This design comes from an exercise in tuning for small area and a short achievable clock period on the open sky130 flow, not from production work.
The RTL was checked by simulation tests, not by an equivalence proof against the original design.
The series may have gaps, and a smaller design here may also do less where the tests do not look.
No activity file was given, so power comes from the tool's default toggle rates.

--- flow/config.mk ---
export PLATFORM = sky130hd
export DESIGN_NAME = cpu
export DESIGN_NICKNAME = cpu
export VERILOG_FILES = /design/flow/design.v
export SDC_FILE = /design/flow/constraint.sdc
export NUM_CORES = 4
export LEC_CHECK = 0
export CAP_MARGIN = 20
export CORE_MARGIN = 2
export CORE_UTILIZATION = 60
export CTS_BUF_LIST = sky130_fd_sc_hd__clkbuf_8
export CTS_CLUSTER_DIAMETER = 50
export CTS_CLUSTER_SIZE = 16
export PLACE_DENSITY = 0.7
export SETUP_SLACK_MARGIN = 2.0
export SLEW_MARGIN = 20
export SYNTH_HIERARCHICAL = 1
--- flow/constraint.sdc ---
create_clock -name core_clock -period 12.0 [get_ports {clk}]
set_input_delay 2.4000 -clock core_clock [delete_from_list [all_inputs] [get_ports {clk}]]
set_output_delay 2.4000 -clock core_clock [all_outputs]
set_load 0.01 [all_outputs]
--- flow/design.v ---
`timescale 1ns / 1ps
module g_inv(input a, output y);
	assign y = ~a;
endmodule
module g_nand2(input a, b, output y);
	assign y = ~(a & b);
endmodule
module g_nor2(input a, b, output y);
	assign y = ~(a | b);
endmodule
module g_xor2(input a, b, output y);
	assign y = a ^ b;
endmodule
module g_xnor2(input a, b, output y);
	assign y = ~(a ^ b);
endmodule
module g_aoi21(input a1, a2, b1, output y);
	assign y = ~((a1 & a2) | b1);
endmodule
module g_oai21(input a1, a2, b1, output y);
	assign y = ~((a1 | a2) & b1);
endmodule
module g_nmaj3(input a, b, c, output y);
	assign y = ~((a & b) | (c & (a | b)));
endmodule
module g_mux2i(input a0, a1, s, output y);
	assign y = ~(s ? a1 : a0);
endmodule
module g_maj3nn(input an, bn, c, output y);
	assign y = (~an & ~bn) | (c & (~an | ~bn));
endmodule
module g_or3(input a, b, c, output y);
	assign y = a | b | c;
endmodule
module g_fsel(input a, b, c, d, e, output y);
	assign y = (a & b) | (c & d) | e;
endmodule
module g_fsel5(input a, b, c, d, e, g, h, output y);
	assign y = (a & b) | (c & d) | e | g | h;
endmodule
module g_a222oi(input a1, a2, b1, b2, c1, c2, output y);
	assign y = ~((a1 & a2) | (b1 & b2) | (c1 & c2));
endmodule
module g_a22oi(input a1, a2, b1, b2, output y);
	assign y = ~((a1 & a2) | (b1 & b2));
endmodule
module g_nand4(input a, b, c, d, output y);
	assign y = ~(a & b & c & d);
endmodule
module g_nand3(input a, b, c, output y);
	assign y = ~(a & b & c);
endmodule
module g_nor3(input a, b, c, output y);
	assign y = ~(a | b | c);
endmodule
module rdbit(input [31:0] d, input [31:0] s, output yn);
	wire [10:0] t;
	genvar k;
	generate for (k = 0; k < 10; k = k + 1) begin : g
		g_a222oi u(.a1(d[3*k]), .a2(s[3*k]), .b1(d[3*k+1]), .b2(s[3*k+1]), .c1(d[3*k+2]), .c2(s[3*k+2]), .y(t[k]));
	end endgenerate
	g_a22oi u10(.a1(d[30]), .a2(s[30]), .b1(d[31]), .b2(s[31]), .y(t[10]));
	wire n0, n1, n2;
	g_nand4 v0(.a(t[0]), .b(t[1]), .c(t[2]), .d(t[3]), .y(n0));
	g_nand4 v1(.a(t[4]), .b(t[5]), .c(t[6]), .d(t[7]), .y(n1));
	g_nand3 v2(.a(t[8]), .b(t[9]), .c(t[10]), .y(n2));
	g_nor3 w(.a(n0), .b(n1), .c(n2), .y(yn));
endmodule
module rdbit2(input [31:0] d, input [31:0] s, output yn, output y);
	wire [10:0] t;
	genvar k;
	generate for (k = 0; k < 10; k = k + 1) begin : g
		g_a222oi u(.a1(d[3*k]), .a2(s[3*k]), .b1(d[3*k+1]), .b2(s[3*k+1]), .c1(d[3*k+2]), .c2(s[3*k+2]), .y(t[k]));
	end endgenerate
	g_a22oi u10(.a1(d[30]), .a2(s[30]), .b1(d[31]), .b2(s[31]), .y(t[10]));
	wire n0, n1, n2;
	g_nand4 v0(.a(t[0]), .b(t[1]), .c(t[2]), .d(t[3]), .y(n0));
	g_nand4 v1(.a(t[4]), .b(t[5]), .c(t[6]), .d(t[7]), .y(n1));
	g_nand3 v2(.a(t[8]), .b(t[9]), .c(t[10]), .y(n2));
	g_nor3 w(.a(n0), .b(n1), .c(n2), .y(yn));
	g_or3 x(.a(n0), .b(n1), .c(n2), .y(y));
endmodule
module ksadd(input [31:0] an, input [31:0] bn, input cin, output [31:0] s, output coutn,
	output [31:0] g, output [31:0] p);
	wire g0_0, p0_0;
	g_maj3nn ug0_0(.an(an[0]), .bn(bn[0]), .c(cin), .y(g0_0));
	g_nor2 ugx_0(.a(an[0]), .b(bn[0]), .y(g[0]));
	g_xor2 up0_0(.a(an[0]), .b(bn[0]), .y(p0_0));
	assign p[0] = p0_0;
	wire g0_1, p0_1;
	g_nor2 ug0_1(.a(an[1]), .b(bn[1]), .y(g0_1));
	assign g[1] = g0_1;
	g_xor2 up0_1(.a(an[1]), .b(bn[1]), .y(p0_1));
	assign p[1] = p0_1;
	wire g0_2, p0_2;
	g_nor2 ug0_2(.a(an[2]), .b(bn[2]), .y(g0_2));
	assign g[2] = g0_2;
	g_xor2 up0_2(.a(an[2]), .b(bn[2]), .y(p0_2));
	assign p[2] = p0_2;
	wire g0_3, p0_3;
	g_nor2 ug0_3(.a(an[3]), .b(bn[3]), .y(g0_3));
	assign g[3] = g0_3;
	g_xor2 up0_3(.a(an[3]), .b(bn[3]), .y(p0_3));
	assign p[3] = p0_3;
	wire g0_4, p0_4;
	g_nor2 ug0_4(.a(an[4]), .b(bn[4]), .y(g0_4));
	assign g[4] = g0_4;
	g_xor2 up0_4(.a(an[4]), .b(bn[4]), .y(p0_4));
	assign p[4] = p0_4;
	wire g0_5, p0_5;
	g_nor2 ug0_5(.a(an[5]), .b(bn[5]), .y(g0_5));
	assign g[5] = g0_5;
	g_xor2 up0_5(.a(an[5]), .b(bn[5]), .y(p0_5));
	assign p[5] = p0_5;
	wire g0_6, p0_6;
	g_nor2 ug0_6(.a(an[6]), .b(bn[6]), .y(g0_6));
	assign g[6] = g0_6;
	g_xor2 up0_6(.a(an[6]), .b(bn[6]), .y(p0_6));
	assign p[6] = p0_6;
	wire g0_7, p0_7;
	g_nor2 ug0_7(.a(an[7]), .b(bn[7]), .y(g0_7));
	assign g[7] = g0_7;
	g_xor2 up0_7(.a(an[7]), .b(bn[7]), .y(p0_7));
	assign p[7] = p0_7;
	wire g0_8, p0_8;
	g_nor2 ug0_8(.a(an[8]), .b(bn[8]), .y(g0_8));
	assign g[8] = g0_8;
	g_xor2 up0_8(.a(an[8]), .b(bn[8]), .y(p0_8));
	assign p[8] = p0_8;
	wire g0_9, p0_9;
	g_nor2 ug0_9(.a(an[9]), .b(bn[9]), .y(g0_9));
	assign g[9] = g0_9;
	g_xor2 up0_9(.a(an[9]), .b(bn[9]), .y(p0_9));
	assign p[9] = p0_9;
	wire g0_10, p0_10;
	g_nor2 ug0_10(.a(an[10]), .b(bn[10]), .y(g0_10));
	assign g[10] = g0_10;
	g_xor2 up0_10(.a(an[10]), .b(bn[10]), .y(p0_10));
	assign p[10] = p0_10;
	wire g0_11, p0_11;
	g_nor2 ug0_11(.a(an[11]), .b(bn[11]), .y(g0_11));
	assign g[11] = g0_11;
	g_xor2 up0_11(.a(an[11]), .b(bn[11]), .y(p0_11));
	assign p[11] = p0_11;
	wire g0_12, p0_12;
	g_nor2 ug0_12(.a(an[12]), .b(bn[12]), .y(g0_12));
	assign g[12] = g0_12;
	g_xor2 up0_12(.a(an[12]), .b(bn[12]), .y(p0_12));
	assign p[12] = p0_12;
	wire g0_13, p0_13;
	g_nor2 ug0_13(.a(an[13]), .b(bn[13]), .y(g0_13));
	assign g[13] = g0_13;
	g_xor2 up0_13(.a(an[13]), .b(bn[13]), .y(p0_13));
	assign p[13] = p0_13;
	wire g0_14, p0_14;
	g_nor2 ug0_14(.a(an[14]), .b(bn[14]), .y(g0_14));
	assign g[14] = g0_14;
	g_xor2 up0_14(.a(an[14]), .b(bn[14]), .y(p0_14));
	assign p[14] = p0_14;
	wire g0_15, p0_15;
	g_nor2 ug0_15(.a(an[15]), .b(bn[15]), .y(g0_15));
	assign g[15] = g0_15;
	g_xor2 up0_15(.a(an[15]), .b(bn[15]), .y(p0_15));
	assign p[15] = p0_15;
	wire g0_16, p0_16;
	g_nor2 ug0_16(.a(an[16]), .b(bn[16]), .y(g0_16));
	assign g[16] = g0_16;
	g_xor2 up0_16(.a(an[16]), .b(bn[16]), .y(p0_16));
	assign p[16] = p0_16;
	wire g0_17, p0_17;
	g_nor2 ug0_17(.a(an[17]), .b(bn[17]), .y(g0_17));
	assign g[17] = g0_17;
	g_xor2 up0_17(.a(an[17]), .b(bn[17]), .y(p0_17));
	assign p[17] = p0_17;
	wire g0_18, p0_18;
	g_nor2 ug0_18(.a(an[18]), .b(bn[18]), .y(g0_18));
	assign g[18] = g0_18;
	g_xor2 up0_18(.a(an[18]), .b(bn[18]), .y(p0_18));
	assign p[18] = p0_18;
	wire g0_19, p0_19;
	g_nor2 ug0_19(.a(an[19]), .b(bn[19]), .y(g0_19));
	assign g[19] = g0_19;
	g_xor2 up0_19(.a(an[19]), .b(bn[19]), .y(p0_19));
	assign p[19] = p0_19;
	wire g0_20, p0_20;
	g_nor2 ug0_20(.a(an[20]), .b(bn[20]), .y(g0_20));
	assign g[20] = g0_20;
	g_xor2 up0_20(.a(an[20]), .b(bn[20]), .y(p0_20));
	assign p[20] = p0_20;
	wire g0_21, p0_21;
	g_nor2 ug0_21(.a(an[21]), .b(bn[21]), .y(g0_21));
	assign g[21] = g0_21;
	g_xor2 up0_21(.a(an[21]), .b(bn[21]), .y(p0_21));
	assign p[21] = p0_21;
	wire g0_22, p0_22;
	g_nor2 ug0_22(.a(an[22]), .b(bn[22]), .y(g0_22));
	assign g[22] = g0_22;
	g_xor2 up0_22(.a(an[22]), .b(bn[22]), .y(p0_22));
	assign p[22] = p0_22;
	wire g0_23, p0_23;
	g_nor2 ug0_23(.a(an[23]), .b(bn[23]), .y(g0_23));
	assign g[23] = g0_23;
	g_xor2 up0_23(.a(an[23]), .b(bn[23]), .y(p0_23));
	assign p[23] = p0_23;
	wire g0_24, p0_24;
	g_nor2 ug0_24(.a(an[24]), .b(bn[24]), .y(g0_24));
	assign g[24] = g0_24;
	g_xor2 up0_24(.a(an[24]), .b(bn[24]), .y(p0_24));
	assign p[24] = p0_24;
	wire g0_25, p0_25;
	g_nor2 ug0_25(.a(an[25]), .b(bn[25]), .y(g0_25));
	assign g[25] = g0_25;
	g_xor2 up0_25(.a(an[25]), .b(bn[25]), .y(p0_25));
	assign p[25] = p0_25;
	wire g0_26, p0_26;
	g_nor2 ug0_26(.a(an[26]), .b(bn[26]), .y(g0_26));
	assign g[26] = g0_26;
	g_xor2 up0_26(.a(an[26]), .b(bn[26]), .y(p0_26));
	assign p[26] = p0_26;
	wire g0_27, p0_27;
	g_nor2 ug0_27(.a(an[27]), .b(bn[27]), .y(g0_27));
	assign g[27] = g0_27;
	g_xor2 up0_27(.a(an[27]), .b(bn[27]), .y(p0_27));
	assign p[27] = p0_27;
	wire g0_28, p0_28;
	g_nor2 ug0_28(.a(an[28]), .b(bn[28]), .y(g0_28));
	assign g[28] = g0_28;
	g_xor2 up0_28(.a(an[28]), .b(bn[28]), .y(p0_28));
	assign p[28] = p0_28;
	wire g0_29, p0_29;
	g_nor2 ug0_29(.a(an[29]), .b(bn[29]), .y(g0_29));
	assign g[29] = g0_29;
	g_xor2 up0_29(.a(an[29]), .b(bn[29]), .y(p0_29));
	assign p[29] = p0_29;
	wire g0_30, p0_30;
	g_nor2 ug0_30(.a(an[30]), .b(bn[30]), .y(g0_30));
	assign g[30] = g0_30;
	g_xor2 up0_30(.a(an[30]), .b(bn[30]), .y(p0_30));
	assign p[30] = p0_30;
	wire g0_31, p0_31;
	g_nor2 ug0_31(.a(an[31]), .b(bn[31]), .y(g0_31));
	assign g[31] = g0_31;
	g_xor2 up0_31(.a(an[31]), .b(bn[31]), .y(p0_31));
	assign p[31] = p0_31;
	wire g1_1;
	g_aoi21 ug1_1(.a1(p0_1), .a2(g0_0), .b1(g0_1), .y(g1_1));
	wire g1_2;
	g_aoi21 ug1_2(.a1(p0_2), .a2(g0_1), .b1(g0_2), .y(g1_2));
	wire p1_2;
	g_nand2 up1_2(.a(p0_2), .b(p0_1), .y(p1_2));
	wire g1_3;
	g_aoi21 ug1_3(.a1(p0_3), .a2(g0_2), .b1(g0_3), .y(g1_3));
	wire p1_3;
	g_nand2 up1_3(.a(p0_3), .b(p0_2), .y(p1_3));
	wire g1_4;
	g_aoi21 ug1_4(.a1(p0_4), .a2(g0_3), .b1(g0_4), .y(g1_4));
	wire p1_4;
	g_nand2 up1_4(.a(p0_4), .b(p0_3), .y(p1_4));
	wire g1_5;
	g_aoi21 ug1_5(.a1(p0_5), .a2(g0_4), .b1(g0_5), .y(g1_5));
	wire p1_5;
	g_nand2 up1_5(.a(p0_5), .b(p0_4), .y(p1_5));
	wire g1_6;
	g_aoi21 ug1_6(.a1(p0_6), .a2(g0_5), .b1(g0_6), .y(g1_6));
	wire p1_6;
	g_nand2 up1_6(.a(p0_6), .b(p0_5), .y(p1_6));
	wire g1_7;
	g_aoi21 ug1_7(.a1(p0_7), .a2(g0_6), .b1(g0_7), .y(g1_7));
	wire p1_7;
	g_nand2 up1_7(.a(p0_7), .b(p0_6), .y(p1_7));
	wire g1_8;
	g_aoi21 ug1_8(.a1(p0_8), .a2(g0_7), .b1(g0_8), .y(g1_8));
	wire p1_8;
	g_nand2 up1_8(.a(p0_8), .b(p0_7), .y(p1_8));
	wire g1_9;
	g_aoi21 ug1_9(.a1(p0_9), .a2(g0_8), .b1(g0_9), .y(g1_9));
	wire p1_9;
	g_nand2 up1_9(.a(p0_9), .b(p0_8), .y(p1_9));
	wire g1_10;
	g_aoi21 ug1_10(.a1(p0_10), .a2(g0_9), .b1(g0_10), .y(g1_10));
	wire p1_10;
	g_nand2 up1_10(.a(p0_10), .b(p0_9), .y(p1_10));
	wire g1_11;
	g_aoi21 ug1_11(.a1(p0_11), .a2(g0_10), .b1(g0_11), .y(g1_11));
	wire p1_11;
	g_nand2 up1_11(.a(p0_11), .b(p0_10), .y(p1_11));
	wire g1_12;
	g_aoi21 ug1_12(.a1(p0_12), .a2(g0_11), .b1(g0_12), .y(g1_12));
	wire p1_12;
	g_nand2 up1_12(.a(p0_12), .b(p0_11), .y(p1_12));
	wire g1_13;
	g_aoi21 ug1_13(.a1(p0_13), .a2(g0_12), .b1(g0_13), .y(g1_13));
	wire p1_13;
	g_nand2 up1_13(.a(p0_13), .b(p0_12), .y(p1_13));
	wire g1_14;
	g_aoi21 ug1_14(.a1(p0_14), .a2(g0_13), .b1(g0_14), .y(g1_14));
	wire p1_14;
	g_nand2 up1_14(.a(p0_14), .b(p0_13), .y(p1_14));
	wire g1_15;
	g_aoi21 ug1_15(.a1(p0_15), .a2(g0_14), .b1(g0_15), .y(g1_15));
	wire p1_15;
	g_nand2 up1_15(.a(p0_15), .b(p0_14), .y(p1_15));
	wire g1_16;
	g_aoi21 ug1_16(.a1(p0_16), .a2(g0_15), .b1(g0_16), .y(g1_16));
	wire p1_16;
	g_nand2 up1_16(.a(p0_16), .b(p0_15), .y(p1_16));
	wire g1_17;
	g_aoi21 ug1_17(.a1(p0_17), .a2(g0_16), .b1(g0_17), .y(g1_17));
	wire p1_17;
	g_nand2 up1_17(.a(p0_17), .b(p0_16), .y(p1_17));
	wire g1_18;
	g_aoi21 ug1_18(.a1(p0_18), .a2(g0_17), .b1(g0_18), .y(g1_18));
	wire p1_18;
	g_nand2 up1_18(.a(p0_18), .b(p0_17), .y(p1_18));
	wire g1_19;
	g_aoi21 ug1_19(.a1(p0_19), .a2(g0_18), .b1(g0_19), .y(g1_19));
	wire p1_19;
	g_nand2 up1_19(.a(p0_19), .b(p0_18), .y(p1_19));
	wire g1_20;
	g_aoi21 ug1_20(.a1(p0_20), .a2(g0_19), .b1(g0_20), .y(g1_20));
	wire p1_20;
	g_nand2 up1_20(.a(p0_20), .b(p0_19), .y(p1_20));
	wire g1_21;
	g_aoi21 ug1_21(.a1(p0_21), .a2(g0_20), .b1(g0_21), .y(g1_21));
	wire p1_21;
	g_nand2 up1_21(.a(p0_21), .b(p0_20), .y(p1_21));
	wire g1_22;
	g_aoi21 ug1_22(.a1(p0_22), .a2(g0_21), .b1(g0_22), .y(g1_22));
	wire p1_22;
	g_nand2 up1_22(.a(p0_22), .b(p0_21), .y(p1_22));
	wire g1_23;
	g_aoi21 ug1_23(.a1(p0_23), .a2(g0_22), .b1(g0_23), .y(g1_23));
	wire p1_23;
	g_nand2 up1_23(.a(p0_23), .b(p0_22), .y(p1_23));
	wire g1_24;
	g_aoi21 ug1_24(.a1(p0_24), .a2(g0_23), .b1(g0_24), .y(g1_24));
	wire p1_24;
	g_nand2 up1_24(.a(p0_24), .b(p0_23), .y(p1_24));
	wire g1_25;
	g_aoi21 ug1_25(.a1(p0_25), .a2(g0_24), .b1(g0_25), .y(g1_25));
	wire p1_25;
	g_nand2 up1_25(.a(p0_25), .b(p0_24), .y(p1_25));
	wire g1_26;
	g_aoi21 ug1_26(.a1(p0_26), .a2(g0_25), .b1(g0_26), .y(g1_26));
	wire p1_26;
	g_nand2 up1_26(.a(p0_26), .b(p0_25), .y(p1_26));
	wire g1_27;
	g_aoi21 ug1_27(.a1(p0_27), .a2(g0_26), .b1(g0_27), .y(g1_27));
	wire p1_27;
	g_nand2 up1_27(.a(p0_27), .b(p0_26), .y(p1_27));
	wire g1_28;
	g_aoi21 ug1_28(.a1(p0_28), .a2(g0_27), .b1(g0_28), .y(g1_28));
	wire p1_28;
	g_nand2 up1_28(.a(p0_28), .b(p0_27), .y(p1_28));
	wire g1_29;
	g_aoi21 ug1_29(.a1(p0_29), .a2(g0_28), .b1(g0_29), .y(g1_29));
	wire p1_29;
	g_nand2 up1_29(.a(p0_29), .b(p0_28), .y(p1_29));
	wire g1_30;
	g_aoi21 ug1_30(.a1(p0_30), .a2(g0_29), .b1(g0_30), .y(g1_30));
	wire p1_30;
	g_nand2 up1_30(.a(p0_30), .b(p0_29), .y(p1_30));
	wire g1_31;
	g_aoi21 ug1_31(.a1(p0_31), .a2(g0_30), .b1(g0_31), .y(g1_31));
	wire p1_31;
	g_nand2 up1_31(.a(p0_31), .b(p0_30), .y(p1_31));
	wire gi_0;
	g_inv ugi_0(.a(g0_0), .y(gi_0));
	wire g2_2;
	g_oai21 ug2_2(.a1(p1_2), .a2(gi_0), .b1(g1_2), .y(g2_2));
	wire g2_3;
	g_oai21 ug2_3(.a1(p1_3), .a2(g1_1), .b1(g1_3), .y(g2_3));
	wire g2_4;
	g_oai21 ug2_4(.a1(p1_4), .a2(g1_2), .b1(g1_4), .y(g2_4));
	wire p2_4;
	g_nor2 up2_4(.a(p1_4), .b(p1_2), .y(p2_4));
	wire g2_5;
	g_oai21 ug2_5(.a1(p1_5), .a2(g1_3), .b1(g1_5), .y(g2_5));
	wire p2_5;
	g_nor2 up2_5(.a(p1_5), .b(p1_3), .y(p2_5));
	wire g2_6;
	g_oai21 ug2_6(.a1(p1_6), .a2(g1_4), .b1(g1_6), .y(g2_6));
	wire p2_6;
	g_nor2 up2_6(.a(p1_6), .b(p1_4), .y(p2_6));
	wire g2_7;
	g_oai21 ug2_7(.a1(p1_7), .a2(g1_5), .b1(g1_7), .y(g2_7));
	wire p2_7;
	g_nor2 up2_7(.a(p1_7), .b(p1_5), .y(p2_7));
	wire g2_8;
	g_oai21 ug2_8(.a1(p1_8), .a2(g1_6), .b1(g1_8), .y(g2_8));
	wire p2_8;
	g_nor2 up2_8(.a(p1_8), .b(p1_6), .y(p2_8));
	wire g2_9;
	g_oai21 ug2_9(.a1(p1_9), .a2(g1_7), .b1(g1_9), .y(g2_9));
	wire p2_9;
	g_nor2 up2_9(.a(p1_9), .b(p1_7), .y(p2_9));
	wire g2_10;
	g_oai21 ug2_10(.a1(p1_10), .a2(g1_8), .b1(g1_10), .y(g2_10));
	wire p2_10;
	g_nor2 up2_10(.a(p1_10), .b(p1_8), .y(p2_10));
	wire g2_11;
	g_oai21 ug2_11(.a1(p1_11), .a2(g1_9), .b1(g1_11), .y(g2_11));
	wire p2_11;
	g_nor2 up2_11(.a(p1_11), .b(p1_9), .y(p2_11));
	wire g2_12;
	g_oai21 ug2_12(.a1(p1_12), .a2(g1_10), .b1(g1_12), .y(g2_12));
	wire p2_12;
	g_nor2 up2_12(.a(p1_12), .b(p1_10), .y(p2_12));
	wire g2_13;
	g_oai21 ug2_13(.a1(p1_13), .a2(g1_11), .b1(g1_13), .y(g2_13));
	wire p2_13;
	g_nor2 up2_13(.a(p1_13), .b(p1_11), .y(p2_13));
	wire g2_14;
	g_oai21 ug2_14(.a1(p1_14), .a2(g1_12), .b1(g1_14), .y(g2_14));
	wire p2_14;
	g_nor2 up2_14(.a(p1_14), .b(p1_12), .y(p2_14));
	wire g2_15;
	g_oai21 ug2_15(.a1(p1_15), .a2(g1_13), .b1(g1_15), .y(g2_15));
	wire p2_15;
	g_nor2 up2_15(.a(p1_15), .b(p1_13), .y(p2_15));
	wire g2_16;
	g_oai21 ug2_16(.a1(p1_16), .a2(g1_14), .b1(g1_16), .y(g2_16));
	wire p2_16;
	g_nor2 up2_16(.a(p1_16), .b(p1_14), .y(p2_16));
	wire g2_17;
	g_oai21 ug2_17(.a1(p1_17), .a2(g1_15), .b1(g1_17), .y(g2_17));
	wire p2_17;
	g_nor2 up2_17(.a(p1_17), .b(p1_15), .y(p2_17));
	wire g2_18;
	g_oai21 ug2_18(.a1(p1_18), .a2(g1_16), .b1(g1_18), .y(g2_18));
	wire p2_18;
	g_nor2 up2_18(.a(p1_18), .b(p1_16), .y(p2_18));
	wire g2_19;
	g_oai21 ug2_19(.a1(p1_19), .a2(g1_17), .b1(g1_19), .y(g2_19));
	wire p2_19;
	g_nor2 up2_19(.a(p1_19), .b(p1_17), .y(p2_19));
	wire g2_20;
	g_oai21 ug2_20(.a1(p1_20), .a2(g1_18), .b1(g1_20), .y(g2_20));
	wire p2_20;
	g_nor2 up2_20(.a(p1_20), .b(p1_18), .y(p2_20));
	wire g2_21;
	g_oai21 ug2_21(.a1(p1_21), .a2(g1_19), .b1(g1_21), .y(g2_21));
	wire p2_21;
	g_nor2 up2_21(.a(p1_21), .b(p1_19), .y(p2_21));
	wire g2_22;
	g_oai21 ug2_22(.a1(p1_22), .a2(g1_20), .b1(g1_22), .y(g2_22));
	wire p2_22;
	g_nor2 up2_22(.a(p1_22), .b(p1_20), .y(p2_22));
	wire g2_23;
	g_oai21 ug2_23(.a1(p1_23), .a2(g1_21), .b1(g1_23), .y(g2_23));
	wire p2_23;
	g_nor2 up2_23(.a(p1_23), .b(p1_21), .y(p2_23));
	wire g2_24;
	g_oai21 ug2_24(.a1(p1_24), .a2(g1_22), .b1(g1_24), .y(g2_24));
	wire p2_24;
	g_nor2 up2_24(.a(p1_24), .b(p1_22), .y(p2_24));
	wire g2_25;
	g_oai21 ug2_25(.a1(p1_25), .a2(g1_23), .b1(g1_25), .y(g2_25));
	wire p2_25;
	g_nor2 up2_25(.a(p1_25), .b(p1_23), .y(p2_25));
	wire g2_26;
	g_oai21 ug2_26(.a1(p1_26), .a2(g1_24), .b1(g1_26), .y(g2_26));
	wire p2_26;
	g_nor2 up2_26(.a(p1_26), .b(p1_24), .y(p2_26));
	wire g2_27;
	g_oai21 ug2_27(.a1(p1_27), .a2(g1_25), .b1(g1_27), .y(g2_27));
	wire p2_27;
	g_nor2 up2_27(.a(p1_27), .b(p1_25), .y(p2_27));
	wire g2_28;
	g_oai21 ug2_28(.a1(p1_28), .a2(g1_26), .b1(g1_28), .y(g2_28));
	wire p2_28;
	g_nor2 up2_28(.a(p1_28), .b(p1_26), .y(p2_28));
	wire g2_29;
	g_oai21 ug2_29(.a1(p1_29), .a2(g1_27), .b1(g1_29), .y(g2_29));
	wire p2_29;
	g_nor2 up2_29(.a(p1_29), .b(p1_27), .y(p2_29));
	wire g2_30;
	g_oai21 ug2_30(.a1(p1_30), .a2(g1_28), .b1(g1_30), .y(g2_30));
	wire p2_30;
	g_nor2 up2_30(.a(p1_30), .b(p1_28), .y(p2_30));
	wire g2_31;
	g_oai21 ug2_31(.a1(p1_31), .a2(g1_29), .b1(g1_31), .y(g2_31));
	wire p2_31;
	g_nor2 up2_31(.a(p1_31), .b(p1_29), .y(p2_31));
	wire g3_4;
	g_aoi21 ug3_4(.a1(p2_4), .a2(g0_0), .b1(g2_4), .y(g3_4));
	wire gi_1;
	g_inv ugi_1(.a(g1_1), .y(gi_1));
	wire g3_5;
	g_aoi21 ug3_5(.a1(p2_5), .a2(gi_1), .b1(g2_5), .y(g3_5));
	wire g3_6;
	g_aoi21 ug3_6(.a1(p2_6), .a2(g2_2), .b1(g2_6), .y(g3_6));
	wire g3_7;
	g_aoi21 ug3_7(.a1(p2_7), .a2(g2_3), .b1(g2_7), .y(g3_7));
	wire g3_8;
	g_aoi21 ug3_8(.a1(p2_8), .a2(g2_4), .b1(g2_8), .y(g3_8));
	wire p3_8;
	g_nand2 up3_8(.a(p2_8), .b(p2_4), .y(p3_8));
	wire g3_9;
	g_aoi21 ug3_9(.a1(p2_9), .a2(g2_5), .b1(g2_9), .y(g3_9));
	wire p3_9;
	g_nand2 up3_9(.a(p2_9), .b(p2_5), .y(p3_9));
	wire g3_10;
	g_aoi21 ug3_10(.a1(p2_10), .a2(g2_6), .b1(g2_10), .y(g3_10));
	wire p3_10;
	g_nand2 up3_10(.a(p2_10), .b(p2_6), .y(p3_10));
	wire g3_11;
	g_aoi21 ug3_11(.a1(p2_11), .a2(g2_7), .b1(g2_11), .y(g3_11));
	wire p3_11;
	g_nand2 up3_11(.a(p2_11), .b(p2_7), .y(p3_11));
	wire g3_12;
	g_aoi21 ug3_12(.a1(p2_12), .a2(g2_8), .b1(g2_12), .y(g3_12));
	wire p3_12;
	g_nand2 up3_12(.a(p2_12), .b(p2_8), .y(p3_12));
	wire g3_13;
	g_aoi21 ug3_13(.a1(p2_13), .a2(g2_9), .b1(g2_13), .y(g3_13));
	wire p3_13;
	g_nand2 up3_13(.a(p2_13), .b(p2_9), .y(p3_13));
	wire g3_14;
	g_aoi21 ug3_14(.a1(p2_14), .a2(g2_10), .b1(g2_14), .y(g3_14));
	wire p3_14;
	g_nand2 up3_14(.a(p2_14), .b(p2_10), .y(p3_14));
	wire g3_15;
	g_aoi21 ug3_15(.a1(p2_15), .a2(g2_11), .b1(g2_15), .y(g3_15));
	wire p3_15;
	g_nand2 up3_15(.a(p2_15), .b(p2_11), .y(p3_15));
	wire g3_16;
	g_aoi21 ug3_16(.a1(p2_16), .a2(g2_12), .b1(g2_16), .y(g3_16));
	wire p3_16;
	g_nand2 up3_16(.a(p2_16), .b(p2_12), .y(p3_16));
	wire g3_17;
	g_aoi21 ug3_17(.a1(p2_17), .a2(g2_13), .b1(g2_17), .y(g3_17));
	wire p3_17;
	g_nand2 up3_17(.a(p2_17), .b(p2_13), .y(p3_17));
	wire g3_18;
	g_aoi21 ug3_18(.a1(p2_18), .a2(g2_14), .b1(g2_18), .y(g3_18));
	wire p3_18;
	g_nand2 up3_18(.a(p2_18), .b(p2_14), .y(p3_18));
	wire g3_19;
	g_aoi21 ug3_19(.a1(p2_19), .a2(g2_15), .b1(g2_19), .y(g3_19));
	wire p3_19;
	g_nand2 up3_19(.a(p2_19), .b(p2_15), .y(p3_19));
	wire g3_20;
	g_aoi21 ug3_20(.a1(p2_20), .a2(g2_16), .b1(g2_20), .y(g3_20));
	wire p3_20;
	g_nand2 up3_20(.a(p2_20), .b(p2_16), .y(p3_20));
	wire g3_21;
	g_aoi21 ug3_21(.a1(p2_21), .a2(g2_17), .b1(g2_21), .y(g3_21));
	wire p3_21;
	g_nand2 up3_21(.a(p2_21), .b(p2_17), .y(p3_21));
	wire g3_22;
	g_aoi21 ug3_22(.a1(p2_22), .a2(g2_18), .b1(g2_22), .y(g3_22));
	wire p3_22;
	g_nand2 up3_22(.a(p2_22), .b(p2_18), .y(p3_22));
	wire g3_23;
	g_aoi21 ug3_23(.a1(p2_23), .a2(g2_19), .b1(g2_23), .y(g3_23));
	wire p3_23;
	g_nand2 up3_23(.a(p2_23), .b(p2_19), .y(p3_23));
	wire g3_24;
	g_aoi21 ug3_24(.a1(p2_24), .a2(g2_20), .b1(g2_24), .y(g3_24));
	wire p3_24;
	g_nand2 up3_24(.a(p2_24), .b(p2_20), .y(p3_24));
	wire g3_25;
	g_aoi21 ug3_25(.a1(p2_25), .a2(g2_21), .b1(g2_25), .y(g3_25));
	wire p3_25;
	g_nand2 up3_25(.a(p2_25), .b(p2_21), .y(p3_25));
	wire g3_26;
	g_aoi21 ug3_26(.a1(p2_26), .a2(g2_22), .b1(g2_26), .y(g3_26));
	wire p3_26;
	g_nand2 up3_26(.a(p2_26), .b(p2_22), .y(p3_26));
	wire g3_27;
	g_aoi21 ug3_27(.a1(p2_27), .a2(g2_23), .b1(g2_27), .y(g3_27));
	wire p3_27;
	g_nand2 up3_27(.a(p2_27), .b(p2_23), .y(p3_27));
	wire g3_28;
	g_aoi21 ug3_28(.a1(p2_28), .a2(g2_24), .b1(g2_28), .y(g3_28));
	wire p3_28;
	g_nand2 up3_28(.a(p2_28), .b(p2_24), .y(p3_28));
	wire g3_29;
	g_aoi21 ug3_29(.a1(p2_29), .a2(g2_25), .b1(g2_29), .y(g3_29));
	wire p3_29;
	g_nand2 up3_29(.a(p2_29), .b(p2_25), .y(p3_29));
	wire g3_30;
	g_aoi21 ug3_30(.a1(p2_30), .a2(g2_26), .b1(g2_30), .y(g3_30));
	wire p3_30;
	g_nand2 up3_30(.a(p2_30), .b(p2_26), .y(p3_30));
	wire g3_31;
	g_aoi21 ug3_31(.a1(p2_31), .a2(g2_27), .b1(g2_31), .y(g3_31));
	wire p3_31;
	g_nand2 up3_31(.a(p2_31), .b(p2_27), .y(p3_31));
	wire g4_8;
	g_oai21 ug4_8(.a1(p3_8), .a2(gi_0), .b1(g3_8), .y(g4_8));
	wire g4_9;
	g_oai21 ug4_9(.a1(p3_9), .a2(g1_1), .b1(g3_9), .y(g4_9));
	wire gi_2;
	g_inv ugi_2(.a(g2_2), .y(gi_2));
	wire g4_10;
	g_oai21 ug4_10(.a1(p3_10), .a2(gi_2), .b1(g3_10), .y(g4_10));
	wire gi_3;
	g_inv ugi_3(.a(g2_3), .y(gi_3));
	wire g4_11;
	g_oai21 ug4_11(.a1(p3_11), .a2(gi_3), .b1(g3_11), .y(g4_11));
	wire g4_12;
	g_oai21 ug4_12(.a1(p3_12), .a2(g3_4), .b1(g3_12), .y(g4_12));
	wire g4_13;
	g_oai21 ug4_13(.a1(p3_13), .a2(g3_5), .b1(g3_13), .y(g4_13));
	wire g4_14;
	g_oai21 ug4_14(.a1(p3_14), .a2(g3_6), .b1(g3_14), .y(g4_14));
	wire g4_15;
	g_oai21 ug4_15(.a1(p3_15), .a2(g3_7), .b1(g3_15), .y(g4_15));
	wire g4_16;
	g_oai21 ug4_16(.a1(p3_16), .a2(g3_8), .b1(g3_16), .y(g4_16));
	wire p4_16;
	g_nor2 up4_16(.a(p3_16), .b(p3_8), .y(p4_16));
	wire g4_17;
	g_oai21 ug4_17(.a1(p3_17), .a2(g3_9), .b1(g3_17), .y(g4_17));
	wire p4_17;
	g_nor2 up4_17(.a(p3_17), .b(p3_9), .y(p4_17));
	wire g4_18;
	g_oai21 ug4_18(.a1(p3_18), .a2(g3_10), .b1(g3_18), .y(g4_18));
	wire p4_18;
	g_nor2 up4_18(.a(p3_18), .b(p3_10), .y(p4_18));
	wire g4_19;
	g_oai21 ug4_19(.a1(p3_19), .a2(g3_11), .b1(g3_19), .y(g4_19));
	wire p4_19;
	g_nor2 up4_19(.a(p3_19), .b(p3_11), .y(p4_19));
	wire g4_20;
	g_oai21 ug4_20(.a1(p3_20), .a2(g3_12), .b1(g3_20), .y(g4_20));
	wire p4_20;
	g_nor2 up4_20(.a(p3_20), .b(p3_12), .y(p4_20));
	wire g4_21;
	g_oai21 ug4_21(.a1(p3_21), .a2(g3_13), .b1(g3_21), .y(g4_21));
	wire p4_21;
	g_nor2 up4_21(.a(p3_21), .b(p3_13), .y(p4_21));
	wire g4_22;
	g_oai21 ug4_22(.a1(p3_22), .a2(g3_14), .b1(g3_22), .y(g4_22));
	wire p4_22;
	g_nor2 up4_22(.a(p3_22), .b(p3_14), .y(p4_22));
	wire g4_23;
	g_oai21 ug4_23(.a1(p3_23), .a2(g3_15), .b1(g3_23), .y(g4_23));
	wire p4_23;
	g_nor2 up4_23(.a(p3_23), .b(p3_15), .y(p4_23));
	wire g4_24;
	g_oai21 ug4_24(.a1(p3_24), .a2(g3_16), .b1(g3_24), .y(g4_24));
	wire p4_24;
	g_nor2 up4_24(.a(p3_24), .b(p3_16), .y(p4_24));
	wire g4_25;
	g_oai21 ug4_25(.a1(p3_25), .a2(g3_17), .b1(g3_25), .y(g4_25));
	wire p4_25;
	g_nor2 up4_25(.a(p3_25), .b(p3_17), .y(p4_25));
	wire g4_26;
	g_oai21 ug4_26(.a1(p3_26), .a2(g3_18), .b1(g3_26), .y(g4_26));
	wire p4_26;
	g_nor2 up4_26(.a(p3_26), .b(p3_18), .y(p4_26));
	wire g4_27;
	g_oai21 ug4_27(.a1(p3_27), .a2(g3_19), .b1(g3_27), .y(g4_27));
	wire p4_27;
	g_nor2 up4_27(.a(p3_27), .b(p3_19), .y(p4_27));
	wire g4_28;
	g_oai21 ug4_28(.a1(p3_28), .a2(g3_20), .b1(g3_28), .y(g4_28));
	wire p4_28;
	g_nor2 up4_28(.a(p3_28), .b(p3_20), .y(p4_28));
	wire g4_29;
	g_oai21 ug4_29(.a1(p3_29), .a2(g3_21), .b1(g3_29), .y(g4_29));
	wire p4_29;
	g_nor2 up4_29(.a(p3_29), .b(p3_21), .y(p4_29));
	wire g4_30;
	g_oai21 ug4_30(.a1(p3_30), .a2(g3_22), .b1(g3_30), .y(g4_30));
	wire p4_30;
	g_nor2 up4_30(.a(p3_30), .b(p3_22), .y(p4_30));
	wire g4_31;
	g_oai21 ug4_31(.a1(p3_31), .a2(g3_23), .b1(g3_31), .y(g4_31));
	wire p4_31;
	g_nor2 up4_31(.a(p3_31), .b(p3_23), .y(p4_31));
	wire g5_16;
	g_aoi21 ug5_16(.a1(p4_16), .a2(g0_0), .b1(g4_16), .y(g5_16));
	wire g5_17;
	g_aoi21 ug5_17(.a1(p4_17), .a2(gi_1), .b1(g4_17), .y(g5_17));
	wire g5_18;
	g_aoi21 ug5_18(.a1(p4_18), .a2(g2_2), .b1(g4_18), .y(g5_18));
	wire g5_19;
	g_aoi21 ug5_19(.a1(p4_19), .a2(g2_3), .b1(g4_19), .y(g5_19));
	wire gi_4;
	g_inv ugi_4(.a(g3_4), .y(gi_4));
	wire g5_20;
	g_aoi21 ug5_20(.a1(p4_20), .a2(gi_4), .b1(g4_20), .y(g5_20));
	wire gi_5;
	g_inv ugi_5(.a(g3_5), .y(gi_5));
	wire g5_21;
	g_aoi21 ug5_21(.a1(p4_21), .a2(gi_5), .b1(g4_21), .y(g5_21));
	wire gi_6;
	g_inv ugi_6(.a(g3_6), .y(gi_6));
	wire g5_22;
	g_aoi21 ug5_22(.a1(p4_22), .a2(gi_6), .b1(g4_22), .y(g5_22));
	wire gi_7;
	g_inv ugi_7(.a(g3_7), .y(gi_7));
	wire g5_23;
	g_aoi21 ug5_23(.a1(p4_23), .a2(gi_7), .b1(g4_23), .y(g5_23));
	wire g5_24;
	g_aoi21 ug5_24(.a1(p4_24), .a2(g4_8), .b1(g4_24), .y(g5_24));
	wire g5_25;
	g_aoi21 ug5_25(.a1(p4_25), .a2(g4_9), .b1(g4_25), .y(g5_25));
	wire g5_26;
	g_aoi21 ug5_26(.a1(p4_26), .a2(g4_10), .b1(g4_26), .y(g5_26));
	wire g5_27;
	g_aoi21 ug5_27(.a1(p4_27), .a2(g4_11), .b1(g4_27), .y(g5_27));
	wire g5_28;
	g_aoi21 ug5_28(.a1(p4_28), .a2(g4_12), .b1(g4_28), .y(g5_28));
	wire g5_29;
	g_aoi21 ug5_29(.a1(p4_29), .a2(g4_13), .b1(g4_29), .y(g5_29));
	wire g5_30;
	g_aoi21 ug5_30(.a1(p4_30), .a2(g4_14), .b1(g4_30), .y(g5_30));
	wire g5_31;
	g_aoi21 ug5_31(.a1(p4_31), .a2(g4_15), .b1(g4_31), .y(g5_31));
	g_xor2 us0(.a(p0_0), .b(cin), .y(s[0]));
	g_xor2 us1(.a(p0_1), .b(g0_0), .y(s[1]));
	g_xnor2 us2(.a(p0_2), .b(g1_1), .y(s[2]));
	g_xor2 us3(.a(p0_3), .b(g2_2), .y(s[3]));
	g_xor2 us4(.a(p0_4), .b(g2_3), .y(s[4]));
	g_xnor2 us5(.a(p0_5), .b(g3_4), .y(s[5]));
	g_xnor2 us6(.a(p0_6), .b(g3_5), .y(s[6]));
	g_xnor2 us7(.a(p0_7), .b(g3_6), .y(s[7]));
	g_xnor2 us8(.a(p0_8), .b(g3_7), .y(s[8]));
	g_xor2 us9(.a(p0_9), .b(g4_8), .y(s[9]));
	g_xor2 us10(.a(p0_10), .b(g4_9), .y(s[10]));
	g_xor2 us11(.a(p0_11), .b(g4_10), .y(s[11]));
	g_xor2 us12(.a(p0_12), .b(g4_11), .y(s[12]));
	g_xor2 us13(.a(p0_13), .b(g4_12), .y(s[13]));
	g_xor2 us14(.a(p0_14), .b(g4_13), .y(s[14]));
	g_xor2 us15(.a(p0_15), .b(g4_14), .y(s[15]));
	g_xor2 us16(.a(p0_16), .b(g4_15), .y(s[16]));
	g_xnor2 us17(.a(p0_17), .b(g5_16), .y(s[17]));
	g_xnor2 us18(.a(p0_18), .b(g5_17), .y(s[18]));
	g_xnor2 us19(.a(p0_19), .b(g5_18), .y(s[19]));
	g_xnor2 us20(.a(p0_20), .b(g5_19), .y(s[20]));
	g_xnor2 us21(.a(p0_21), .b(g5_20), .y(s[21]));
	g_xnor2 us22(.a(p0_22), .b(g5_21), .y(s[22]));
	g_xnor2 us23(.a(p0_23), .b(g5_22), .y(s[23]));
	g_xnor2 us24(.a(p0_24), .b(g5_23), .y(s[24]));
	g_xnor2 us25(.a(p0_25), .b(g5_24), .y(s[25]));
	g_xnor2 us26(.a(p0_26), .b(g5_25), .y(s[26]));
	g_xnor2 us27(.a(p0_27), .b(g5_26), .y(s[27]));
	g_xnor2 us28(.a(p0_28), .b(g5_27), .y(s[28]));
	g_xnor2 us29(.a(p0_29), .b(g5_28), .y(s[29]));
	g_xnor2 us30(.a(p0_30), .b(g5_29), .y(s[30]));
	g_xnor2 us31(.a(p0_31), .b(g5_30), .y(s[31]));
	assign coutn = g5_31;
endmodule
module shl32(input [31:0] bn, input [4:0] s, output [31:0] y);
	wire [31:0] l0, l1, l2, l3;
	wire [4:0] sn = ~s;
	genvar i;
	generate for (i = 0; i < 32; i = i + 1) begin : st
		if (i >= 1) begin : a0
			g_mux2i m(.a0(bn[i]), .a1(bn[i-1]), .s(s[0]), .y(l0[i]));
		end else begin : z0
			g_nor2 m(.a(bn[i]), .b(s[0]), .y(l0[i]));
		end
		if (i >= 2) begin : a1
			g_mux2i m(.a0(l0[i]), .a1(l0[i-2]), .s(s[1]), .y(l1[i]));
		end else begin : z1
			g_nand2 m(.a(l0[i]), .b(sn[1]), .y(l1[i]));
		end
		if (i >= 4) begin : a2
			g_mux2i m(.a0(l1[i]), .a1(l1[i-4]), .s(s[2]), .y(l2[i]));
		end else begin : z2
			g_nor2 m(.a(l1[i]), .b(s[2]), .y(l2[i]));
		end
		if (i >= 8) begin : a3
			g_mux2i m(.a0(l2[i]), .a1(l2[i-8]), .s(s[3]), .y(l3[i]));
		end else begin : z3
			g_nand2 m(.a(l2[i]), .b(sn[3]), .y(l3[i]));
		end
		if (i >= 16) begin : a4
			g_mux2i m(.a0(l3[i]), .a1(l3[i-16]), .s(s[4]), .y(y[i]));
		end else begin : z4
			g_nor2 m(.a(l3[i]), .b(s[4]), .y(y[i]));
		end
	end endgenerate
endmodule
module cpu(clk, rst, display, f, imem_addr, imem_data, dmem_addr, dmem_we, dmem_wdata, dmem_rdata);
	input clk, rst;
	input [3:0] display;
	output [31:0] f;
	output [5:0] imem_addr;
	input [31:0] imem_data;
	output [5:0] dmem_addr;
	output dmem_we;
	output [31:0] dmem_wdata;
	input [31:0] dmem_rdata;
	reg [31:0] PC;
	reg [1023:0] rf;
	reg [31:0] valid;
	wire [31:0] I = imem_data;
	wire [5:0] opcode = I[31:26];
	wire [4:0] rs = I[25:21];
	wire [4:0] rt = I[20:16];
	wire [4:0] rd = I[15:11];
	wire [5:0] func = I[5:0];
	wire [15:0] imm = I[15:0];
	wire op_r    = opcode == 6'b000000;
	wire op_j    = opcode == 6'b000010;
	wire op_jal  = opcode == 6'b000011;
	wire op_addi = opcode == 6'b001000;
	wire op_andi = opcode == 6'b001100;
	wire op_xori = opcode == 6'b001110;
	wire op_sltiu= opcode == 6'b001011;
	wire op_lw   = opcode == 6'b100011;
	wire op_sw   = opcode == 6'b101011;
	wire op_beq  = opcode == 6'b000100;
	wire op_bne  = opcode == 6'b000101;
	wire f_sub  = op_r & (func == 6'b100010);
	wire f_and  = op_r & (func == 6'b100100);
	wire f_or   = op_r & (func == 6'b100101);
	wire f_xor  = op_r & (func == 6'b100110);
	wire f_nor  = op_r & (func == 6'b100111);
	wire f_sltu = op_r & (func == 6'b101011);
	wire f_sllv = op_r & (func == 6'b000100);
	wire f_jr   = op_r & (func == 6'b001000);
	wire use_imm = op_addi | op_andi | op_xori | op_sltiu | op_lw | op_sw;
	wire sext    = op_addi | op_lw | op_sw;
	wire alu_and = f_and | op_andi;
	wire alu_or  = f_or;
	wire alu_xor = f_xor | op_xori;
	wire alu_nor = f_nor;
	wire alu_slt = f_sltu | op_sltiu;
	wire alu_sll = f_sllv;
	wire alu_sub = f_sub | op_beq | op_bne;
	wire alu_log = alu_and | alu_or | alu_xor | alu_nor;
	wire alu_ari = ~(alu_log | alu_slt | alu_sll);
	wire do_sub  = alu_sub | alu_slt;
	wire write_reg = ~(f_jr | op_j | op_sw | op_beq | op_bne);
	wire wr_rt     = op_addi | op_andi | op_xori | op_sltiu | op_lw;
	wire [4:0] W_Addr = op_jal ? 5'b11111 : (wr_rt ? rt : rd);
	wire [31:0] selA = valid & (32'b1 << rs);
	wire [31:0] selB = valid & (32'b1 << rt);
	wire [31:0] An, RBn, RB;
	wire [31:0] A = ~An;
	genvar gb, gr;
	generate for (gb = 0; gb < 32; gb = gb + 1) begin : rb
		wire [31:0] col;
		for (gr = 0; gr < 32; gr = gr + 1) begin : c
			assign col[gr] = rf[gr*32 + gb];
		end
		rdbit ua(.d(col), .s(selA), .yn(An[gb]));
		rdbit2 ub(.d(col), .s(selB), .yn(RBn[gb]), .y(RB[gb]));
	end endgenerate
	integer i;
	wire [31:0] imm_ext = {{16{sext & imm[15]}}, imm};
	wire [31:0] immx = imm_ext ^ {32{do_sub}};
	wire s_bimm = use_imm;
	wire s_badd = ~use_imm & ~do_sub;
	wire s_bsub = ~use_imm & do_sub;
	wire [31:0] Bxn;
	generate for (gb = 0; gb < 32; gb = gb + 1) begin : bx
		g_a222oi u(.a1(s_bimm), .a2(immx[gb]), .b1(s_badd), .b2(RB[gb]), .c1(s_bsub), .c2(RBn[gb]), .y(Bxn[gb]));
	end endgenerate
	wire [31:0] Bx = ~Bxn;
	wire [31:0] S, g, p;
	wire coutn;
	ksadd adder(.an(An), .bn(Bxn), .cin(do_sub), .s(S), .coutn(coutn), .g(g), .p(p));
	wire lt = coutn;
	wire [31:0] shl_raw;
	shl32 shifter(.bn(Bxn), .s(A[4:0]), .y(shl_raw));
	wire big = |A[31:5];
	wire [31:0] shl = big ? 32'b0 : shl_raw;
	wire [31:0] AorB = g | p;
	wire [31:0] L = ({32{alu_and}} & g)
	              | ({32{alu_or}}  & AorB)
	              | ({32{alu_xor}} & p)
	              | ({32{alu_nor}} & ~AorB);
	wire [31:0] F = ({32{alu_ari}} & S)
	              | ({32{alu_slt}} & {31'b0, lt})
	              | ({32{alu_sll}} & shl)
	              | L;
	wire z_add = ~|(p ^ {AorB[30:0], 1'b0});
	wire z_sub = &p;
	wire z_sll = (|A[31:5]) | ~|(Bx & (32'hffffffff >> A[4:0]));
	wire [16:0] icl;
	wire [14:0] ich;
	assign icl[0] = 1'b1;
	assign ich[0] = 1'b1;
	genvar gk;
	generate for (gk = 0; gk < 16; gk = gk + 1) begin : incl
		assign icl[gk+1] = icl[gk] & PC[gk+2];
	end
	for (gk = 0; gk < 14; gk = gk + 1) begin : inch
		assign ich[gk+1] = ich[gk] & PC[gk+18];
	end endgenerate
	wire [13:0] PChi1 = PC[31:18] ^ ich[13:0];
	wire [31:0] PC4 = {icl[16] ? PChi1 : PC[31:18], PC[17:2] ^ icl[15:0], PC[1:0]};
	wire [17:0] brl = {1'b0, PC[17:2], 1'b1} + {1'b0, imm, 1'b1};
	wire [31:0] BR = {brl[17] ? PChi1 : PC[31:18], brl[16:1], PC[1:0]};
	wire take_br = (op_beq & z_sub) | (op_bne & ~z_sub);
	always @(posedge clk or posedge rst) begin
		if (rst) PC <= 32'b0;
		else if (f_jr) PC <= A;
		else if (op_j | op_jal) PC <= {PC4[31:28], I[25:0], 2'b00};
		else if (take_br) PC <= BR;
		else PC <= PC4;
	end
	wire [31:0] W_Data = op_jal ? PC4 : (op_lw ? dmem_rdata : F);
	wire [31:0] wsel = {32{write_reg}} & (32'b1 << W_Addr);
	always @(posedge clk or posedge rst) begin
		if (rst) valid <= 32'b0;
		else valid <= valid | wsel;
	end
	always @(posedge clk) begin
		for (i = 0; i < 32; i = i + 1)
			if (wsel[i]) rf[i*32 +: 32] <= W_Data;
	end
	assign imem_addr = PC[7:2];
	assign dmem_addr = F[7:2];
	assign dmem_we = op_sw;
	assign dmem_wdata = RB;
	wire d_pc = display == 4'b1000;
	wire d_fl = display == 4'b0100;
	wire d_rd = display == 4'b0010;
	wire d_f  = display == 4'b0001;
	wire s_ari = d_f & alu_ari;
	wire s_sll = d_f & alu_sll;
	wire s_slt = d_f & alu_slt;
	wire s_of  = d_fl & alu_ari;
	wire s_zsub = d_fl & alu_sub;
	wire s_zadd = d_fl & alu_ari & ~alu_sub;
	wire s_zslt = d_fl & alu_slt;
	wire s_zsll = d_fl & alu_sll;
	wire s_zlog = d_fl & alu_log;
	wire [31:0] f_early = ({32{d_pc}} & PC) | ({32{d_rd}} & dmem_rdata) | ({32{d_f}} & L);
	wire s_sllx = s_sll & ~big;
	wire f0_slt = s_slt & lt;
	wire f0_of  = s_of & (A[31] ~^ Bx[31]) & (S[31] ^ A[31]);
	wire f1_a = (z_sub & s_zsub) | (z_add & s_zadd);
	wire f1_b = (~lt & s_zslt) | (z_sll & s_zsll) | (~|L & s_zlog);
	g_fsel5 uf0(.a(s_ari), .b(S[0]), .c(s_sllx), .d(shl_raw[0]), .e(f_early[0]), .g(f0_slt), .h(f0_of), .y(f[0]));
	g_fsel5 uf1(.a(s_ari), .b(S[1]), .c(s_sllx), .d(shl_raw[1]), .e(f_early[1]), .g(f1_a), .h(f1_b), .y(f[1]));
	generate for (gb = 2; gb < 32; gb = gb + 1) begin : fo
		g_fsel u(.a(s_ari), .b(S[gb]), .c(s_sllx), .d(shl_raw[gb]), .e(f_early[gb]), .y(f[gb]));
	end endgenerate
endmodule
--- flow/flow/run.sh ---
#!/bin/bash
# Layout flow: the standard ORFS flow (standard.sh: standard synthesis, floorplan, place,
# CTS, route, finish), unchanged except that buffer_ports buffers the ports with plain
# buffers (sky130 buf_1, which the resizer may size up later) instead of the delay buffers
# (clkdlybuf4s50_1) it picks on its own. Every port still gets its buffer.
# make's output goes to standard_flow.log; ORFS keeps each step's full log under orfs/logs/.
set -euo pipefail
export BUFFER_PORTS_ARGS="-buffer_cell sky130_fd_sc_hd__buf_1"
bash standard.sh finish > standard_flow.log 2>&1
--- flow/standard.sh ---
#!/bin/bash
# synth_recipe.tcl (not shown) runs the flow's synth.tcl, then flattens the netlist and writes it again
# the make line also repeats each setting of config.mk as NAME=value (left out here)
make -C /OpenROAD-flow-scripts/flow DESIGN_CONFIG=/design/flow/config.mk WORK_HOME=/design/flow/orfs CLKGATE_MAP_FILE= SYNTH_SCRIPT=/design/flow/synth_recipe.tcl "${@:-finish}"
### Floorplan with the power grid, run 1

Bar = 100 µm. Pins as bars on the die edge. Tap cells in grey.
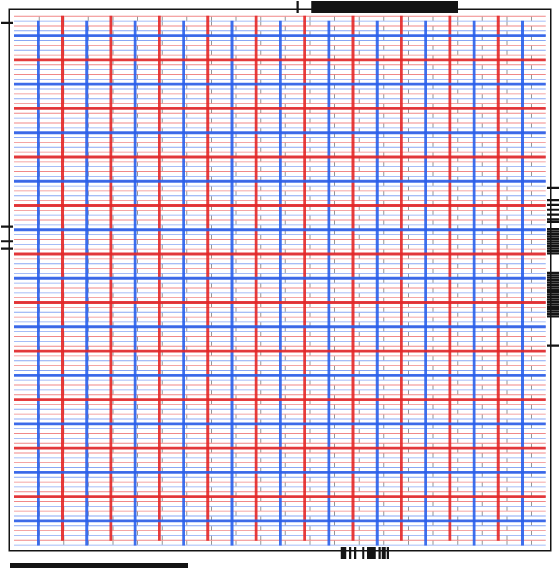
net	colour
VDD	red
VSS	blue
tap cells	1,165
met1 rails	110
signal pins	147
rows	109

### Cell classes on the final placement, run 1

Bar = 100 µm.
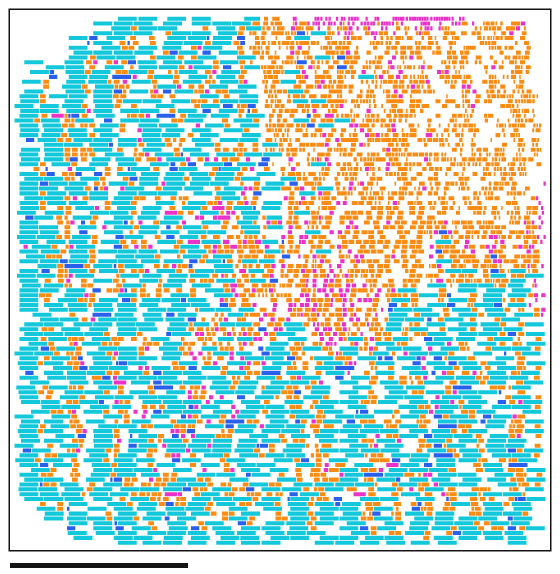
class	colour	cells
flip-flops	cyan	1,088
all other logic	orange	2,640
clock drivers and dummy loads	blue	183
other buffers and delay cells	magenta	500

==> reports/results.txt, run 1 <==
worst setup margin: 1860 ps
sequential share of cell area: 53.2%
Routability Congestion: 1.17
CP startpoint: imem_data[22]
Finished Layout Cells: 5,591
clock transition at the registers of the reported paths: 90 ps
final count of hold timing violations: 0
worst rel slew slack: 16.9%
dpl cells: 5,305
Syn Inst Count: 3,878
IO Pins: 147
CLK BUF: 103
mux share of post-synthesis cell area: 3.08%
H-tree depth: 3
grt total ovfl: 0
antenna viol nets, final: 0
Synth Warn #: 7
critical path type: input pin to output pin
Worst Path Arrival: 7740 ps
Post-Synth Adder-Cell Area: 1.08%
area delta synth->final: 13.7%
commonest non-fill, non-tap cell in the layout: edfxtp_1
Fin Clk Skew: 60.5 ps
Site Rows: 109
# Taps: 1,165
Area contributors post-synth: edfxtp_1 57%, a222oi_1 13%, dfrtp_1 3.0%, mux2i_1 3.0%, nand4_1 1.8%
area post-placement: 57,100 µm²
via count: 47,200
crit-path leading delay family: simple AND/OR/NAND/NOR gates
pin count of the biggest net entering global routing: 65
final wirelength: 235,000 µm
ANT cells: 15
worst path cell trace: clkbuf_2 -> and2_2 -> and3_1 -> buf_4 -> a222oi_1 -> nand4_1 -> nor3_4 -> nand4_1 -> nor4_2 -> nand2_1 -> nor3_2 -> buf_4 -> a221o_1 -> buf_1
die width: 303 µm
Max Slew Vio Count: 0
Synth Area in Compound Gates: 22.1%
peak supply drop: 361 µV
buffer and inverter count on the worst path: 4
setup_tns: 0 ps
Area-dominant class: sequential cells
P_sw: 4.87 mW
RSZ-0062 raised after global routing: true
top cells by count, synth: 1,024 x edfxtp_1, 686 x a222oi_1, 238 x nor2_1, 160 x mux2i_1, 153 x nand4_1
worst hold path endpoint: valid[28]$_DFF_PP0_
Post-DP HPWL: 157,000 µm
hold_buf cts: 0
Tot Pwr: 12.4 mW
number of non-clock buffers: 500
Primary FF master, synth: edfxtp_1
Synth area leader: edfxtp_1
Routed wire per std cell: 42.1 µm
post-synthesis cell area: 53,500 µm²
Die H: 303 µm
Clock-cell share: 3.78%
setup violators final: 0
CP max stage delay: 860 ps
clk root buf: clkbuf_8
final worst-path cycle share: 84.5%
layout cells sized above 1: 21.5%
Worst EP required: 9600 ps
pwr/cell area: 203 nW/µm²
number of synthesized flops with an enable pin: 1,024
Worst-Skew Late Latency: 840 ps
post-CTS resize count: 105
DRT Pass-1 Iters: 17
status: no timing/DRC/antenna violations
class of the worst hold path: flip-flop to flip-flop
post-CTS setup buffer count: 59
Post-route DRC: 0
Worst path slowest cell: nor3_4
DR iter-0 viols: 13,300
Reg2Reg Depth: 19
CP max FO: 32
share of cell area taken by multi-input logic gates: 34.7%
Cell variety after synth: 88
vias in the first global route: 42,800
### Clock network drawn from the DEF, run 1

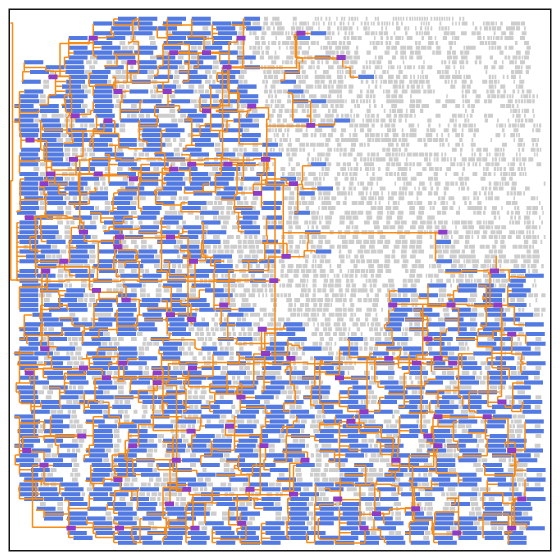
[clock wires] orange | length: 11,600 µm
[flip-flops] blue | count: 1,088
[cells driving clock nets] purple | count: 101
routed clock nets	102

==> run 1: power groups by stage <==
| stage | Sequential, mW | Clock, mW | Combinational [mW] |
|---|---|---|---|
| 2_1_floorplan | 5.42 | 0 | 2.15 |
| 3_3_place_gp | 5.45 | 0 | 3.95 |
| 3_5_place_dp | 5.46 | 0 | 3.99 |
| 4_1_cts | 5.37 | 2.50 | 4.08 |
| 5_1_grt | 5.41 | 2.64 | 4.53 |
| 6_report | 5.39 | 2.52 | 4.47 |
==> run 1: registers in the layout (all words and copies together), names as in the netlist <==
| name | flops |
|---|---|
| PC | 32 |
| rf | 1024 |
| valid | 32 |
==> run 1: per-layer routing <==
| metal | track usage [%] | vias to the layer above | wire [µm] | part of all wire, % |
|---|---|---|---|---|
| li1 | - | 18200 | - | - |
| met1 | 62.9 | 22700 | 74400 | 32 |
| met2 | 68.8 | 5162 | 93500 | 40 |
| met3 | 24.4 | 1108 | 45100 | 19 |
| met4 | 34.8 | 8 | 22100 | 9.4 |
| met5 | 1.09 | - | 268 | 0.11 |
### Metal layers overlaid, run 1

Bar = 100 µm. Only two layers are drawn.
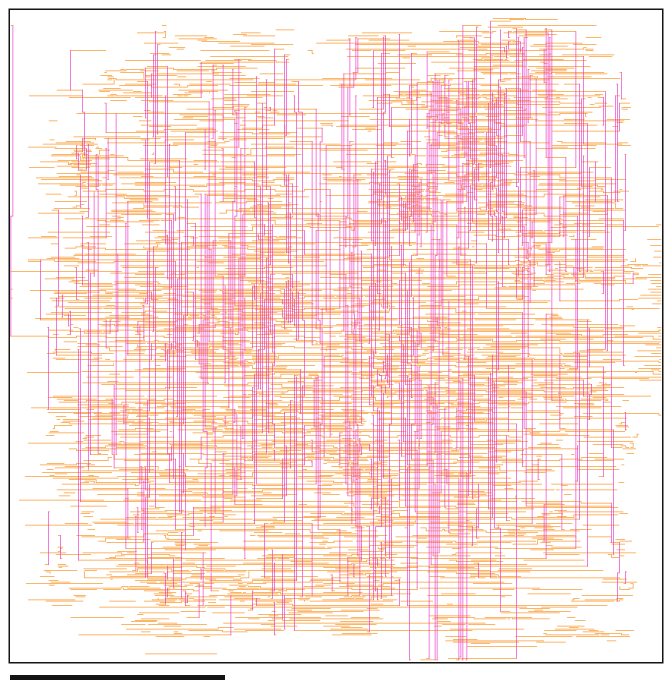

## Run 2: what changed since run 1
--- a/flow/design.v
+++ b/flow/design.v
@@ -748,5 +748,4 @@
 endmodule
-module shl32(input [31:0] bn, input [4:0] s, output [31:0] y);
+module shl32(input [31:0] bn, input [4:0] s, input [4:0] sn, output [31:0] y);
 	wire [31:0] l0, l1, l2, l3;
-	wire [4:0] sn = ~s;
 	genvar i;
@@ -754,3 +753,3 @@
 		if (i >= 1) begin : a0
-			g_mux2i m(.a0(bn[i]), .a1(bn[i-1]), .s(s[0]), .y(l0[i]));
+			g_mux2i m(.a0(bn[i-1]), .a1(bn[i]), .s(sn[0]), .y(l0[i]));
 		end else begin : z0
@@ -759,3 +758,3 @@
 		if (i >= 2) begin : a1
-			g_mux2i m(.a0(l0[i]), .a1(l0[i-2]), .s(s[1]), .y(l1[i]));
+			g_mux2i m(.a0(l0[i-2]), .a1(l0[i]), .s(sn[1]), .y(l1[i]));
 		end else begin : z1
@@ -764,3 +763,3 @@
 		if (i >= 4) begin : a2
-			g_mux2i m(.a0(l1[i]), .a1(l1[i-4]), .s(s[2]), .y(l2[i]));
+			g_mux2i m(.a0(l1[i-4]), .a1(l1[i]), .s(sn[2]), .y(l2[i]));
 		end else begin : z2
@@ -769,3 +768,3 @@
 		if (i >= 8) begin : a3
-			g_mux2i m(.a0(l2[i]), .a1(l2[i-8]), .s(s[3]), .y(l3[i]));
+			g_mux2i m(.a0(l2[i-8]), .a1(l2[i]), .s(sn[3]), .y(l3[i]));
 		end else begin : z3
@@ -774,3 +773,3 @@
 		if (i >= 16) begin : a4
-			g_mux2i m(.a0(l3[i]), .a1(l3[i-16]), .s(s[4]), .y(y[i]));
+			g_mux2i m(.a0(l3[i-16]), .a1(l3[i]), .s(sn[4]), .y(y[i]));
 		end else begin : z4
@@ -863,3 +862,3 @@
 	wire [31:0] shl_raw;
-	shl32 shifter(.bn(Bxn), .s(A[4:0]), .y(shl_raw));
+	shl32 shifter(.bn(Bxn), .s(A[4:0]), .sn(An[4:0]), .y(shl_raw));
 	wire big = |A[31:5];
--- a/flow/config.mk
+++ b/flow/config.mk
@@ -9,3 +9,3 @@
 export CORE_MARGIN = 2
-export CORE_UTILIZATION = 60
+export CORE_UTILIZATION = 55
 export CTS_BUF_LIST = sky130_fd_sc_hd__clkbuf_8
@@ -13,3 +13,3 @@
 export CTS_CLUSTER_SIZE = 16
-export PLACE_DENSITY = 0.7
+export PLACE_DENSITY = 0.65
 export SETUP_SLACK_MARGIN = 2.0
### Metal layers overlaid, run 2

Bar = 100 µm. Only two layers are drawn.
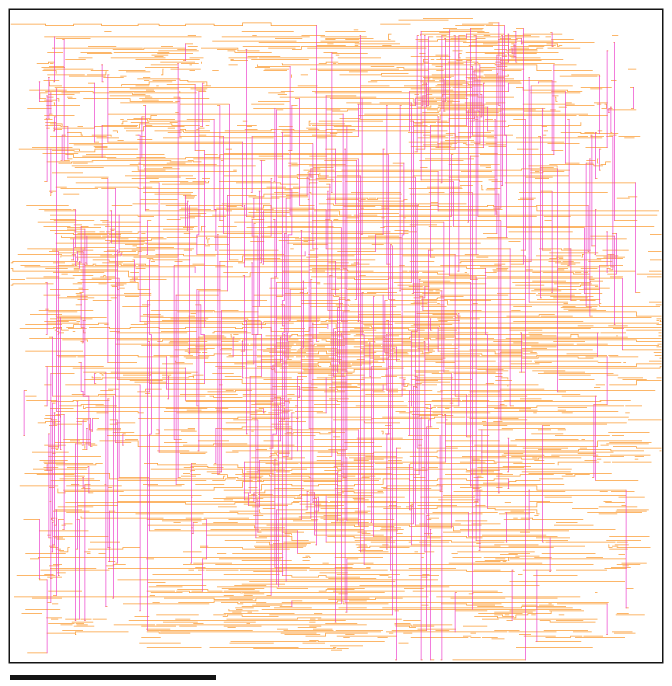
layer	colour	wire length
met4	magenta	18,200 µm
met3	orange	42.4 mm

### Floorplan with the power grid, run 2

Bar = 100 µm. Pins as bars on the die edge. Tap cells in grey.
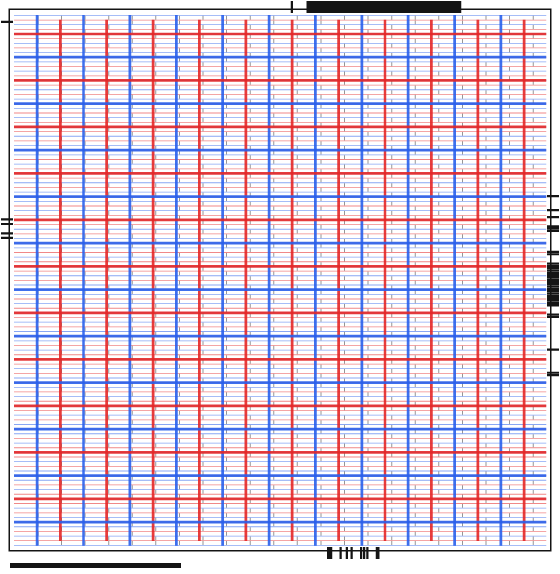
net	colour
VDD	red
VSS	blue
tap cells	1,276
met1 rails	115
met4 straps	22
met5 straps	22
rows	114

==> run 2 against run 1 <==
Against the previous run:
- still clean on timing, DRC and antenna
- clock-buffer cell count rose by 2
- combinational power up 3%
- critical path depth is 7 higher
- sequential power about the same
- via count is 1.1% lower
- hold slack lost 15 ps
- worst setup slack lost 82 ps
- clock skew up 51 ps
- critical endpoint is now f[0]
- largest power group unchanged
==> reports/results.txt, run 2 <==
worst path cell trace: buf_2 -> nor3b_1 -> and3_1 -> buf_12 -> a222oi_1 -> nand4_1 -> or3_4 -> a222oi_1 -> buf_4 -> xor2_4 -> nand2_1 -> nor2_2 -> nand2_1 -> o21ai_1 -> a21oi_2 -> xnor2_1 -> or3_1 -> a211oi_2 -> nor3_2 -> nand2_1 -> buf_1
clock transition at the registers of the reported paths: 90 ps
post-synthesis cell area: 53,500 µm²
Syn Inst Count: 3,876
setup slack, reg-to-reg: 5270 ps
Initial Util: 55.4%
grt total ovfl: 0
Post-route DRC: 0
post-synthesis sequential area ratio: 60.4%
CP dominant cell by count: nand2_1
largest family of logic cells by synthesized area: compound AO/OA/AOI/OAI gates
biggest regs: rf (1024), PC (32), valid (32)
Worst path slowest cell: a222oi_1
class of the worst hold path: flip-flop to flip-flop
RSZ-0062 raised after global routing: true
footprint of the multi-input gates: 21,100 µm²
CTS Buf Count: 100
worst rel slew slack: 19.0%
Area-dominant class: sequential cells
top cells by count, synth: 1,024 x edfxtp_1, 686 x a222oi_1, 238 x nor2_1, 160 x mux2i_1, 153 x nand4_1
Die H: 316 µm
Comb power frac: 37.1%
CP max stage delay: 740 ps
number of synthesized flops with an enable pin: 1,024
max FFs per register: 1,024
Synth Area in Compound Gates: 22.1%
clk root buf: clkbuf_8
setup violators final: 0
Yosys top cell area share: 57.4%
CTS sink count: 1,088
IO Pins: 147
asr flop ratio synth: 5.88%
setup_tns: 0 ps
Routed wire per std cell: 42.9 µm
Port Buffers: 146
FF+latch area: 32,400 µm²
# Taps: 1,276
Sequential Power Share: 43.7%
Hold Path Origin: valid[10]$_DFF_PP0_
final worst-path cycle share: 85.1%
share of cell area taken by multi-input logic gates: 34.6%
Sw Share: 40.5%
hold_buf cts: 0
P_sw: 5.02 mW
die width: 316 µm
Seq Cell Count: 1,088
dpl cells: 5,444
Synth Warn #: 7
Cell variety after synth: 88
core area: 96,600 µm²
Tot Pwr: 12.4 mW
Largest Register: rf
clock power share: 19.2%
Finished Layout Cells: 5,709
Clock-cell share: 3.51%
layout cells sized above 1: 21.9%
commonest non-fill, non-tap cell in the layout: edfxtp_1
final count of hold timing violations: 0
Worst Path Arrival: 7820 ps
fin area: 61,100 µm²
Worst EP required: 9600 ps
CLK BUF: 105
final wirelength: 245,000 µm
syn_nets: 3,990
vias in the first global route: 42,500
peak supply drop: 150 µV
Final Util: 63.3%
Site Rows: 114
comb pwr: 4.60 mW
Post-DP HPWL: 171,000 µm
sequential share of cell area: 52.9%
Post-Synth Adder-Cell Area: 1.08%
Slew @ Worst Pin: 1210 ps
Placement Setup Slack: 896 ps
buffer and inverter count on the worst path: 4
status: no timing/DRC/antenna violations
Worst-Skew Late Latency: 870 ps
DRT Pass-1 Iters: 15
Total GRT Usage: 47.8%
Setup crit end kind: output pin
WHS: 484 ps
DR iter-0 viols: 12,700
number of non-clock buffers: 529
Fill cells: 7,390
Primary FF master, synth: edfxtp_1
CP max FO: 32
area post-placement: 57,600 µm²
antenna viol nets, final: 0
Fmax: 0.0979 GHz
mux share of post-synthesis cell area: 3.08%
H-tree depth: 3
Signal inverters: 52
Fin Clk Skew: 111 ps
Int Pwr: 7.38 mW
Routability Congestion: 1.09
via count: 46,700
startpoint types: input pin
minimum clock period: 10,220 ps
initial antenna violation count: 15
first-pass GRT wire length: 332,000 µm
Sequential Power: 5.42 mW
worst setup margin: 1780 ps
crit-path leading delay family: simple AND/OR/NAND/NOR gates
DR vias/cell: 8.17
critical path type: input pin to output pin
highest-count cells in the layout ignoring fill and taps: 1,024 x edfxtp_1, 686 x a222oi_1, 359 x buf_4, 189 x nor2_1, 160 x mux2i_1
Max Slew Vio Count: 0
ANT cells: 5
worst r2r src: valid[9]$_DFF_PP0_
max-cap violations: 0
Synth area leader: edfxtp_1
area delta synth->final: 14.2%
Top pwr grp: sequential cells
pin count of the biggest net entering global routing: 65
Post-Synth Simple-Gate Area: 9.42%
Area contributors post-synth: edfxtp_1 57%, a222oi_1 13%, dfrtp_1 3.0%, mux2i_1 3.0%, nand4_1 1.8%
clock network power: 2.38 mW
CP startpoint: imem_data[19]
pwr/cell area: 203 nW/µm²
## run 2: changes by cell type after synthesis
cell,before,now
inv_1,52,50
## run 2: modules after synthesis (local to each module, per instance), excerpt
module    copies in the design  flip-flops and latches
cpu                          1                    1088
g_a22oi                     64                       0
g_aoi21                     75                       0
g_fsel                      30                       0
g_maj3nn                     1                       0
g_nand2                     64                       0
g_nand4                    128                       0
g_nor3                      64                       0
g_oai21                     54                       0
g_xor2                      44                       0
## run 2: layer usage
metal / vias to the layer above / part of all wire, % / GRT usage, %
met2: 4536 / 41 / 67.5
met1: 23000 / 34 / 61.8
met3: 805 / 17 / 19.8
met5: - / 0.14 / 0.521
met4: 22 / 7.4 / 28.0
li1: 18300 / - / -
## run 2: timing repair
item,4_1_cts,5_1_grt
endpoints found under the setup margin,36,30
gates resized for setup,97,63
buffers inserted,56,28
pin swaps,55,49
gates cloned,1,0
hold endpoints to repair,0,0
## run 2: worst paths after layout
path                                        to  cells after the start
max                                       f[0]                     21
min                        valid[10]$_DFF_PP0_                      1
max reg2reg                  rf[460]$_DFFE_PP_                     13
min reg2reg                valid[10]$_DFF_PP0_                      1
max in group asynchronous  valid[20]$_DFF_PP0_                      3
min in group asynchronous      PC[4]$_DFF_PP0_                      3
### Full-chip view from the flow's report step, run 2

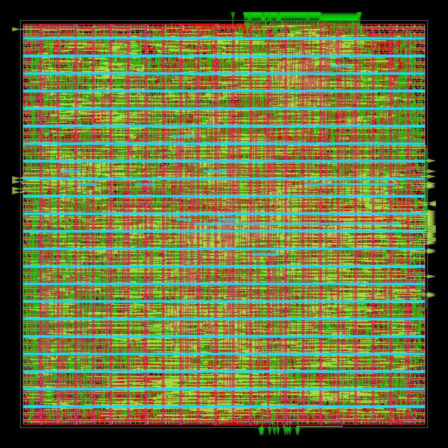

## Run 3: what changed since run 2
--- a/flow/config.mk
+++ b/flow/config.mk
@@ -7,3 +7,3 @@
 export LEC_CHECK = 0
-export CAP_MARGIN = 20
+export CAP_MARGIN = 10
 export CORE_MARGIN = 2
@@ -15,3 +15,3 @@
 export SETUP_SLACK_MARGIN = 2.0
-export SLEW_MARGIN = 20
+export SLEW_MARGIN = 10
 export SYNTH_HIERARCHICAL = 1
### Full-chip view from the flow's report step, run 3

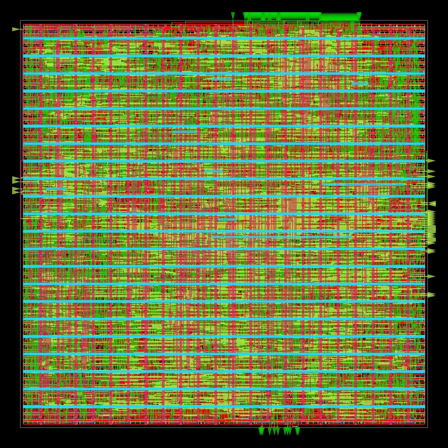
Finished Layout Cells: 5,714
Final Util: 63.2%
Die ar.: 99,800 µm²

==> run 3 against run 2 <==
Against the previous run:
- now fails the layout checks on antenna violations
- combinational power hardly changed
- via count grew 0.31%
- sequential cell count stayed put
- fmax shrank 0.16%
- non-clock buffer count fell by 8
- register-to-register slack worse by 190 ps
- critical path type unchanged
==> reports/results.txt, run 3 <==
core area: 96,600 µm²
setup violators final: 0
mux share of post-synthesis cell area: 3.08%
top cells by count, synth: 1,024 x edfxtp_1, 686 x a222oi_1, 238 x nor2_1, 160 x mux2i_1, 153 x nand4_1
clk buf depth: 3
pwr/cell area: 202 nW/µm²
Total GRT Usage: 47.9%
biggest regs: rf (1024), PC (32), valid (32)
busiest grt layer: met2
class of the worst hold path: flip-flop to flip-flop
H-tree depth: 3
Routed wire per std cell: 43.0 µm
WL met1: 83,200 µm
via count: 46,800
max-cap violations: 0
final wirelength: 245,000 µm
setup_tns: 0 ps
Cell variety after synth: 88
CP dominant cell by count: buf_4
pin count of the biggest net entering global routing: 65
antenna viol nets, final: 1
Worst path slowest cell: nor3_2
clk root buf: clkbuf_8
Layout Check Fails: antenna violations
startpoint types: input pin
highest-count cells in the layout ignoring fill and taps: 1,024 x edfxtp_1, 686 x a222oi_1, 349 x buf_4, 191 x nor2_1, 160 x mux2i_1
Synth area leader: edfxtp_1
Routability Congestion: 1.09
CP max stage delay: 880 ps
Worst-Skew Late Latency: 850 ps
Post-Synth Adder-Cell Area: 1.08%
worst path cell trace: buf_2 -> nor2b_2 -> buf_4 -> and3_1 -> buf_4 -> a222oi_1 -> nand4_1 -> nor3_2 -> nand4_1 -> nor4_1 -> nand2_1 -> nor3_2 -> buf_4 -> a221o_1 -> buf_1
clock transition at the registers of the reported paths: 90 ps
final worst-path cycle share: 85.3%
max FFs per register: 1,024
Setup crit end kind: output pin
CTS Buf Count: 100
footprint of the multi-input gates: 21,100 µm²
DR iter-0 viols: 12,400
WHS: 477 ps
Primary FF master, synth: edfxtp_1
grt met3 use: 19.6%
post-CTS resize count: 99
final count of hold timing violations: 0
Area contributors post-synth: edfxtp_1 57%, a222oi_1 13%, dfrtp_1 3.0%, mux2i_1 3.0%, nand4_1 1.8%
Site Rows: 114
post-synthesis cell area: 53,500 µm²
Syn Area/Cell: 13.8 µm²
Fin Clk Skew: 78.5 ps
Fill cells: 7,427
IO Pins: 147
dpl cells: 5,442
status: failed layout checks
vias in the first global route: 42,500
CP max FO: 32
fin area: 61,000 µm²
critical path type: input pin to output pin
layout cells sized above 1: 21.5%
number of synthesized flops with an enable pin: 1,024
area post-placement: 57,600 µm²
Synth Warn #: 7
DR vias/cell: 8.19
worst rel slew slack: 15.9%
Post-Synth Simple-Gate Area: 9.42%
post-synthesis sequential area ratio: 60.4%
first-pass GRT wire length: 331,000 µm
asr flop ratio synth: 5.88%
post-CTS setup buffer count: 45
CTS sink count: 1,088
FF+latch area: 32,400 µm²
Worst EP required: 9600 ps
Placement Setup Slack: 928 ps
Syn Inst Count: 3,876
routing usage on met1: 62.0%
Initial Util: 55.4%
Die H: 316 µm
Post-DP HPWL: 171,000 µm
area delta synth->final: 14.0%
Slew @ Worst Pin: 1260 ps
die width: 316 µm
Synth Area in Compound Gates: 22.1%
Worst Path Arrival: 7830 ps
initial antenna violation count: 16
commonest non-fill, non-tap cell in the layout: edfxtp_1
syn_nets: 3,990
largest family of logic cells by synthesized area: compound AO/OA/AOI/OAI gates
Largest Register: rf
Tot Pwr: 12.3 mW
RSZ-0062 raised after global routing: true
DR WL met2: 102,000 µm
Port Buffers: 146
Post-route DRC: 0
worst setup margin: 1770 ps
Yosys top cell area share: 57.4%
wire length on met3: 42,000 µm
peak supply drop: 165 µV
CTS tree: built
highest metal used: met5
grt total ovfl: 0
grt met2 use: 67.9%
DRT Pass-1 Iters: 14
minimum clock period: 10,230 ps
Fmax: 0.0977 GHz
hold_buf cts: 0
Max Slew Vio Count: 0
### Clock network drawn from the DEF, run 3

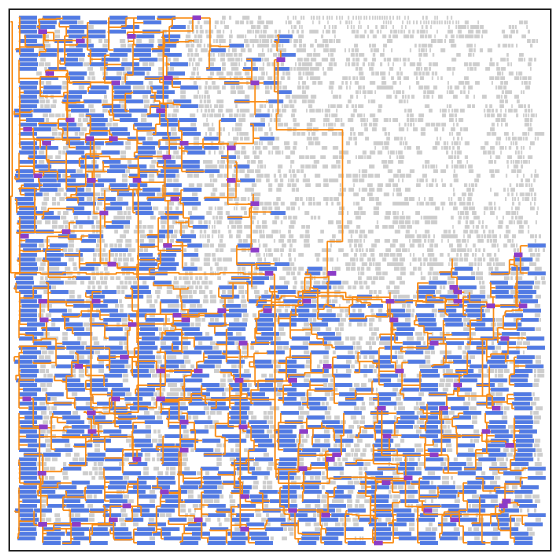
[cells driving clock nets] purple | count: 100
[flip-flops] blue | count: 1,088
[clock wires] orange | length: 11,600 µm
flops lie	all over the die

run 3: final timing paths:
check	from	cells after the start	endpoint	slack [ps]
min	valid[10]$_DFF_PP0_	1	valid[10]$_DFF_PP0_	480
min in group asynchronous	rst	3	PC[31]$_DFFE_PP0P_	1820
max reg2reg	valid[9]$_DFF_PP0_	13	rf[80]$_DFFE_PP_	5080
max in group asynchronous	rst	3	valid[9]$_DFF_PP0_	9490
max	imem_data[23]	15	f[21]	1770
min reg2reg	valid[10]$_DFF_PP0_	1	valid[10]$_DFF_PP0_	480
run 3: layout make-up:
cell class              count  area share, %
multi-input cells        2586           34.6
clock inverters            75           1.09
clock buffers             102           2.30
flip-flops and latches   1088           53.0
inverters                  52          0.320
diodes                     14         0.0574
repair buffers            521           6.01
well taps                1276           2.62
run 3: critical path, delay by kind of cell:
kind / cells / cell delay, ps
compound gates: 2 / 810
buf+inv: 5 / 1340
simple gates: 8 / 3240
run 3: power by group:
part / switching, mW / internal (mW) / total [mW] / leakage [nW]
Combinational: 3.41 / 1.19 / 4.61 / 9.83
Clock: 1.38 / 0.934 / 2.32 / 1.07
Sequential: 0.204 / 5.22 / 5.42 / 9.96
Total: 5.00 / 7.35 / 12.3 / 20.9

re-timing with driven ports:
How much do the figures lean on ideal ports? The routed layouts below were timed once more, with nothing changed but the port constraints.
Step 1 assumes that a clkbuf_16 drives the clock port and a buf_2 every other input.
Step 2 moves the port delays by t, midway between the first and last clock arrival at a register: inputs arrive t later, outputs are due t later. That takes back most of the time a late clock gives input paths.
a / b / c = no drivers / after step 1 / after step 2; a / b = the first two.
run | shift t [ns] | setup WS [ns] | worst setup path at the end | worst data-port slew with drivers (ns)
run 1 | 0.875 | 1.865 / 1.762 / 1.762 | input to output | 0.17
run 2 | 0.891 | 1.782 / 1.561 / 1.561 | input to output | 0.22
run 3 | 0.873 | 1.766 / 1.673 / 1.673 | input to output | 0.23
The setup slack of run 2, which loses most, moves by -0.221 ns with the drivers and by -0.221 ns with both steps.
